Context: an optimization exercise on an open-source flow, tuned for small area. The choices shown serve that exercise and are no tape-out recipe. Where RTL was checked, it was by simulation tests only, not by an equivalence proof against the original. The series may have gaps, and a smaller design here may also do less where the tests do not look. Only the layout flow was run in runs 2, 3 and 5; the RTL was not checked for function there. The clock cells of runs 5 and 6 come from the design's own scripts or RTL, not from TritonCTS. The flow treats the clock pin as an ideal source. Dropping or thinning the clock tree relies on that and would not hold on a real chip.

==> design/flow/design.v <==
`timescale 1ns / 1ps
module Vending_Machine_Controller(
input clk, input reset, input  conf_switch,input i_nickel, input i_dime, input i_quarter,
input sw0, input sw1, input sw2, input sw3,
output reg  oled_Soda, output reg  oled_Chips, output reg  oled_ProteinBar,
output reg  oled_Water,output reg oled_Error, 
 output reg [3:0] o_costMSB, output reg  [3:0] o_costLSB, 
 output reg [3:0] o_moneyMSB, output reg [3:0] o_moneyLSB,
 output reg [127:0] Page0, output reg [127:0] Page1, output reg [127:0] Page2, output reg [127:0] Page3
    );
    parameter init = 2'b00;
    parameter selection = 2'b01;
    parameter dispense = 2'b10;
    parameter change = 2'b11;
    reg [7:0] bit1;
    reg [7:0]bit2;
    reg [7:0]bit3;
    reg [7:0]bit4;
    reg [1:0] state;
    reg [1:0] next_state;
    integer money;
    integer cost;  
    localparam integer Water = 25;
    localparam integer Chips = 50;
    localparam integer ProteinBar = 65;
    localparam integer Soda= 80;
    localparam integer nickel= 5;
    localparam integer dime = 10;
    localparam integer quarter = 25;
    integer flag1;
    integer flag2;
    integer flag3;
    integer flag4;
    integer moneyCalculated;
    always @(posedge clk)
        begin 
        next_state = state;
        case (reset ? init : state)
            init: begin 
     Page0 <= {8'h45, 8'h4E, 8'h45, 8'h42, 8'h33, 8'h34, 8'h34, 8'h20, 8'h20, 8'h20, 8'h20, 8'h20, 8'h20, 8'h20, 8'h20, 8'h20};
     Page1 <= {8'h56, 8'h65, 8'h6E, 8'h64, 8'h69, 8'h6E, 8'h67, 8'h20, 8'h4D, 8'h61, 8'h63, 8'h68, 8'h69, 8'h6E, 8'h65, 8'h20};
     Page2 <= {8'h47, 8'h69, 8'h6F, 8'h76, 8'h61, 8'h6E, 8'h6E, 8'h69, 8'h20, 8'h41, 8'h72, 8'h67, 8'h75, 8'h65, 8'h74, 8'h61};
     Page3 <= {8'h20, 8'h20, 8'h20, 8'h20, 8'h20, 8'h20, 8'h20, 8'h20, 8'h20, 8'h20, 8'h20, 8'h20, 8'h20, 8'h20, 8'h20, 8'h20};
                oled_Soda =0;
                oled_Chips =0;
                oled_ProteinBar =0;
                oled_Water =0;
                oled_Error=0;
                cost = 0;
                o_costMSB = 4'b0000;
                o_costLSB= 4'b0000;
                o_moneyMSB= 4'b0000;
                o_moneyLSB= 4'b0000;
                money =0;
                flag1=0;
                flag2=0;
                flag3=0;
                flag4=0;
                moneyCalculated = 0;
                bit1=8'h30;
                bit2=8'h30;
                bit3=8'h30;
                bit4=8'h30;
      next_state= selection;
    end
        selection: begin
        oled_Error=0;
          if (sw0==1) begin
            if (flag1 ==0) begin
            cost = cost + Water;
            flag1 =1;
            bit1= 8'h31;
           end
           end
           else if (sw0 == 0) begin
           if (flag1 ==1) begin
           cost = cost - Water;
           flag1 = 0;
            bit1= 8'h30;
           end
           end
          if (sw1==1) begin
            if(flag2 ==0) begin
          cost = cost + Chips;
          flag2 = 1;
           bit2= 8'h31;
          end
          end
          else if(sw1 == 0) begin
          if (flag2 == 1) begin
          cost = cost- Chips;
          flag2 = 0;
           bit2= 8'h30;
          end 
          end
          if (sw2==1) begin
          if(flag3 ==0) begin
            cost = cost + ProteinBar;
            flag3= 1;
             bit3= 8'h31;
            end
            end
            else if (sw2 ==0) begin
            if(flag3 ==1) begin
            cost = cost - ProteinBar;
            flag3 =0;
             bit3= 8'h30;
            end 
            end
            if (sw3==1) begin
            if(flag4==0) begin
            cost = cost + Soda;
            flag4 =1;
             bit4= 8'h31;
            end
            end
            else if (sw3==0) begin
            if (flag4 ==1) begin
            cost = cost - Soda;
            flag4 =0;
             bit4= 8'h30;
            end
            end
      Page0 <= {8'h57, 8'h61, 8'h74, 8'h65, 8'h72, 8'h3A, 8'h53, 8'h57, 8'h33, 8'h3D, bit1, 8'h20, 8'h20, 8'h20, 8'h20, 8'h20};
    Page1 <= {8'h43, 8'h68, 8'h69, 8'h70, 8'h73, 8'h3A, 8'h53, 8'h57, 8'h32, 8'h3D, bit2, 8'h20, 8'h20, 8'h20, 8'h20, 8'h20};
     Page2 <= {8'h50, 8'h42, 8'h3A, 8'h53, 8'h57, 8'h31, 8'h3D, bit3, 8'h44, 8'h43, 8'h3A, 8'h53, 8'h57, 8'h30, 8'h3D, bit4};
     Page3 <= {8'h42, 8'h75, 8'h79, 8'h3A, 8'h20, 8'h53, 8'h57, 8'h34, 8'h3D, 8'h31, 8'h20, 8'h20, 8'h20, 8'h20, 8'h20, 8'h20};
    if( cost <= 96) begin
     case (cost / 10)
                    0: o_costMSB = 4'b0000;
                    1: o_costMSB = 4'b0001;
                    2: o_costMSB = 4'b0010;
                    3: o_costMSB = 4'b0011;
                    4: o_costMSB = 4'b0100;
                    5: o_costMSB = 4'b0101;
                    6: o_costMSB = 4'b0110;
                    7: o_costMSB = 4'b0111;
                    8: o_costMSB = 4'b1000;
                    9: o_costMSB = 4'b1001;
                    default: o_costMSB = 4'b0000;  
                endcase
             case (cost % 10)
                    0: o_costLSB = 4'b0000;
                    1: o_costLSB = 4'b0001;
                    2: o_costLSB = 4'b0010;
                    3: o_costLSB = 4'b0011;
                    4: o_costLSB = 4'b0100;
                    5: o_costLSB = 4'b0101;
                    6: o_costLSB = 4'b0110;
                    7: o_costLSB = 4'b0111;
                    8: o_costLSB = 4'b1000;
                    9: o_costLSB = 4'b1001;
                    default: o_costLSB = 4'b0000;  
                endcase
        end
          if (money <= 95) begin
          if (i_nickel ==1) begin money = money + nickel;
          end
          if (i_dime==1)begin money = money + dime;
         end
          if (i_quarter==1) begin money = money + quarter;
         end
         end
         if (money <=95) begin
          case (money / 10)
                    0: o_moneyMSB = 4'b0000;
                    1: o_moneyMSB = 4'b0001;
                    2: o_moneyMSB = 4'b0010;
                    3: o_moneyMSB = 4'b0011;
                    4: o_moneyMSB = 4'b0100;
                    5: o_moneyMSB = 4'b0101;
                    6: o_moneyMSB = 4'b0110;
                    7: o_moneyMSB = 4'b0111;
                    8: o_moneyMSB = 4'b1000;
                    9: o_moneyMSB = 4'b1001;
                    default: o_moneyMSB = 4'b0000;  
                endcase
        case (money % 10)
                    0: o_moneyLSB = 4'b0000;
                    1: o_moneyLSB = 4'b0001;
                    2: o_moneyLSB = 4'b0010;
                    3: o_moneyLSB = 4'b0011;
                    4: o_moneyLSB = 4'b0100;
                    5: o_moneyLSB = 4'b0101;
                    6: o_moneyLSB = 4'b0110;
                    7: o_moneyLSB = 4'b0111;
                    8: o_moneyLSB = 4'b1000;
                    9: o_moneyLSB = 4'b1001;
                    default: o_moneyLSB = 4'b0000; 
                endcase
         end
       if (money >=95)begin
        money = 95;
        end 
       if (conf_switch == 1) begin
            if((cost==0)) begin
                 next_state= selection;
                    oled_Error =1;
                     Page3 <= {8'h53, 8'h65, 8'h6c, 8'h65, 8'h63, 8'h74, 8'h20, 8'h61, 8'h20, 8'h70, 8'h72, 8'h6F, 8'h64, 8'h20, 8'h20, 8'h20};
                     end   
              if ( (money < cost) || (money==0)) begin
                    next_state = selection;
                     oled_Error = 1;
                    Page3 <= {8'h45, 8'h6E, 8'h74, 8'h65, 8'h72, 8'h20, 8'h6D, 8'h6F, 8'h72, 8'h65, 8'h20, 8'h6D, 8'h6F, 8'h6E, 8'h65, 8'h79};
                     end 
                  if( (money <cost) && (cost >95)) begin
                    next_state= selection;
                    oled_Error=1;
                    Page3 <= {8'h44, 8'h65, 8'h73, 8'h65, 8'h6C, 8'h65, 8'h63, 8'h74, 8'h20, 8'h70, 8'h72, 8'h6F, 8'h64, 8'h28, 8'h73, 8'h29};
                     end 
                      else if((money >=cost) && (money>0) &&  (cost >0) && (cost<=95))begin
                      next_state=dispense;
                    end
                   end
                    else next_state= selection;
                     end
          dispense: begin
     Page0 <= {8'h20, 8'h20, 8'h20, 8'h20, 8'h20, 8'h20, 8'h20, 8'h20, 8'h20, 8'h20, 8'h20, 8'h20, 8'h20, 8'h20, 8'h20, 8'h20};
     Page1 <= {8'h20, 8'h20, 8'h20, 8'h20, 8'h20, 8'h20, 8'h20, 8'h20, 8'h20, 8'h20, 8'h20, 8'h20, 8'h20, 8'h20, 8'h20, 8'h20};
     Page2 <= {8'h2E, 8'h2E, 8'h2E, 8'h2E, 8'h44, 8'h69, 8'h70, 8'h65, 8'h6E, 8'h73, 8'h69, 8'h6E, 8'h67, 8'h2E, 8'h2E, 8'h2E};
     Page3 <= {8'h20, 8'h20, 8'h20, 8'h20, 8'h20, 8'h20, 8'h20, 8'h20, 8'h20, 8'h20, 8'h20, 8'h20, 8'h20, 8'h20, 8'h20, 8'h20};
          oled_Error =0;
          if( sw0 && sw2) begin
          cost = cost - Water;
          cost = cost - ProteinBar;
          cost = cost + 80;
          Page3 <= {8'h44, 8'h69, 8'h73, 8'h63, 8'h6F, 8'h75, 8'h6E, 8'h74, 8'h21, 8'h32, 8'h30, 8'h63, 8'h20, 8'h6F, 8'h66, 8'h66};
          end
        if( cost<=96) begin
     case (cost / 10)
                    0: o_costMSB = 4'b0000;
                    1: o_costMSB = 4'b0001;
                    2: o_costMSB = 4'b0010;
                    3: o_costMSB = 4'b0011;
                    4: o_costMSB = 4'b0100;
                    5: o_costMSB = 4'b0101;
                    6: o_costMSB = 4'b0110;
                    7: o_costMSB = 4'b0111;
                    8: o_costMSB = 4'b1000;
                    9: o_costMSB = 4'b1001;
                    default: o_costMSB = 4'b0000;  
                endcase
             case (cost % 10)
                    0: o_costLSB = 4'b0000;
                    1: o_costLSB = 4'b0001;
                    2: o_costLSB = 4'b0010;
                    3: o_costLSB = 4'b0011;
                    4: o_costLSB = 4'b0100;
                    5: o_costLSB = 4'b0101;
                    6: o_costLSB = 4'b0110;
                    7: o_costLSB = 4'b0111;
                    8: o_costLSB = 4'b1000;
                    9: o_costLSB = 4'b1001;
                    default: o_costLSB = 4'b0000;  
                endcase
                end
            if(sw0) begin
            oled_Water = 1;
            end
            if (sw1) begin
            oled_Chips =1;
            end 
            if (sw2) begin
            oled_ProteinBar =1;
            end
            if (sw3) begin
            oled_Soda =1;
            end 
            if(money >= cost) begin
           next_state = change;
          end
          end
          change: begin
    Page0 <= {8'h48, 8'h65, 8'h72, 8'h65, 8'h27, 8'h73, 8'h20, 8'h79, 8'h6F, 8'h75, 8'h72, 8'h20, 8'h20, 8'h20, 8'h20, 8'h20};
     Page1 <= {8'h43, 8'h68, 8'h61, 8'h6E, 8'h67, 8'h65, 8'h20, 8'h20, 8'h20, 8'h20, 8'h20, 8'h20, 8'h20, 8'h20, 8'h20, 8'h20};
     Page2 <= {8'h54, 8'h75, 8'h72, 8'h6E, 8'h20, 8'h6F, 8'h66, 8'h66, 8'h20, 8'h61, 8'h6C, 8'h6C, 8'h20, 8'h73, 8'h77, 8'h73};
     Page3 <= {8'h74, 8'h6F, 8'h20, 8'h62, 8'h75, 8'h79, 8'h20, 8'h61, 8'h67, 8'h61, 8'h69, 8'h6E, 8'h20, 8'h20, 8'h20, 8'h20};
             if (!moneyCalculated && (money >= cost)) begin
            money = money - cost;
            moneyCalculated =1 ; 
        end  
        if(money <=95)begin
                case (money / 10)
                    0: o_moneyMSB = 4'b0000;
                    1: o_moneyMSB = 4'b0001;
                    2: o_moneyMSB = 4'b0010;
                    3: o_moneyMSB = 4'b0011;
                    4: o_moneyMSB = 4'b0100;
                    5: o_moneyMSB = 4'b0101;
                    6: o_moneyMSB = 4'b0110;
                    7: o_moneyMSB = 4'b0111;
                    8: o_moneyMSB = 4'b1000;
                    9: o_moneyMSB = 4'b1001;
                    default: o_moneyMSB = 4'b0000; 
                endcase
        case (money % 10)
                    0: o_moneyLSB = 4'b0000;
                    1: o_moneyLSB = 4'b0001;
                    2: o_moneyLSB = 4'b0010;
                    3: o_moneyLSB = 4'b0011;
                    4: o_moneyLSB = 4'b0100;
                    5: o_moneyLSB = 4'b0101;
                    6: o_moneyLSB = 4'b0110;
                    7: o_moneyLSB = 4'b0111;
                    8: o_moneyLSB = 4'b1000;
                    9: o_moneyLSB = 4'b1001;
                    default: o_moneyLSB = 4'b0000; 
                endcase
                end
               if ((sw0 == 0) && (sw1 == 0) && (sw2 ==0) && (sw3 ==0))
               next_state = init;
        end
       endcase
        if (reset == 1) state <= init;
        else state <= next_state;
       end
endmodule
==> design/flow/run.sh <==
#!/bin/bash
# synth_recipe.tcl (not shown) runs the flow's synth.tcl, then flattens the netlist and writes it again
# the make line also repeats each setting of config.mk as NAME=value (left out here)
make -C /OpenROAD-flow-scripts/flow DESIGN_CONFIG=/design/flow/config.mk WORK_HOME=/design/flow/orfs CLKGATE_MAP_FILE= SYNTH_SCRIPT=/design/flow/synth_recipe.tcl finish
==> design/flow/config.mk <==
export PLATFORM = sky130hd
export DESIGN_NAME = Vending_Machine_Controller
export DESIGN_NICKNAME = Vending_Machine_Controller
export VERILOG_FILES = /design/flow/design.v
export SDC_FILE = /design/flow/constraint.sdc
export NUM_CORES = 8
export LEC_CHECK = 0
export CAP_MARGIN = 20
export CORE_AREA = 5 5 355 355
export DIE_AREA = 0 0 360 360
export SLEW_MARGIN = 20
==> design/flow/constraint.sdc <==
create_clock -name core_clock -period 30.0 [get_ports {clk}]
set_input_delay 6.0000 -clock core_clock [delete_from_list [all_inputs] [get_ports {clk}]]
set_output_delay 6.0000 -clock core_clock [all_outputs]
set_load 0.01 [all_outputs]
==> impl_metrics.csv, run 1 <==
group,metric,value,unit
sta,relSlewSlack,17.29,%
logic_synthesis,ys_top_cells_by_area,"edfxtp_1 (7.2%), xnor2_1 (7.1%), buf_4 (6.7%)",
run,cap_violations,0,
global_route,grt-ovfl-total,0,
sta,fin_hold_ws,492.4,ps
floorplan,fp.dieH,360,um
place,port_buffers,361,
cells_and_area,final_cell_mix,"nor2_1 (666), nand2_1 (608), xnor2_1 (405)",
floorplan,num_rows,128,
cells_and_area,final_common_cell,"nor2_1",
logic_synthesis,synth_compound_area_share,31.95,%
worst_setup_path,crit_fanout,39,
cells_and_area,drive_gt1_share,7.416,%
floorplan,core,0.1217,mm^2
routing,route.detailed.drc,0,
floorplan,die_w,360,um
cells_and_area,fin_util,44.39,%
worst_setup_path,critPathKind,"in -> reg",
floorplan,dieArea,0.1296,mm^2
clocking,clk_latency,620,ps
place,hpwlAfterDp,157300,um
place,gp_congestion,0.9857,
sta,max_freq,34.93,MHz
logic_synthesis,synthTopCellsByCount,"nor2_1 (668), nand2_1 (608), buf_4 (453)",
sta,tns,0,ps
logic_synthesis,ys_ff_latch,212,
routing,vias,56970,
sta,hold_viol_final,0,
global_route,antenna_found_initial,11,
sta,tightest_slew,1236,ps
sta,finalMaxSlewViolations,0,
logic_synthesis,yosys.area_share.simple,29.43,%
logic_synthesis,async_flop_share,0,%
sta,setup_viol,0,
global_route,grt_first_pass_wirelength,305800,um
floorplan,initial_core_util,41.54,%
clocking,post-cts-setup-buffer-count,0,
global_route,grt_pass1_vias,51270,
logic_synthesis,yosysWarnings,1,
worst_setup_path,cp-start-kind,"primary input",
cells_and_area,fin_nets,7234,
routing,viasPerCell,6.522,
worst_setup_path,arrival,29100,ps
logic_synthesis,synth.area.mux_share,2.146,%
worst_setup_path,endpoint_kind,"flop",
worst_hold_path,hp-class,"reg -> reg",
logic_synthesis,synth_top_area_share,7.246,%
outcome,status,"timing/DRC/antenna clean",
worst_setup_path,crit_required,30470,ps
routing,wire_per_inst,22.99,um
logic_synthesis,syn_avg_cell_area,7.077,um^2
clocking,clkTransAtPathRegs,60,ps
logic_synthesis,yosysTopAreaCell,"edfxtp_1",
logic_synthesis,synthXorXnorAreaFrac,10.74,%
routing,antenna_left,0,
logic_synthesis,synthCells,7144,
global_route,track_usage,28.56,%
routing,routed_wl,200800,um
logic_synthesis,synthAdderAreaFrac,3.702,%
floorplan,io_pins,543,
global_route,grt_max_degree,53,
sta,rsz0062_at_grt,"false",
worst_setup_path,crit_slowest_cell,"clkdlybuf4s50_1",
run 1: state kept, by name, summed over array words and instances, names as in the netlist, 4 cells and up:
name,cells
bit4,8
bit1,8
bit2,8
money,32
o_moneyLSB,4
o_costLSB,4
Page3,42
Page0,18
Page2,20
o_moneyMSB,4
Page1,8
o_costMSB,4
cost,32
bit3,8
run 1: worst paths after layout:
kind | startpoint | endpoint | depth (start not counted)
min reg2reg | bit3[7]$_SDFFCE_PN0P_ | Page2[71]$_DFF_P_ | 1
min | bit3[7]$_SDFFCE_PN0P_ | Page2[71]$_DFF_P_ | 1
max reg2reg | money[0]$_DFFE_PN_ | o_moneyMSB[1]$_DFFE_PP_ | 74
max | sw0 | o_costMSB[1]$_DFFE_PP_ | 66
run 1: worst max-delay path, delay by kind of cell:
family | cells | cell delay, ps
mux | 3 | 1050
fa+ha+maj | 2 | 530
buf+inv | 4 | 2030
compound gates | 27 | 9700
simple gates | 28 | 9050
xor+xnor | 2 | 690
run 1: logic make-up (layout without fill, tap and decap cells):
logic type | Yosys count | after routing
AND/OR/NAND/NOR | 2882 | 2882
XOR/XNOR | 589 | 589
multiplexers | 104 | 104
buffers and inverters | 979 | 762
adder cells (fa/ha/maj) | 152 | 152
AO/OA/AOI/OAI | 2224 | 2224
flip-flops | 212 | 212
other | 2 | 185
run 1: metrics by stage:
stage / setup WS (ps) / instances
after CTS: 1786 / 8731
after global placement: 1022 / 8684
final: 1374 / 8735
after global routing: 22.20 / 8731
after detailed placement: 1232 / 8685
after floorplan: 7264 / 7323
run 1: area by class of cell:
class	count	area [um^2]
clock buffer	40	765.7
sequential	212	5468
timing repair buffer	513	4752
inverter	203	762.0
fill	12660	67680
clock inverter	6	53.80
tap	1625	2033
antenna	4	10.01
multi-input combinational	6132	40190
run 1: per-layer routing:
layer	up-vias	global-route usage, %	part of all wire (%)
met2	2744	45.49	44
met3	364	3.917	8.3
li1	26600	-	-
met4	0	11.10	4.6
met5	-	0	0
met1	27260	39.16	43
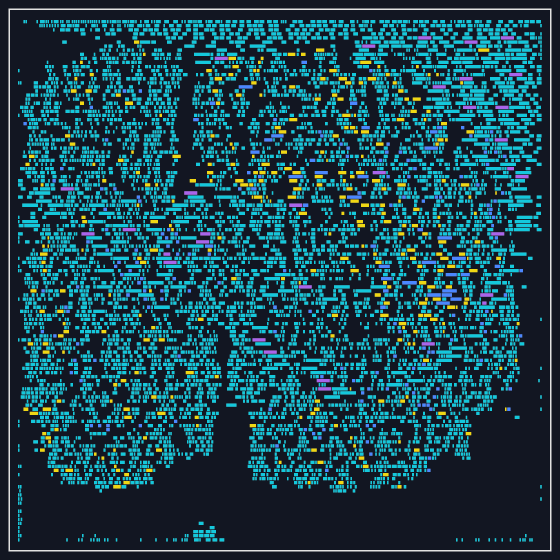
**Above:** run 1 (sizing map).
blue -> x3 and x4  # cells 191, most used buf_4
purple -> x6 and larger  # cells 32, most used clkbuf_16
cyan -> x1 and smaller  # cells 6,579, most used nor2_1
yellow -> x2  # cells 304, most used or2_2
Final Cell Area: 0.05403 mm^2
Repair and plain buffers: 513
Area Growth Syn to Fin: 6.880%

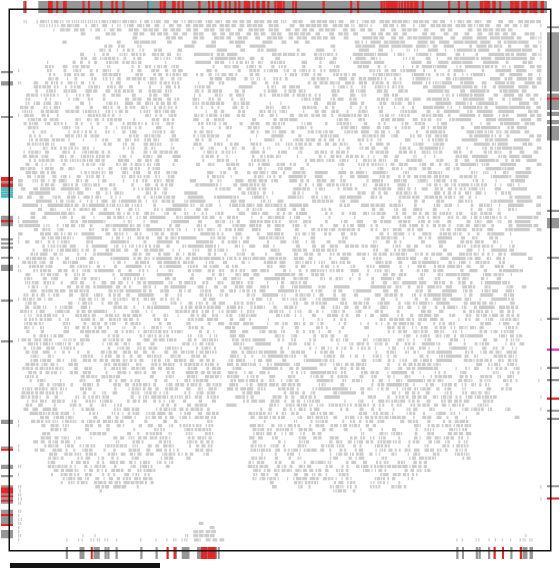
**Above:** run 1 (pin placement).
Scale bar: 100 um. Pins as bars across the die edge, other pins in grey.
magenta -> sw2  # pins 1, direction input, edge right
red -> Page2  # pins 128, direction output, edge 97 top, 15 bottom, 13 left, 3 right
cyan -> o_moneyLSB  # pins 4, direction output, edge 3 left, 1 top

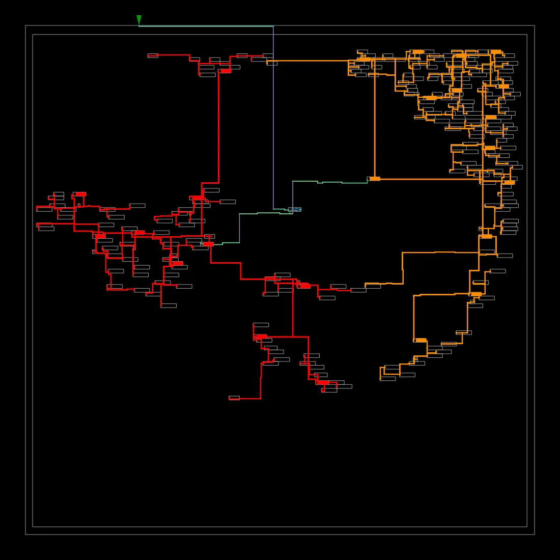
**Above:** run 1 (the clock tree on the layout).
Seq cells: 212
clock root cell: clkbuf_16
CTS Buf Count: 25
Max H-tree Level: 1
Clock Sinks: 212

## Run 2: files that changed since run 1, shown whole
removed: design/flow/run.sh
==> design/flow/design.v <==
module Vending_Machine_Controller(
input clk, input reset, input  conf_switch,input i_nickel, input i_dime, input i_quarter,
input sw0, input sw1, input sw2, input sw3,
output reg  oled_Soda, output reg  oled_Chips, output reg  oled_ProteinBar,
output reg  oled_Water,output reg oled_Error,
 output [3:0] o_costMSB, output [3:0] o_costLSB,
 output [3:0] o_moneyMSB, output [3:0] o_moneyLSB,
 output reg [127:0] Page0, output reg [127:0] Page1, output reg [127:0] Page2, output reg [127:0] Page3
    );
    localparam [3:0] I0 = 4'd0,   
                     I1 = 4'd1,   
                     SB = 4'd2,   
                     SD = 4'd3,   
                     SS = 4'd4,   
                     SE = 4'd5,   
                     SX = 4'd6,   
                     DN = 4'd7,   
                     DD = 4'd8,   
                     C1 = 4'd9,   
                     C0 = 4'd10;  
    reg [3:0] f;
    reg [3:0] r;     
    reg [4:0] md;    
    reg ovf;         
    reg [4:0] cd;    
    assign o_costMSB = cd[4:1];
    assign o_costLSB = {1'b0, cd[0], 1'b0, cd[0]};
    assign o_moneyMSB = md[4:1];
    assign o_moneyLSB = {1'b0, md[0], 1'b0, md[0]};
    wire [5:0] c = (sw0 ? 6'd5 : 6'd0) + (sw1 ? 6'd10 : 6'd0) + (sw2 ? 6'd13 : 6'd0) + (sw3 ? 6'd16 : 6'd0);
    wire [4:0] base = ovf ? 5'd19 : md;
    wire [5:0] s = base + i_nickel + (i_dime ? 6'd2 : 6'd0) + (i_quarter ? 6'd5 : 6'd0);
    wire [5:0] m = (s > 6'd19) ? 6'd19 : s;
    wire [4:0] cr = (r[0] ? 5'd5 : 5'd0) + (r[1] ? 5'd10 : 5'd0) + (r[2] ? 5'd13 : 5'd0) + (r[3] ? 5'd16 : 5'd0)
                    - ((sw0 & sw2) ? 5'd2 : 5'd0);
    wire in_init = (f == I0) || (f == C0);
    wire in_sel = (f == I1) || (f == SB) || (f == SS) || (f == SE) || (f == SX);
    wire in_disp = (f == SD);
    always @(posedge clk) begin
        if (reset || in_init) begin
            f <= reset ? I0 : I1;
            r <= 4'd0;
            md <= 5'd0;
            ovf <= 1'b0;
            cd <= 5'd0;
        end else if (in_sel) begin
            r <= {sw3, sw2, sw1, sw0};
            if (c <= 6'd19) cd <= c[4:0];
            if (s <= 6'd19) begin
                md <= s[4:0];
                ovf <= 1'b0;
            end else
                ovf <= 1'b1;
            if (!conf_switch) f <= SB;
            else if (c > 6'd19) f <= SX;
            else if (m < c || m == 6'd0) f <= SE;
            else if (c == 6'd0) f <= SS;
            else f <= SD;
        end else if (in_disp) begin
            r <= {sw3, sw2, sw1, sw0};
            cd <= cr;
            f <= (sw0 & sw2) ? DD : DN;
        end else begin
            if (f != C1 && f != C0) begin
                md <= base - cd;
                ovf <= 1'b0;
            end
            f <= (sw0 | sw1 | sw2 | sw3) ? C1 : C0;
        end
    end
    localparam [127:0] T0 = "ENEB344         ",
                       T1 = "Vending Machine ",
                       T2 = "Giovanni Argueta",
                       BL = "                ",
                       M0 = "Water:SW3=0     ",
                       M1 = "Chips:SW2=0     ",
                       M2 = "PB:SW1=0DC:SW0=0",
                       BUY = "Buy: SW4=1      ",
                       SEL = "Select a prod   ",
                       ENT = "Enter more money",
                       DES = "Deselect prod(s)",
                       DSP = "....Dipensing...",
                       DIS = "Discount!20c off",
                       H0 = "Here's your     ",
                       H1 = "Change          ",
                       H2 = "Turn off all sws",
                       H3 = "to buy again    ";
    always @* begin
        oled_Water = 1'b0; oled_Chips = 1'b0; oled_ProteinBar = 1'b0; oled_Soda = 1'b0;
        oled_Error = 1'b0;
        case (f)
            I0, I1: begin
                Page0 = T0; Page1 = T1; Page2 = T2; Page3 = BL;
            end
            DN, DD: begin
                Page0 = BL; Page1 = BL; Page2 = DSP; Page3 = (f == DD) ? DIS : BL;
                {oled_Soda, oled_ProteinBar, oled_Chips, oled_Water} = r;
            end
            C1, C0: begin
                Page0 = H0; Page1 = H1; Page2 = H2; Page3 = H3;
                {oled_Soda, oled_ProteinBar, oled_Chips, oled_Water} = r;
            end
            default: begin
                Page0 = M0 | {80'd0, 7'd0, r[0], 40'd0};
                Page1 = M1 | {80'd0, 7'd0, r[1], 40'd0};
                Page2 = M2 | {56'd0, 7'd0, r[2], 56'd0, 7'd0, r[3]};
                case (f)
                    SS: Page3 = SEL;
                    SE: Page3 = ENT;
                    SX: Page3 = DES;
                    default: Page3 = BUY;
                endcase
                oled_Error = (f == SS) || (f == SE) || (f == SX);
            end
        endcase
    end
endmodule
==> design/flow/flow/run.sh <==
#!/bin/bash
# Standard ORFS layout, with minimum-size port buffers.
set -euo pipefail
bash standard.sh finish "BUFFER_PORTS_ARGS=-buffer_cell sky130_fd_sc_hd__buf_1" > make_finish.log 2>&1
==> design/flow/standard.sh <==
#!/bin/bash
# synth_recipe.tcl (not shown) runs the flow's synth.tcl, then flattens the netlist and writes it again
# the make line also repeats each setting of config.mk as NAME=value (left out here)
make -C /OpenROAD-flow-scripts/flow DESIGN_CONFIG=/design/flow/config.mk WORK_HOME=/design/flow/orfs CLKGATE_MAP_FILE= SYNTH_SCRIPT=/design/flow/synth_recipe.tcl "${@:-finish}"
==> design/flow/config.mk <==
export PLATFORM = sky130hd
export DESIGN_NAME = Vending_Machine_Controller
export DESIGN_NICKNAME = Vending_Machine_Controller
export VERILOG_FILES = /design/flow/design.v
export SDC_FILE = /design/flow/constraint.sdc
export NUM_CORES = 8
export LEC_CHECK = 0
export CAP_MARGIN = 20
export CORE_AREA = 5 5 105 105
export DIE_AREA = 0 0 110 110
export SLEW_MARGIN = 20
==> run 2 against run 1 <==
- the flow now stops in I/O pin placement (3_2_place_iop)
- synthesized cell count decreased by 89%
- synthesized area decreased by 88%
==> impl_metrics.csv, run 2 <==
group,metric,value,unit
outcome,stop_stage,"I/O pin placement (3_2_place_iop)",
floorplan,num_rows,36,
logic_synthesis,synth_edf_count,0,
logic_synthesis,ys_types,52,
logic_synthesis,syn_area,0.005857,mm^2
logic_synthesis,syn_avg_cell_area,7.222,um^2
logic_synthesis,async_flop_share,0,%
logic_synthesis,synth_ff_type,"dfxtp_1",
logic_synthesis,synth_seq_area_share,6.494,%
outcome,firstError,"[ERROR PPL-0024] Number of IO pins (543) exceeds maximum number of available positions (390). Increase the die perimeter from 440.00um to 738.48um.",
floorplan,die_w,110,um
outcome,status,"did not finish",
logic_synthesis,synth_top_area_share,58.71,%
floorplan,initial_core_util,59.92,%
floorplan,fp.dieH,110,um
logic_synthesis,ys_ff_latch,19,
logic_synthesis,yosysTopAreaCell,"buf_4",
logic_synthesis,yosysWarnings,1,
logic_synthesis,synthCells,811,
logic_synthesis,ys_top_cells_by_area,"buf_4 (59%), dfxtp_1 (6.5%), ha_1 (4.7%)",
logic_synthesis,synth_most_common_cell,"buf_4",
logic_synthesis,synthTopCellsByCount,"buf_4 (458), nand2_1 (42), nor2_1 (41)",
## run 2: cells by family after synthesis
group | after synthesis | synth area share [%]
compound gates | 95 | 10.90
xor+xnor | 14 | 2.222
fa+ha+maj | 25 | 5.725
buf+inv | 511 | 62.23
flops | 19 | 6.494
mux | 8 | 1.474
other cells | 2 | 0.1282
simple gates | 137 | 10.83
## Run 3: files that changed since run 2, shown whole
==> design/flow/design.v <==
module Vending_Machine_Controller(
input clk, input reset, input  conf_switch,input i_nickel, input i_dime, input i_quarter,
input sw0, input sw1, input sw2, input sw3,
output reg  oled_Soda, output reg  oled_Chips, output reg  oled_ProteinBar,
output reg  oled_Water,output reg oled_Error,
 output [3:0] o_costMSB, output [3:0] o_costLSB,
 output [3:0] o_moneyMSB, output [3:0] o_moneyLSB,
 output reg [127:0] Page0, output reg [127:0] Page1, output reg [127:0] Page2, output reg [127:0] Page3
    );
    localparam [2:0] ZI = 3'd1,   
                     ZB = 3'd6,   
                     ZS = 3'd2,   
                     ZE = 3'd0,   
                     ZX = 3'd4,   
                     ZD = 3'd7,   
                     ZK = 3'd5,   
                     ZC = 3'd3;   
    reg [2:0] z;
    reg nx;
    reg [3:0] r;     
    reg [4:0] md;    
    reg ovf;         
    reg [4:0] cd;    
    assign o_costMSB = cd[4:1];
    assign o_costLSB = {1'b0, cd[0], 1'b0, cd[0]};
    assign o_moneyMSB = md[4:1];
    assign o_moneyLSB = {1'b0, md[0], 1'b0, md[0]};
    wire [3:0] sw = {sw3, sw2, sw1, sw0};
    wire too_much = (sw3 & (sw0 | sw1 | sw2)) | (sw1 & sw2);
    reg [4:0] c;
    always @* begin
        case (sw)
            4'b0001: c = 5'd5;
            4'b0010: c = 5'd10;
            4'b0100: c = 5'd13;
            4'b1000: c = 5'd16;
            4'b0011: c = 5'd15;
            4'b0101: c = 5'd18;
            default: c = 5'd0;
        endcase
    end
    wire [4:0] base = ovf ? 5'd19 : md;
    wire init_br = reset || ((z == ZI || z == ZC) && !nx);
    wire sel_br = (z == ZI && nx) || (z == ZB && !nx) || z == ZS || z == ZE || z == ZX;
    wire disp_br = z == ZB && nx;
    wire first_chg = z == ZD || z == ZK;
    wire [4:0] coin = {3'b000, i_dime, i_nickel} + (i_quarter ? 5'd5 : 5'd0);
    wire [4:0] opnd = sel_br ? coin : ~cd;
    wire [5:0] sum = {1'b0, base} + {1'b0, opnd} + {5'd0, !sel_br};
    wire s_ok = sum <= 6'd19;
    wire short = (sum == 6'd0) || (sum < {1'b0, c});
    wire disc = sw0 & sw2;
    always @(posedge clk) begin
        if (init_br) begin
            z <= ZI;
            nx <= !reset;
            r <= 4'd0;
            md <= 5'd0;
            ovf <= 1'b0;
            cd <= 5'd0;
        end else if (sel_br) begin
            r <= sw;
            if (!too_much) cd <= c;
            if (s_ok) begin
                md <= sum[4:0];
                ovf <= 1'b0;
            end else
                ovf <= 1'b1;
            nx <= 1'b0;
            if (!conf_switch) z <= ZB;
            else if (too_much) z <= ZX;
            else if (short) z <= ZE;
            else if (sw == 4'd0) z <= ZS;
            else begin
                z <= ZB;
                nx <= 1'b1;
            end
        end else if (disp_br) begin
            r <= sw;
            if (disc) cd <= cd - 5'd2;
            z <= disc ? ZK : ZD;
        end else begin
            if (first_chg) begin
                md <= sum[4:0];
                ovf <= 1'b0;
            end
            z <= ZC;
            nx <= |sw;
        end
    end
    localparam [127:0] T0 = "ENEB344         ",
                       T1 = "Vending Machine ",
                       T2 = "Giovanni Argueta",
                       BL = "                ",
                       M0 = "Water:SW3=0     ",
                       M1 = "Chips:SW2=0     ",
                       M2 = "PB:SW1=0DC:SW0=0",
                       BUY = "Buy: SW4=1      ",
                       SEL = "Select a prod   ",
                       ENT = "Enter more money",
                       DES = "Deselect prod(s)",
                       DSP = "....Dipensing...",
                       DIS = "Discount!20c off",
                       H0 = "Here's your     ",
                       H1 = "Change          ",
                       H2 = "Turn off all sws",
                       H3 = "to buy again    ";
    always @* begin
        oled_Water = 1'b0; oled_Chips = 1'b0; oled_ProteinBar = 1'b0; oled_Soda = 1'b0;
        oled_Error = 1'b0;
        case (z)
            ZI: begin
                Page0 = T0; Page1 = T1; Page2 = T2; Page3 = BL;
            end
            ZD, ZK: begin
                Page0 = BL; Page1 = BL; Page2 = DSP; Page3 = (z == ZK) ? DIS : BL;
                {oled_Soda, oled_ProteinBar, oled_Chips, oled_Water} = r;
            end
            ZC: begin
                Page0 = H0; Page1 = H1; Page2 = H2; Page3 = H3;
                {oled_Soda, oled_ProteinBar, oled_Chips, oled_Water} = r;
            end
            default: begin
                Page0 = M0 | {80'd0, 7'd0, r[0], 40'd0};
                Page1 = M1 | {80'd0, 7'd0, r[1], 40'd0};
                Page2 = M2 | {56'd0, 7'd0, r[2], 56'd0, 7'd0, r[3]};
                case (z)
                    ZS: Page3 = SEL;
                    ZE: Page3 = ENT;
                    ZX: Page3 = DES;
                    default: Page3 = BUY;
                endcase
                oled_Error = z != ZB;
            end
        endcase
    end
endmodule
==> design/flow/flow/run.sh <==
#!/bin/bash
# Layout flow: the standard flow (standard.sh) with these changes:
#  - after the standard synthesis, the combinational logic between the
#    registers is re-mapped for area (flow/resynth.tcl); registers untouched;
#  - minimum-size port buffers;
#  - global placement not timing-driven (flow/pre_gpl.tcl removes the
#    synthesis buffers, as timing-driven placement would);
#  - the tie cells of constant outputs are paired so that no tie pin is left
#    unused (flow/ties_pair.tcl after floorplan, flow/ties_inv.tcl after
#    global placement).
# Each tool's output goes to a log file of its own in this folder.
set -euo pipefail
F=$(pwd)/flow
R=$(pwd)/orfs/results/$FLOW_PLATFORM/Vending_Machine_Controller/base
LIB=$FLOW_HOME/platforms/$FLOW_PLATFORM/lib/sky130_fd_sc_hd__tt_025C_1v80.lib

bash standard.sh synth > make_synth.log 2>&1
cp $R/1_2_yosys.v std_synth.v
python3 $F/cellmodels.py $LIB cells.v > cellmodels.log 2>&1
RS_LIB=$LIB RS_CELLS=cells.v RS_IN=std_synth.v RS_TOP=$FLOW_TOP \
RS_DONT_USE="sky130_fd_sc_hd__probe_p_8 sky130_fd_sc_hd__probec_p_8 sky130_fd_sc_hd__lpflow_*" \
RS_ABC=$F/area.abc RS_STAT=resynth_stat.txt RS_OUT=resynth.v \
  yosys -c $F/resynth.tcl > resynth.log 2>&1
cp resynth.v $R/1_2_yosys.v
bash standard.sh finish \
  "BUFFER_PORTS_ARGS=-buffer_cell sky130_fd_sc_hd__buf_1" \
  "CTS_ARGS=-sink_clustering_enable -repair_clock_nets -buf_list sky130_fd_sc_hd__clkbuf_4 -sink_clustering_size 50 -sink_clustering_max_diameter 400 -dont_use_dummy_load" \
  "PRE_GLOBAL_PLACE_TCL=$F/pre_gpl.tcl" \
  "POST_FLOORPLAN_TCL=$F/ties_pair.tcl" \
  "POST_GLOBAL_PLACE_TCL=$F/ties_inv.tcl" > make_finish.log 2>&1
==> design/flow/flow/area.abc <==
strash
&get -n
&deepsyn -I 1 -J 50
&put
dch -f
amap
==> design/flow/flow/cellmodels.py <==
#!/usr/bin/env python3
"""Write Verilog models of the liberty's cells: combinational cells as assigns
of their liberty functions, every other cell (flip-flops, ties, ...) as a
blackbox with its pins.  Usage: cellmodels.py LIB OUT.v"""
import re, sys

def cells(text):
    i = 0
    for m in re.finditer(r'\n\s*cell\s*\(\s*"?([A-Za-z0-9_]+)"?\s*\)\s*\{', text):
        start = m.end()
        depth = 1
        j = start
        while depth:
            c = text[j]
            if c == '{':
                depth += 1
            elif c == '}':
                depth -= 1
            j += 1
        yield m.group(1), text[start:j - 1]

def pins(body):
    for m in re.finditer(r'\n\s*pin\s*\(\s*"?([A-Za-z0-9_]+)"?\s*\)\s*\{', body):
        start = m.end()
        depth = 1
        j = start
        while depth:
            c = body[j]
            if c == '{':
                depth += 1
            elif c == '}':
                depth -= 1
            j += 1
        pb = body[start:j - 1]
        # only this pin's own attributes, not nested groups
        flat = re.sub(r'\{[^{}]*\}', '', pb)
        while re.search(r'\{[^{}]*\}', flat):
            flat = re.sub(r'\{[^{}]*\}', '', flat)
        d = re.search(r'direction\s*:\s*"?(\w+)"?', flat)
        f = re.search(r'function\s*:\s*"([^"]*)"', flat)
        yield m.group(1), d.group(1) if d else None, f.group(1) if f else None

def main():
    text = open(sys.argv[1]).read()
    out = []
    for name, body in cells(text):
        ps = list(pins(body))
        seq = re.search(r'\n\s*(ff|latch|statetable)\s*\(', body) is not None
        ins = [p for p, d, f in ps if d == 'input']
        outs = [(p, f) for p, d, f in ps if d == 'output']
        others = [p for p, d, f in ps if d not in ('input', 'output')]
        comb = (not seq and outs and not others and all(f for p, f in outs)
                and all(re.fullmatch(r'[A-Za-z0-9_!&|^() ]+', f) for p, f in outs)
                and all(set(re.findall(r'[A-Za-z_][A-Za-z0-9_]*', f)) <= set(ins) for p, f in outs))
        decl = ', '.join([f'input {p}' for p in ins] + [f'output {p}' for p, f in outs]
                         + [f'inout {p}' for p in others])
        if comb:
            out.append(f'module {name}({decl});')
            for p, f in outs:
                out.append(f'  assign {p} = {f.replace("!", "~")};')
            out.append('endmodule')
        else:
            out.append(f'(* blackbox *) module {name}({decl});')
            out.append('endmodule')
    open(sys.argv[2], 'w').write('\n'.join(out) + '\n')

main()
==> design/flow/flow/pre_gpl.tcl <==
# Global placement runs without timing-driven mode (no buffering of
# high-fanout nets while placing); remove synthesis buffers here instead, as
# timing-driven mode would.
remove_buffers
==> design/flow/flow/resynth.tcl <==
# Re-map the combinational logic of the standard synthesis's netlist for area.
# The flip-flops are blackboxes here, so every register keeps its instance,
# name and cell type; only the logic between them is re-synthesised.
yosys -import
set lib $::env(RS_LIB)
read_verilog $::env(RS_CELLS)
read_verilog $::env(RS_IN)
hierarchy -top $::env(RS_TOP)
flatten
opt_clean -purge
hierarchy -top $::env(RS_TOP)
read_liberty -lib -ignore_redef $lib
techmap
opt -fast
set du {}
foreach c $::env(RS_DONT_USE) { lappend du -dont_use $c }
abc -liberty $lib {*}$du -script $::env(RS_ABC)
opt_clean -purge
setundef -zero
splitnets
opt_clean -purge
hilomap -singleton -hicell sky130_fd_sc_hd__conb_1 HI -locell sky130_fd_sc_hd__conb_1 LO
insbuf -buf sky130_fd_sc_hd__buf_4 A X
opt_clean -purge
check -assert -mapped
tee -o $::env(RS_STAT) stat -liberty $lib
write_verilog -noattr -nohex -nodec $::env(RS_OUT)
==> design/flow/flow/ties_inv.tcl <==
# Ties left using only their LO pin: for each pair of them, keep one and drive
# the other's port from an inverter fed by the kept cell's HI pin, so no tie
# pin is left unconnected.  Runs after port buffering and global placement.
set block [ord::get_db_block]
set lo_only {}
foreach inst [$block getInsts] {
  if {[[$inst getMaster] getName] ne "sky130_fd_sc_hd__conb_1"} { continue }
  set hn [[$inst findITerm HI] getNet]
  set ln [[$inst findITerm LO] getNet]
  if {$ln ne "NULL" && $hn eq "NULL"} { lappend lo_only $inst }
}
# pair nearest neighbours greedily
set inv_master [[ord::get_db] findMaster sky130_fd_sc_hd__inv_1]
set left $lo_only
set k 0
while {[llength $left] >= 2} {
  set a [lindex $left 0]
  set left [lrange $left 1 end]
  lassign [$a getLocation] ax ay
  set best -1; set bd 1e18
  for {set j 0} {$j < [llength $left]} {incr j} {
    lassign [[lindex $left $j] getLocation] bx by
    set d [expr {abs($bx-$ax)+abs($by-$ay)}]
    if {$d < $bd} { set bd $d; set best $j }
  }
  set b [lindex $left $best]
  set left [lreplace $left $best $best]
  lassign [$b getLocation] bx by
  set bt [$b findITerm LO]
  set pnet [$bt getNet]
  $bt disconnect
  odb::dbInst_destroy $b
  set inv [odb::dbInst_create $block $inv_master "tie_inv_$k"]
  set hnet [odb::dbNet_create $block "tie_inv_net_$k"]
  [$a findITerm HI] connect $hnet
  [$inv findITerm A] connect $hnet
  [$inv findITerm Y] connect $pnet
  $inv setLocation $bx $by
  $inv setPlacementStatus PLACED
  incr k
}
puts "ties_inv: made $k inverters"
==> design/flow/flow/ties_pair.tcl <==
# Pair tie cells: after repair_tie_fanout each constant output port has a
# conb_1 of its own, using only one of its two pins.  Give a port tied low the
# LO pin of a cell that already drives a port tied high, and delete its own
# cell, so both pins of the kept cell are used.
set block [ord::get_db_block]
set hi_only {}
set lo_only {}
foreach inst [$block getInsts] {
  if {[[$inst getMaster] getName] ne "sky130_fd_sc_hd__conb_1"} { continue }
  set hn [[$inst findITerm HI] getNet]
  set ln [[$inst findITerm LO] getNet]
  if {$hn ne "NULL" && $ln eq "NULL"} { lappend hi_only $inst }
  if {$ln ne "NULL" && $hn eq "NULL"} { lappend lo_only $inst }
}
set n [expr {min([llength $hi_only], [llength $lo_only])}]
puts "ties_pair: [llength $hi_only] high-only, [llength $lo_only] low-only ties; pairing $n"
for {set i 0} {$i < $n} {incr i} {
  set h [lindex $hi_only $i]
  set l [lindex $lo_only $i]
  set lt [$l findITerm LO]
  set net [$lt getNet]
  $lt disconnect
  [$h findITerm LO] connect $net
  odb::dbInst_destroy $l
}
==> design/flow/config.mk <==
export PLATFORM = sky130hd
export DESIGN_NAME = Vending_Machine_Controller
export DESIGN_NICKNAME = Vending_Machine_Controller
export VERILOG_FILES = /design/flow/design.v
export SDC_FILE = /design/flow/constraint.sdc
export NUM_CORES = 8
export LEC_CHECK = 0
export CAP_MARGIN = 20
export CORE_AREA = 5 5 151 151
export DIE_AREA = 0 0 156 156
export GPL_TIMING_DRIVEN = 0
export SLEW_MARGIN = 20
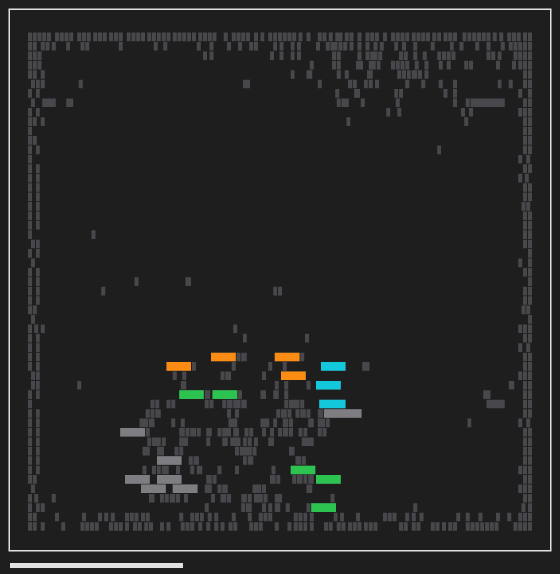
**Above:** run 3 (where the registers sit).
Scale bar: 50 um.
cyan -> z  # placed flops 3
green -> cd  # placed flops 5, where bottom centre
orange -> r  # placed flops 4
not coloured = 7

==> run 3 against run 2 <==
- now clean on timing, DRC and antenna
- synthesized area decreased by 10%
- synthesized cell count down 7.6%
==> impl_metrics.csv, run 3 <==
group,metric,value,unit
outcome,status,"timing/DRC/antenna clean",
sta,skew,16.21,ps
worst_setup_path,cp_top_family,"buffers and inverters",
sta,hold_viol_final,0,
clocking,htree_levels,1,
routing,vias,3529,
routing,first_iter_violations,126,
run,cap_violations,0,
clocking,cts_root_buf,"clkbuf_4",
worst_setup_path,arrival,4460,ps
sta,finalMaxSlewViolations,0,
worst_setup_path,critPathKind,"reg -> out",
routing,drt_first_pass_iters,4,
place,dp_slack,19300,ps
floorplan,fp.dieH,156,um
sta,tightest_slew,797.4,ps
clocking,clkTransAtPathRegs,120,ps
sta,relSlewSlack,46.65,%
cells_and_area,final_cell_mix,"buf_1 (345), conb_1 (99), nor2_1 (62)",
sta,setup_viol,0,
sta,min_period,10460,ps
sta,tns,0,ps
routing,antenna_left,0,
worst_setup_path,crit_required,24000,ps
clocking,cts_tree,"yes",
worst_hold_path,hp-class,"reg -> reg",
worst_setup_path,crit_fanout,33,
clocking,numCtsBuffers,3,
clocking,numClockSinks,19,
floorplan,initial_core_util,24.94,%
clocking,post_cts_resized,0,
floorplan,core,0.02102,mm^2
worst_setup_path,cp-start-kind,"flop",
cells_and_area,stdcell_count,993,
logic_synthesis,syn_area,0.005243,mm^2
logic_synthesis,yosysWarnings,1,
place,hpwlAfterDp,14550,um
cells_and_area,drive_gt1_share,1.532,%
routing,route.detailed.drc,0,
clocking,cts_hold_buf,0,
global_route,grt_max_degree,34,
clocking,post-cts-setup-buffer-count,0,
place,dpl-instance-area,0.003528,mm^2
floorplan,io_pins,543,
global_route,grt_pass1_vias,2898,
worst_setup_path,cpPeakStageDelay,760,ps
cells_and_area,reg_top3,"cd x5, md x5, r x4",
clocking,cts_buffer_depth,2,
cells_and_area,diodes,0,
sta,max_freq,95.61,MHz
logic_synthesis,syn_avg_cell_area,6.999,um^2
floorplan,dieArea,0.02434,mm^2
cells_and_area,final_common_cell,"buf_1",
routing,routed_wl,16290,um
clocking,clk_latency,310,ps
global_route,antenna_found_initial,0,
logic_synthesis,synthCells,749,
global_route,track_usage,11.23,%
place,dp.cells,990,
cells_and_area,postLayoutCellArea,0.003553,mm^2
routing,wire_per_inst,16.41,um
cells_and_area,fin_nets,828,
global_route,grt-ovfl-total,0,
routing,viasPerCell,3.554,
sta,finalCritPeriodShare,34.86,%
cells_and_area,fin_util,16.90,%
worst_setup_path,path_buf_inv,6,
floorplan,die_w,156,um
global_route,grt_first_pass_wirelength,20150,um
place,port_buffers,345,
floorplan,num_rows,53,
cells_and_area,syn_to_final_growth,-32.22,%
worst_setup_path,path_cells,"clkinv_1 > buf_16 > nor2_2 > clkinv_1 > nor2_2 > buf_8 > clkinv_1 > o21ai_0 > buf_1",
sta,rsz0062_at_grt,"false",
sta,fin_ws,19540,ps
worst_setup_path,endpoint_kind,"output port",
worst_setup_path,critPathMostFrequentCell,"clkinv_1",
worst_setup_path,crit_slowest_cell,"dfxtp_2",
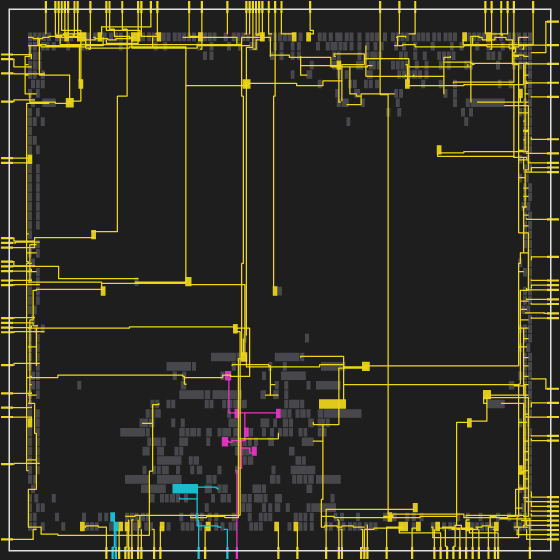
**Above:** run 3 (I/O nets highlighted).
yellow -> Page2  # direction output, edge 38 top, 34 right, 32 bottom, 24 left, end cells 48, buffers 95, wire 4,270 um
cyan -> o_moneyLSB  # direction output, edge bottom, end cells 3, buffers 2, wire 59.1 um
magenta -> sw2  # direction input, edge bottom, end cells 6, buffers 1, wire 76.1 um

-- run 3: path summary, 6_finish.rpt --
check	endpoint	cells after the start	startpoint	slack [ps]
setup / recovery	Page1[40]	9	z[0]$_SDFF_PP1_	19540
hold / removal	md[2]$_SDFFE_PP0P_	2	md[2]$_SDFFE_PP0P_	490
setup reg to reg	md[3]$_SDFFE_PP0P_	25	z[2]$_SDFF_PP0_	23060
hold reg to reg	md[2]$_SDFFE_PP0P_	2	md[2]$_SDFFE_PP0P_	490
-- run 3: area by class of cell --
cell class                 count  area [um^2]
inverter                      88        330.3
tap                          275        344.1
timing repair buffer         348         1349
multi-input combinational    260         1116
fill                        2456        17470
sequential                    19        391.6
clock buffer                   3        22.52
-- run 3: metal layers --
metal | GRT usage, % | part of all wire [%] | routed length, um | vias to the layer above
met5 | 0 | 0 | 0 | -
met4 | 0.6669 | 0.21 | 34 | 0
met3 | 0.6103 | 6.7 | 1097 | 4
met2 | 22.30 | 56 | 9045 | 239
met1 | 13.80 | 38 | 6114 | 1554
li1 | - | - | - | 1732
-- run 3: worst reg2reg max path: stages (launching register included) --
cell and delay [ps]:
dfxtp_1 650, nor2_1 230, nand2_1 350, clkinv_1 680, nor2_2 600, buf_6 250
clkinv_1 330, nor2_1 630, clkinv_1 350, o22ai_1 280, nand2_1 100, o31ai_1 90
nor2_1 110, a21oi_1 200, a21oi_1 110, o21ai_0 280, o21ai_0 160, o21ai_0 280
clkinv_1 170, o211ai_1 190, nand2_1 90, nand2_1 70, nand2_1 60, nor2_1 240
clkinv_1 180, o22ai_1 180
-- run 3: through the flow --
| stage | hold WS (ps) |
|---|---|
| after floorplan | 440.9 |
| after global placement | 480.2 |
| after detailed placement | 480.3 |
| after CTS | 497.2 |
| after global routing | 518.2 |
| final | 493.4 |
**Run 3: sizing map**

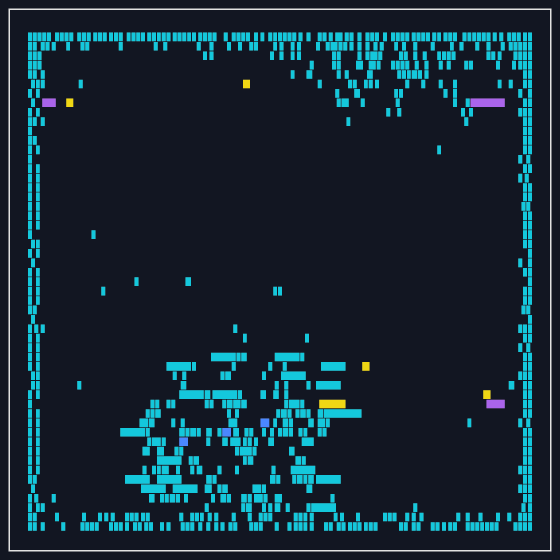

==> run 4, diff against run 3 <==
--- a/design/flow/design.v
+++ b/design/flow/design.v
@@ -10,10 +10,10 @@
     localparam [2:0] ZI = 3'd1,   
                      ZB = 3'd6,   
-                     ZS = 3'd2,   
-                     ZE = 3'd0,   
-                     ZX = 3'd4,   
-                     ZD = 3'd7,   
-                     ZK = 3'd5,   
-                     ZC = 3'd3;   
+                     ZS = 3'd7,   
+                     ZE = 3'd2,   
+                     ZX = 3'd3,   
+                     ZD = 3'd5,   
+                     ZK = 3'd4,   
+                     ZC = 3'd0;   
     reg [2:0] z;
     reg nx;
--- a/design/flow/flow/run.sh
+++ b/design/flow/flow/run.sh
@@ -4,6 +4,4 @@
 #    registers is re-mapped for area (flow/resynth.tcl); registers untouched;
 #  - minimum-size port buffers;
-#  - global placement not timing-driven (flow/pre_gpl.tcl removes the
-#    synthesis buffers, as timing-driven placement would);
 #  - the tie cells of constant outputs are paired so that no tie pin is left
 #    unused (flow/ties_pair.tcl after floorplan, flow/ties_inv.tcl after
@@ -26,5 +24,4 @@
   "BUFFER_PORTS_ARGS=-buffer_cell sky130_fd_sc_hd__buf_1" \
   "CTS_ARGS=-sink_clustering_enable -repair_clock_nets -buf_list sky130_fd_sc_hd__clkbuf_4 -sink_clustering_size 50 -sink_clustering_max_diameter 400 -dont_use_dummy_load" \
-  "PRE_GLOBAL_PLACE_TCL=$F/pre_gpl.tcl" \
   "POST_FLOORPLAN_TCL=$F/ties_pair.tcl" \
   "POST_GLOBAL_PLACE_TCL=$F/ties_inv.tcl" > make_finish.log 2>&1
--- a/design/flow/config.mk
+++ b/design/flow/config.mk
@@ -9,4 +9,3 @@
 export CORE_AREA = 5 5 151 151
 export DIE_AREA = 0 0 156 156
-export GPL_TIMING_DRIVEN = 0
 export SLEW_MARGIN = 20
removed: design/flow/flow/pre_gpl.tcl
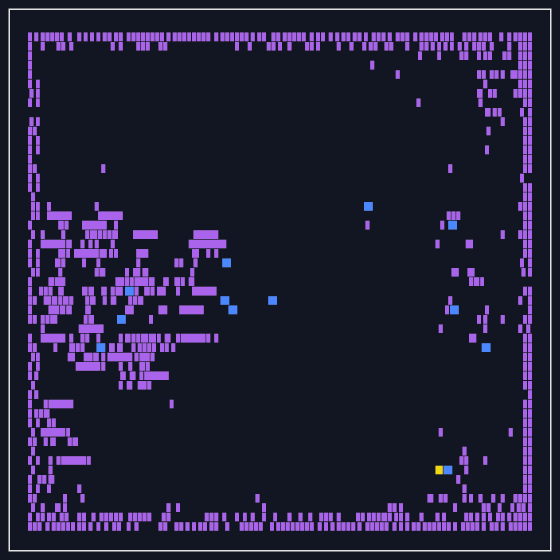
**Above:** run 4 (sizing map).
yellow -> x2  # cells 1, most used nor2_2
blue -> x3 and x4  # cells 12, most used buf_4
purple -> x1 and smaller  # cells 721, most used buf_1

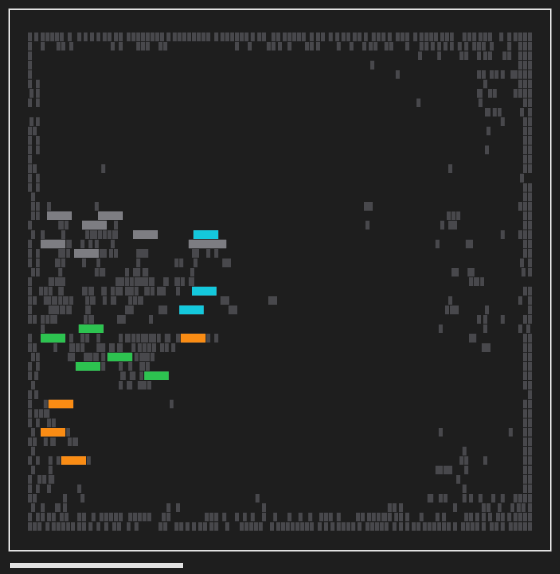
**Above:** run 4 (where the registers sit).
Scale bar: 50 um.
green -> cd  # placed flops 5
cyan -> z  # placed flops 3
orange -> r  # placed flops 4, where lower left
not coloured = 7

==> run 4 against run 3 <==
- global-route usage is 1.5 points lower
- critical path depth is 17 higher
- synthesized cell count is 1.3% higher
- final cell count is 1.7% higher
- hold slack better by 1.0 ps
- clock skew is 2.6 ps higher
- register-to-register slack worse by 250 ps
==> impl_metrics.csv, run 4 <==
group,metric,value,unit
worst_setup_path,endpoint_kind,"flop",
sta,setup_viol,0,
cells_and_area,syn_to_final_growth,-31.74,%
global_route,grt_first_pass_wirelength,18650,um
cells_and_area,fin_nets,844,
floorplan,num_rows,53,
routing,route.detailed.drc,0,
cells_and_area,final_cell_mix,"buf_1 (345), conb_1 (99), nor2_1 (85)",
routing,antenna_left,0,
worst_setup_path,cp_top_family,"compound AO/OA/AOI/OAI gates",
sta,min_period,9722,ps
global_route,grt_pass1_vias,3025,
global_route,track_usage,9.721,%
cells_and_area,final_common_cell,"buf_1",
worst_setup_path,crit_required,30080,ps
cells_and_area,reg_top3,"cd x5, md x5, r x4",
sta,rsz0062_at_grt,"false",
sta,fin_hold_ws,494.4,ps
logic_synthesis,yosysWarnings,1,
worst_setup_path,reg2reg_from,"z[1]$_SDFF_PP0_",
clocking,numCtsBuffers,3,
sta,tns,0,ps
worst_setup_path,cp-start-kind,"primary input",
routing,drt_first_pass_iters,4,
sta,finalMaxSlewViolations,0,
floorplan,die_w,156,um
clocking,post-cts-setup-buffer-count,0,
worst_setup_path,cpPeakStageDelay,510,ps
floorplan,initial_core_util,25.20,%
sta,tightest_slew,1071,ps
worst_setup_path,path_buf_inv,2,
clocking,numClockSinks,19,
clocking,cts_buffer_depth,2,
place,hpwlAfterDp,12730,um
outcome,status,"timing/DRC/antenna clean",
place,port_buffers,345,
sta,skew,18.76,ps
floorplan,fp.dieH,156,um
cells_and_area,multi_input_area,0.001164,mm^2
sta,hold_viol_final,0,
floorplan,core,0.02102,mm^2
worst_setup_path,crit_start,"i_quarter",
clocking,cts_hold_buf,0,
sta,finalCritPeriodShare,32.41,%
cells_and_area,drive_gt1_share,1.771,%
worst_setup_path,arrival,9800,ps
run 4: metrics by stage:
step / std cells / setup slack [ps] / area (um^2) / utilization [%]
global placement: 1006 / 20180 / 3591 / 17.08
detailed placement: 1006 / 20000 / 3591 / 17.08
floorplan: 954 / 20440 / 6030 / -
finish: 1010 / 20280 / 3616 / 17.20
CTS: 1009 / 20330 / 3613 / 17.19
global route: 1009 / 19620 / 3613 / 17.19
run 4: path summary, 6_finish.rpt:
path	end	slack, ps	depth (start not counted)
setup reg to reg	nx$_DFFE_PP_	22810	33
setup / recovery	nx$_DFFE_PP_	20280	26
hold / removal	md[2]$_SDFFE_PP0P_	490	2
hold reg to reg	md[2]$_SDFFE_PP0P_	490	2
run 4: layout make-up:
cell class                      count  area share, %
Antenna cell                        1        0.06920
Clock buffer                        3         0.6228
Timing Repair Buffer              354          37.68
Sequential cell                    19          10.80
Inverter                           88          9.135
Tap cell                          275          9.516
Multi-Input combinational cell    270          32.18
run 4: worst min-delay path, cell delays in order, from the launching register on:
cell      delay, ps
dfxtp_1         340
clkinv_1         50
o22ai_1          60
run 4: routing by layer:
layer | part of all wire, % | vias up | track usage (%)
met5 | 0 | - | 0
met4 | 0.29 | 0 | 0.7503
met3 | 8.5 | 6 | 1.221
met2 | 51 | 247 | 17.39
met1 | 40 | 1602 | 13.00
li1 | - | 1771 | -
**Run 4: I/O nets highlighted**

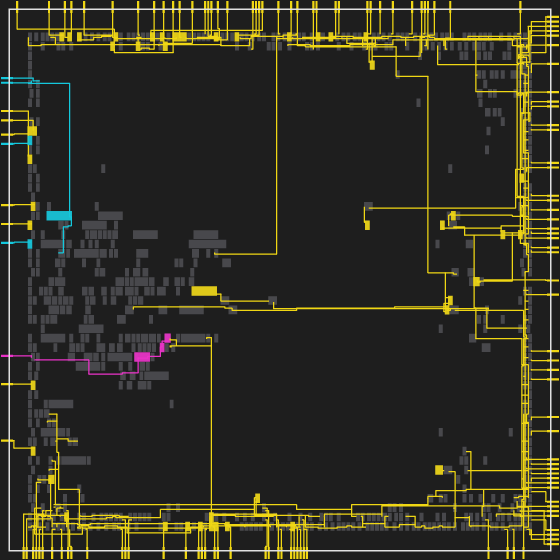

==> run 5, diff against run 4 <==
--- a/design/flow/design.v
+++ b/design/flow/design.v
@@ -10,10 +10,10 @@
     localparam [2:0] ZI = 3'd1,   
                      ZB = 3'd6,   
-                     ZS = 3'd7,   
-                     ZE = 3'd2,   
-                     ZX = 3'd3,   
-                     ZD = 3'd5,   
-                     ZK = 3'd4,   
-                     ZC = 3'd0;   
+                     ZS = 3'd2,   
+                     ZE = 3'd0,   
+                     ZX = 3'd4,   
+                     ZD = 3'd7,   
+                     ZK = 3'd5,   
+                     ZC = 3'd3;   
     reg [2:0] z;
     reg nx;
==> design/flow/flow/run.sh (replaced) <==
#!/bin/bash
# Layout flow: the standard flow (standard.sh) with these changes:
#  - after the standard synthesis, the combinational logic between the
#    registers is re-mapped for area (flow/resynth.tcl, trying the ABC
#    scripts in flow/abc/ and keeping the smallest); registers untouched;
#  - minimum-size port buffers;
#  - global placement not timing-driven (flow/pre_gpl.tcl removes the
#    synthesis buffers, as timing-driven placement would);
#  - the tie cells of constant outputs are paired so that no tie pin is left
#    unused (flow/ties_pair.tcl after floorplan, flow/ties_inv.tcl after
#    global placement);
#  - after CTS the clock tree is replaced by two buffers on the clock port,
#    each driving the registers near it (flow/clock_groups.tcl).
# Each tool's output goes to a log file of its own in this folder.
set -euo pipefail
F=$(pwd)/flow
R=$(pwd)/orfs/results/$FLOW_PLATFORM/Vending_Machine_Controller/base
LIB=$FLOW_HOME/platforms/$FLOW_PLATFORM/lib/sky130_fd_sc_hd__tt_025C_1v80.lib

bash standard.sh synth > make_synth.log 2>&1
cp $R/1_2_yosys.v std_synth.v
python3 $F/cellmodels.py $LIB cells.v > cellmodels.log 2>&1
RS_LIB=$LIB RS_CELLS=cells.v RS_IN=std_synth.v RS_TOP=$FLOW_TOP \
RS_DONT_USE="sky130_fd_sc_hd__probe_p_8 sky130_fd_sc_hd__probec_p_8 sky130_fd_sc_hd__lpflow_*" \
RS_ABC="$(ls $F/abc/*.abc | tr '\n' ' ')" RS_STAT=resynth_stat.txt RS_OUT=resynth.v \
  yosys -c $F/resynth.tcl > resynth.log 2>&1
cp resynth.v $R/1_2_yosys.v
CLOCK_GROUPS=2 CLOCK_GROUP_BUF=sky130_fd_sc_hd__clkbuf_4 bash standard.sh finish \
  "BUFFER_PORTS_ARGS=-buffer_cell sky130_fd_sc_hd__buf_1" \
  "CTS_ARGS=-sink_clustering_enable -repair_clock_nets -buf_list sky130_fd_sc_hd__clkbuf_4 -sink_clustering_size 50 -sink_clustering_max_diameter 400 -dont_use_dummy_load" \
  "PRE_GLOBAL_PLACE_TCL=$F/pre_gpl.tcl" \
  "POST_FLOORPLAN_TCL=$F/ties_pair.tcl" \
  "POST_GLOBAL_PLACE_TCL=$F/ties_inv.tcl" \
  "POST_CTS_TCL=$F/clock_groups.tcl" > make_finish.log 2>&1
==> design/flow/flow/abc/ds0.abc (new file) <==
strash
&get -n
&deepsyn -I 1 -J 50 -S 0
&put
dch -f
amap
==> design/flow/flow/abc/ds1.abc (new file) <==
strash
&get -n
&deepsyn -I 1 -J 50 -S 1
&put
dch -f
amap
==> design/flow/flow/abc/ds2.abc (new file) <==
strash
&get -n
&deepsyn -I 1 -J 50 -S 2
&put
dch -f
amap
==> design/flow/flow/abc/ds3.abc (new file) <==
strash
&get -n
&deepsyn -I 1 -J 50 -S 3
&put
dch -f
amap
==> design/flow/flow/abc/ds4.abc (new file) <==
strash
&get -n
&deepsyn -I 1 -J 50 -S 4
&put
dch -f
amap
==> design/flow/flow/abc/ds5.abc (new file) <==
strash
&get -n
&deepsyn -I 1 -J 50 -S 5
&put
dch -f
amap
==> design/flow/flow/abc/ds6.abc (new file) <==
strash
&get -n
&deepsyn -I 1 -J 50 -S 6
&put
dch -f
amap
==> design/flow/flow/abc/ds7.abc (new file) <==
strash
&get -n
&deepsyn -I 1 -J 50 -S 7
&put
dch -f
amap
==> design/flow/flow/clock_groups.tcl (new file) <==
# After CTS: replace the clock tree by CLOCK_GROUPS buffers (cell
# CLOCK_GROUP_BUF) fed by the clock port, each driving the flip-flops of one
# group; the flip-flops are grouped by position (k-means) and each buffer is
# placed at its group's centre.  The placement is legalised again.
set block [ord::get_db_block]
set k $::env(CLOCK_GROUPS)
set master [[ord::get_db] findMaster $::env(CLOCK_GROUP_BUF)]
set clk_net [[$block findBTerm clk] getNet]
# every clock buffer below the port, and every other clock pin (the sinks)
set bufs {}
set sinks {}
set todo [list $clk_net]
while {[llength $todo]} {
  set n [lindex $todo 0]
  set todo [lrange $todo 1 end]
  foreach it [$n getITerms] {
    if {![$it isInputSignal]} { continue }
    set inst [$it getInst]
    if {[string match "sky130_fd_sc_hd__clkbuf_*" [[$inst getMaster] getName]]} {
      lappend bufs $inst
      lappend todo [[$inst findITerm X] getNet]
    } else {
      lappend sinks $it
    }
  }
}
foreach b $bufs {
  set o [[$b findITerm X] getNet]
  foreach it [$o getITerms] { if {[$it getInst] ne $b} { $it disconnect } }
  odb::dbInst_destroy $b
  odb::dbNet_destroy $o
}
foreach it $sinks { $it disconnect }
# k-means on the sinks' positions, started from the sinks sorted along x
set pts {}
foreach it $sinks {
  set b [[$it getInst] getBBox]
  lappend pts [list [expr {([$b xMin] + [$b xMax]) / 2}] [expr {([$b yMin] + [$b yMax]) / 2}]]
}
set n [llength $pts]
set order [lsort -integer -indices -index 0 [lmap p $pts {lindex $p 0}]]
set cent {}
for {set g 0} {$g < $k} {incr g} {
  lappend cent [lindex $pts [lindex $order [expr {int(($g + 0.5) * $n / $k)}]]]
}
for {set iter 0} {$iter < 50} {incr iter} {
  set assign {}
  foreach p $pts {
    set best 0; set bd 1e30
    for {set g 0} {$g < $k} {incr g} {
      lassign [lindex $cent $g] cx cy
      set d [expr {abs([lindex $p 0] - $cx) + abs([lindex $p 1] - $cy)}]
      if {$d < $bd} { set bd $d; set best $g }
    }
    lappend assign $best
  }
  set new {}
  for {set g 0} {$g < $k} {incr g} {
    set sx 0; set sy 0; set c 0
    foreach p $pts a $assign { if {$a == $g} { set sx [expr {$sx + [lindex $p 0]}]; set sy [expr {$sy + [lindex $p 1]}]; incr c } }
    if {$c} { lappend new [list [expr {$sx / $c}] [expr {$sy / $c}]] } else { lappend new [lindex $cent $g] }
  }
  set cent $new
}
for {set g 0} {$g < $k} {incr g} {
  set buf [odb::dbInst_create $block $master "clkbuf_group_$g"]
  set net [odb::dbNet_create $block "clknet_group_$g"]
  $net setSigType CLOCK
  [$buf findITerm A] connect $clk_net
  [$buf findITerm X] connect $net
  set c 0
  foreach it $sinks a $assign { if {$a == $g} { $it connect $net; incr c } }
  lassign [lindex $cent $g] cx cy
  $buf setLocation [expr {int($cx)}] [expr {int($cy)}]
  $buf setPlacementStatus PLACED
  puts "clock_groups: $buf drives $c clock pins"
}
puts "clock_groups: [llength $bufs] tree buffers replaced by $k"
detailed_placement
check_placement -verbose
==> design/flow/flow/pre_gpl.tcl (new file) <==
# Global placement runs without timing-driven mode (no buffering of
# high-fanout nets while placing); remove synthesis buffers here instead, as
# timing-driven mode would.
remove_buffers
--- a/design/flow/flow/resynth.tcl
+++ b/design/flow/flow/resynth.tcl
@@ -1,5 +1,6 @@
 # Re-map the combinational logic of the standard synthesis's netlist for area.
 # The flip-flops are blackboxes here, so every register keeps its instance,
-# name and cell type; only the logic between them is re-synthesised.
+# name and cell type; only the logic between them is re-synthesised.  Each
+# ABC script in RS_ABC is tried in turn and the smallest result is kept.
 yosys -import
 set lib $::env(RS_LIB)
@@ -13,8 +14,25 @@
 techmap
 opt -fast
+design -save base
 set du {}
 foreach c $::env(RS_DONT_USE) { lappend du -dont_use $c }
-abc -liberty $lib {*}$du -script $::env(RS_ABC)
-opt_clean -purge
+set best_area 1e30
+set best_script ""
+foreach script $::env(RS_ABC) {
+  design -load base
+  abc -liberty $lib {*}$du -script $script
+  opt_clean -purge
+  tee -q -o rs_try.txt stat -liberty $lib
+  set f [open rs_try.txt r]; set txt [read $f]; close $f
+  if {![regexp {Chip area for module [^:]*: ([0-9.]+)} $txt -> area]} { continue }
+  puts "RESYNTH $script area $area"
+  if {$area < $best_area} {
+    set best_area $area
+    set best_script $script
+    design -save best
+  }
+}
+puts "RESYNTH best $best_script area $best_area"
+design -load best
 setundef -zero
 splitnets
--- a/design/flow/config.mk
+++ b/design/flow/config.mk
@@ -6,6 +6,7 @@
 export NUM_CORES = 8
 export LEC_CHECK = 0
-export CAP_MARGIN = 20
+export CAP_MARGIN = 0
 export CORE_AREA = 5 5 151 151
 export DIE_AREA = 0 0 156 156
-export SLEW_MARGIN = 20
+export GPL_TIMING_DRIVEN = 0
+export SLEW_MARGIN = 0
removed: design/flow/flow/area.abc
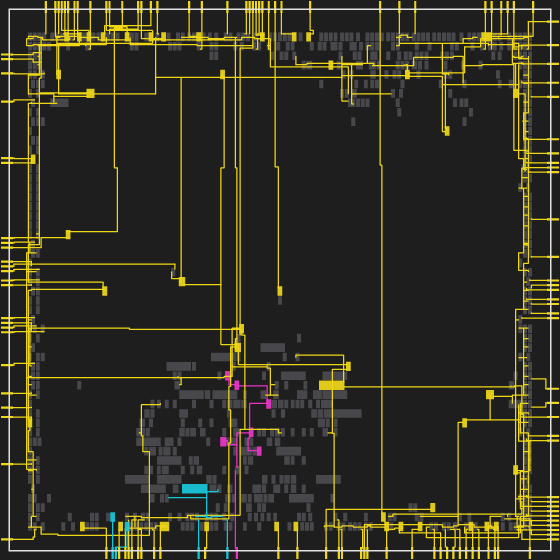
**Above:** run 5 (I/O nets highlighted).
magenta -> sw2  # direction input, edge bottom, end cells 6, buffers 1, wire 83.0 um
cyan -> o_moneyLSB  # direction output, edge bottom, end cells 3, buffers 2, wire 65.5 um
yellow -> Page2  # direction output, edge 38 top, 34 right, 32 bottom, 24 left, end cells 48, buffers 94, wire 4,200 um

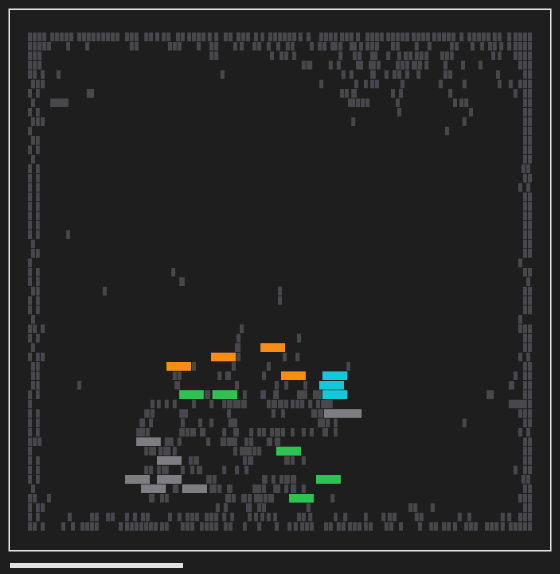
**Above:** run 5 (where the registers sit).
Scale bar: 50 um.
green -> cd  # placed flops 5, where bottom centre
cyan -> z  # placed flops 3
orange -> r  # placed flops 4
register share of the cell area: 11.10%
Seq. cell area: 390.4 um^2
post-route core utilization: 16.73%

==> run 5 against run 4 <==
- still clean
- wire length rose by 12%
- via count fell by 2.2%
- synthesized area fell by 1.0%
- register-to-register slack got worse by 310 ps
- critical path depth fell by 18
- setup slack got worse by 2000 ps
- synthesized cell count fell by 1.3%
- hold slack improved by 6.9 ps
- sequential share of layout area rose by 0.31 points
- first-iteration DRC count rose by 26%
- final cell count fell by 1.9%
- highest routed layer unchanged
==> impl_metrics.csv, run 5 <==
group,metric,value,unit
outcome,status,"timing/DRC/antenna clean",
routing,drt_first_pass_iters,4,
floorplan,fp.dieH,156,um
routing,wire_per_inst,16.32,um
worst_setup_path,reg2regPathDepth,24,
sta,tns,0,ps
worst_setup_path,crit_start,"z[0]$_SDFF_PP1_",
run,cap_violations,0,
floorplan,dieArea,0.02434,mm^2
sta,fin_ws,18290,ps
worst_setup_path,path_buf_inv,5,
floorplan,initial_core_util,24.94,%
worst_setup_path,critPathMostFrequentCell,"clkinv_1",
worst_setup_path,r2r-end,"nx$_DFFE_PP_",
sta,rsz0062_at_grt,"false",
clocking,clk_latency,170,ps
worst_hold_path,hp-class,"reg -> reg",
cells_and_area,final_common_cell,"buf_1",
worst_setup_path,crit_cells,8,
sta,max_freq,85.40,MHz
global_route,track_usage,11.25,%
worst_setup_path,arrival,5710,ps
cells_and_area,fin_nets,826,
worst_setup_path,cpPeakStageDelay,1260,ps
sta,finalCritPeriodShare,39.03,%
worst_setup_path,crit_fanout,42,
cells_and_area,final_cell_mix,"buf_1 (345), conb_1 (99), nor2_1 (64)",
logic_synthesis,yosysWarnings,1,
sta,skew,9.797,ps
routing,viasPerCell,3.579,
worst_setup_path,rrSetupSlack,22500,ps
worst_setup_path,critPathKind,"reg -> out",
cells_and_area,diodes,0,
cells_and_area,reg_top3,"cd x5, md x5, r x4",
global_route,grt_pass1_vias,2963,
worst_setup_path,path_cells,"clkinv_1 > nor2_1 > clkinv_1 > nor2_2 > buf_8 > clkinv_1 > o21ai_0 > buf_1",
routing,first_iter_violations,137,
place,dp.cells,989,
cells_and_area,syn_to_final_growth,-32.94,%
place,dpl-instance-area,0.003501,mm^2
clocking,numClockSinks,19,
worst_setup_path,endpoint_kind,"output port",
worst_setup_path,cp-start-kind,"flop",
worst_setup_path,crit_slowest_cell,"clkinv_1",
cells_and_area,postLayoutCellArea,0.003516,mm^2
worst_setup_path,cp-endpoint,"Page1[40]",
floorplan,num_rows,53,
logic_synthesis,syn_avg_cell_area,6.999,um^2
routing,antenna_left,0,
global_route,antenna_found_initial,0,
sta,relSlewSlack,18.83,%
worst_setup_path,crit_required,24000,ps
place,dp_slack,18210,ps
worst_setup_path,cp_top_family,"buffers and inverters",
worst_setup_path,reg2reg_from,"z[0]$_SDFF_PP1_",
global_route,grt_first_pass_wirelength,20130,um
routing,routed_wl,16180,um
sta,setup_viol,0,
cells_and_area,nFillCells,2465,
floorplan,die_w,156,um
sta,hold_viol_final,0,
cells_and_area,stdcell_count,991,
global_route,grt_max_degree,43,
floorplan,io_pins,543,
place,hpwlAfterDp,14470,um
sta,tightest_slew,1216,ps
floorplan,core,0.02102,mm^2
routing,vias,3547,
logic_synthesis,syn_area,0.005243,mm^2
clocking,clkTransAtPathRegs,110,ps
sta,finalMaxSlewViolations,0,
sta,min_period,11710,ps
logic_synthesis,synthCells,749,
place,port_buffers,345,
global_route,grt-ovfl-total,0,
cells_and_area,drive_gt1_share,0.8380,%
routing,route.detailed.drc,0,
worst_hold_path,hold_depth,2,
[run 5: per-stage QoR]
step | hold slack (ps)
6_report | 501.3
2_1_floorplan | 440.9
5_1_grt | 514.8
3_5_place_dp | 486.0
3_3_place_gp | 480.2
[run 5: area by class of cell]
type	count	area, um^2	area share (%)
sequential	19	390.4	11.10
inverter	88	330.3	9.395
tap	275	344.1	9.786
timing repair buffer	347	1325	37.69
buffer	2	15.01	0.4270
multi-input combinational	260	1111	31.60
[run 5: per-layer routing]
layer  part of all wire [%]  GRT usage (%)  vias up
met2                     56          22.44      256
met5                      0              0        -
met4                   0.70          1.292        0
li1                       -              -     1720
met3                    7.6         0.8877        5
met1                     36          13.33     1566
[run 5: worst reg2reg max path, stage by stage (launching register included)]
cell and delay, ps:
dfxtp_1 1140, clkinv_1 1280, nor2_1 1260, nor2_2 270, buf_8 250, clkinv_1 220
nor2_1 220, clkinv_1 180, o22ai_1 120, nand2_1 130, o31ai_1 90, nor2_1 150
a21oi_1 80, a21oi_1 200, nand2_1 80, o21ai_0 140, nor2_1 70, a21oi_1 300
nor2_1 70, o32a_1 290, o221ai_1 160, o21a_1 190, a21oi_1 70, a222oi_1 240
nor2_1 70
[run 5: worst min path at each step]
stage | from | to | slack (ps)
3_5_place_dp | md[2]$_SDFFE_PP0P_ | md[2]$_SDFFE_PP0P_ | 490
6_report | md[2]$_SDFFE_PP0P_ | md[2]$_SDFFE_PP0P_ | 500
2_1_floorplan | md[1]$_SDFFE_PP0P_ | md[1]$_SDFFE_PP0P_ | 440
3_3_place_gp | md[4]$_SDFFE_PP0P_ | md[4]$_SDFFE_PP0P_ | 480
5_1_grt | md[2]$_SDFFE_PP0P_ | md[2]$_SDFFE_PP0P_ | 510
**Run 5: sizing map**

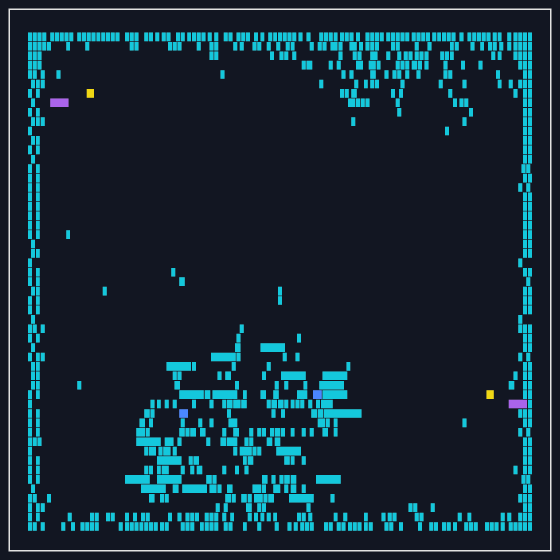

==> run 6, diff against run 5 <==
--- a/design/flow/design.v
+++ b/design/flow/design.v
@@ -80,4 +80,5 @@
             if (disc) cd <= cd - 5'd2;
             z <= disc ? ZK : ZD;
+            nx <= 1'b0;
         end else begin
             if (first_chg) begin
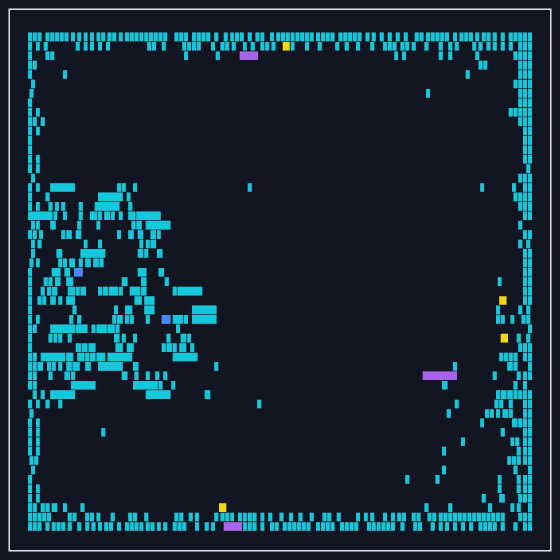
**Above:** run 6 (sizing map).
purple -> x6 and larger  # cells 3, most used buf_8
yellow -> x2  # cells 4, most used nor2_2
cyan -> x1 and smaller  # cells 704, most used buf_1
blue -> x3 and x4  # cells 2, most used clkbuf_4

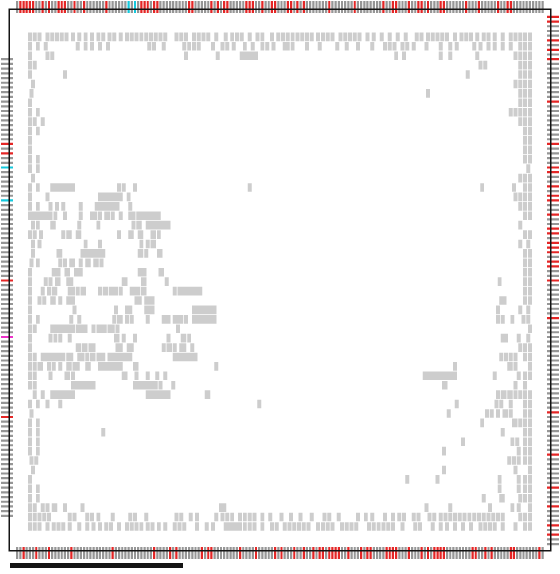
**Above:** run 6 (pin placement).
Scale bar: 50 um. Pins as bars across the die edge, other pins in grey.
cyan -> o_moneyLSB  # pins 4, direction output, edge 2 top, 2 left
magenta -> sw2  # pins 1, direction input, edge left
red -> Page2  # pins 128, direction output, edge 50 top, 46 bottom, 28 right, 4 left
all pins by edge = 166 top, 166 bottom, 113 right, 98 left

==> run 6 against run 5 <==
- still clean
- clock skew decreased by 8.0 ps
- maximum frequency increased by 9.3%
- core utilization increased by 0.10 points
- setup slack improved by 1000 ps
- die area unchanged
- via count decreased by 0.39%
- global-route usage decreased by 1.6 points
- critical path depth unchanged
==> impl_metrics.csv, run 6 <==
group,metric,value,unit
global_route,grt_first_pass_wirelength,18190,um
cells_and_area,final_cell_mix,"buf_1 (345), conb_1 (99), nor2_1 (62)",
sta,hold_viol_final,0,
clocking,clk_latency,170,ps
floorplan,fp.dieH,156,um
cells_and_area,syn_to_final_growth,-32.38,%
worst_setup_path,cpPeakStageDelay,960,ps
cells_and_area,final_common_cell,"buf_1",
run,cap_violations,0,
sta,finalCritPeriodShare,35.71,%
worst_hold_path,worstHoldStart,"md[4]$_SDFFE_PP0P_",
routing,routed_wl,14420,um
worst_setup_path,crit_required,24000,ps
floorplan,core,0.02102,mm^2
sta,tightest_slew,889.4,ps
worst_setup_path,reg2regPathDepth,26,
cells_and_area,drive_gt1_share,1.262,%
sta,skew,1.820,ps
routing,first_iter_violations,126,
worst_setup_path,critPathKind,"reg -> out",
sta,tns,0,ps
global_route,grt-ovfl-total,0,
sta,setup_viol,0,
cells_and_area,stdcell_count,988,
cells_and_area,diodes,0,
routing,route.detailed.drc,0,
sta,min_period,10710,ps
place,dp_slack,18780,ps
place,dp.cells,986,
cells_and_area,postLayoutCellArea,0.003537,mm^2
worst_setup_path,reg2reg_from,"z[0]$_SDFF_PP1_",
logic_synthesis,synthCells,745,
routing,drt_first_pass_iters,4,
clocking,numClockSinks,19,
sta,finalMaxSlewViolations,0,
worst_hold_path,hold_depth,2,
cells_and_area,reg_top3,"cd x5, md x5, r x4",
global_route,grt_max_degree,39,
floorplan,io_pins,543,
worst_hold_path,hold-path-endpoint,"md[4]$_SDFFE_PP0P_",
place,port_buffers,345,
sta,relSlewSlack,40.64,%
routing,wire_per_inst,14.60,um
worst_setup_path,crit_fanout,38,
outcome,status,"timing/DRC/antenna clean",
worst_setup_path,path_buf_inv,5,
global_route,antenna_found_initial,1,
worst_setup_path,endpoint_kind,"output port",
cells_and_area,nFillCells,2488,
routing,antenna_left,0,
worst_setup_path,r2r-end,"md[2]$_SDFFE_PP0P_",
floorplan,dieArea,0.02434,mm^2
sta,rsz0062_at_grt,"false",
floorplan,initial_core_util,24.89,%
floorplan,die_w,156,um
worst_hold_path,hp-class,"reg -> reg",
worst_setup_path,crit_slowest_cell,"nor2_2",
worst_setup_path,arrival,4710,ps
place,dpl-instance-area,0.003517,mm^2
clocking,clkTransAtPathRegs,110,ps
logic_synthesis,syn_avg_cell_area,7.022,um^2
place,hpwlAfterDp,12720,um
routing,viasPerCell,3.576,
floorplan,num_rows,53,
worst_setup_path,critPathMostFrequentCell,"clkinv_1",
global_route,track_usage,9.672,%
cells_and_area,fin_nets,823,
worst_setup_path,path_cells,"buf_16 > clkinv_1 > nor2_2 > clkinv_1 > nor2_2 > clkinv_1 > o21ai_0 > buf_1",
worst_setup_path,cp-start-kind,"flop",
sta,fin_ws,19290,ps
worst_setup_path,rrSetupSlack,22950,ps
worst_setup_path,cp_top_family,"buffers and inverters",
global_route,grt_pass1_vias,2863,
sta,fin_hold_ws,497.7,ps
logic_synthesis,yosysWarnings,1,
logic_synthesis,syn_area,0.005231,mm^2
routing,vias,3533,
sta,max_freq,93.35,MHz
==> run 6: final cells by class <==
cell class              instances  area [um^2]  share of cell area [%]
plain buffers                   2        15.01                  0.4245
inverters                      86        322.8                   9.126
multi-input cells             258         1122                   31.73
flip-flops and latches         19        380.4                   10.75
well taps                     275        344.1                   9.728
repair buffers                348         1353                   38.24
==> run 6: worst max path at each step <==
stage / from / to / slack [ps] / cells past startpoint
2_1_floorplan: z[0]$_SDFF_PP1_ / Page1[40] / 19020 / 7
3_3_place_gp: z[0]$_SDFF_PP1_ / Page1[40] / 17060 / 7
3_5_place_dp: z[0]$_SDFF_PP1_ / Page1[40] / 18780 / 8
5_1_grt: z[0]$_SDFF_PP1_ / Page1[40] / 18530 / 8
6_report: z[0]$_SDFF_PP1_ / Page1[40] / 19290 / 8
==> run 6: stage by stage <==
step / utilization (%)
after floorplan: -
after global placement: 16.43
after detailed placement: 16.73
after global routing: 16.83
final: 16.83
==> run 6: worst reg2reg max path: cells and delay by family (launching register included) <==
kind,cells,cell delay [ps]
AO/OA/AOI/OAI,12,2110
buffers and inverters,5,1630
flip-flops,1,750
AND/OR/NAND/NOR,9,2500
==> run 6: metal layers <==
layer  vias up  routed length, um  GRT usage (%)
li1       1714                  -              -
met4         0                163          1.917
met2       248               7435          17.39
met1      1562               5443          12.18
met3         9               1380          1.581
met5         -                  0              0

afterwards: timing with drivers on the ports:
The results above use ideal ports. As a check the final layouts listed here were re-extracted and re-timed, cells and wires unchanged.
Step 1 assumes that a clkbuf_16 drives the clock port and a buf_2 every other input.
Step 2 also shifts input and output timing later by t, the mid clock arrival at the registers, as if the neighbouring blocks saw the same clock.
a / b / c = ideal / step 1 / step 2; a / b = the first two.
run	t, ns	setup WS [ns]	clock arrival spread, ns	worst data-port slew with drivers (ns)
run 1	0.661	1.374 / 1.405 / 0.744	0.038 / 0.038	0.05
run 3	0.321	19.541 / 19.517 / 19.838	0.016 / 0.016	0.07
run 4	0.320	20.278 / 20.280 / 19.960	0.019 / 0.019	0.03
run 5	0.200	18.291 / 18.256 / 18.456	0.010 / 0.010	0.07
run 6	0.207	19.288 / 19.248 / 19.455	0.002 / 0.002	0.04
After both steps every run listed still meets setup and hold. The setup slack of run 1, which loses most, moves by +0.031 ns with the drivers and by -0.630 ns with both steps.
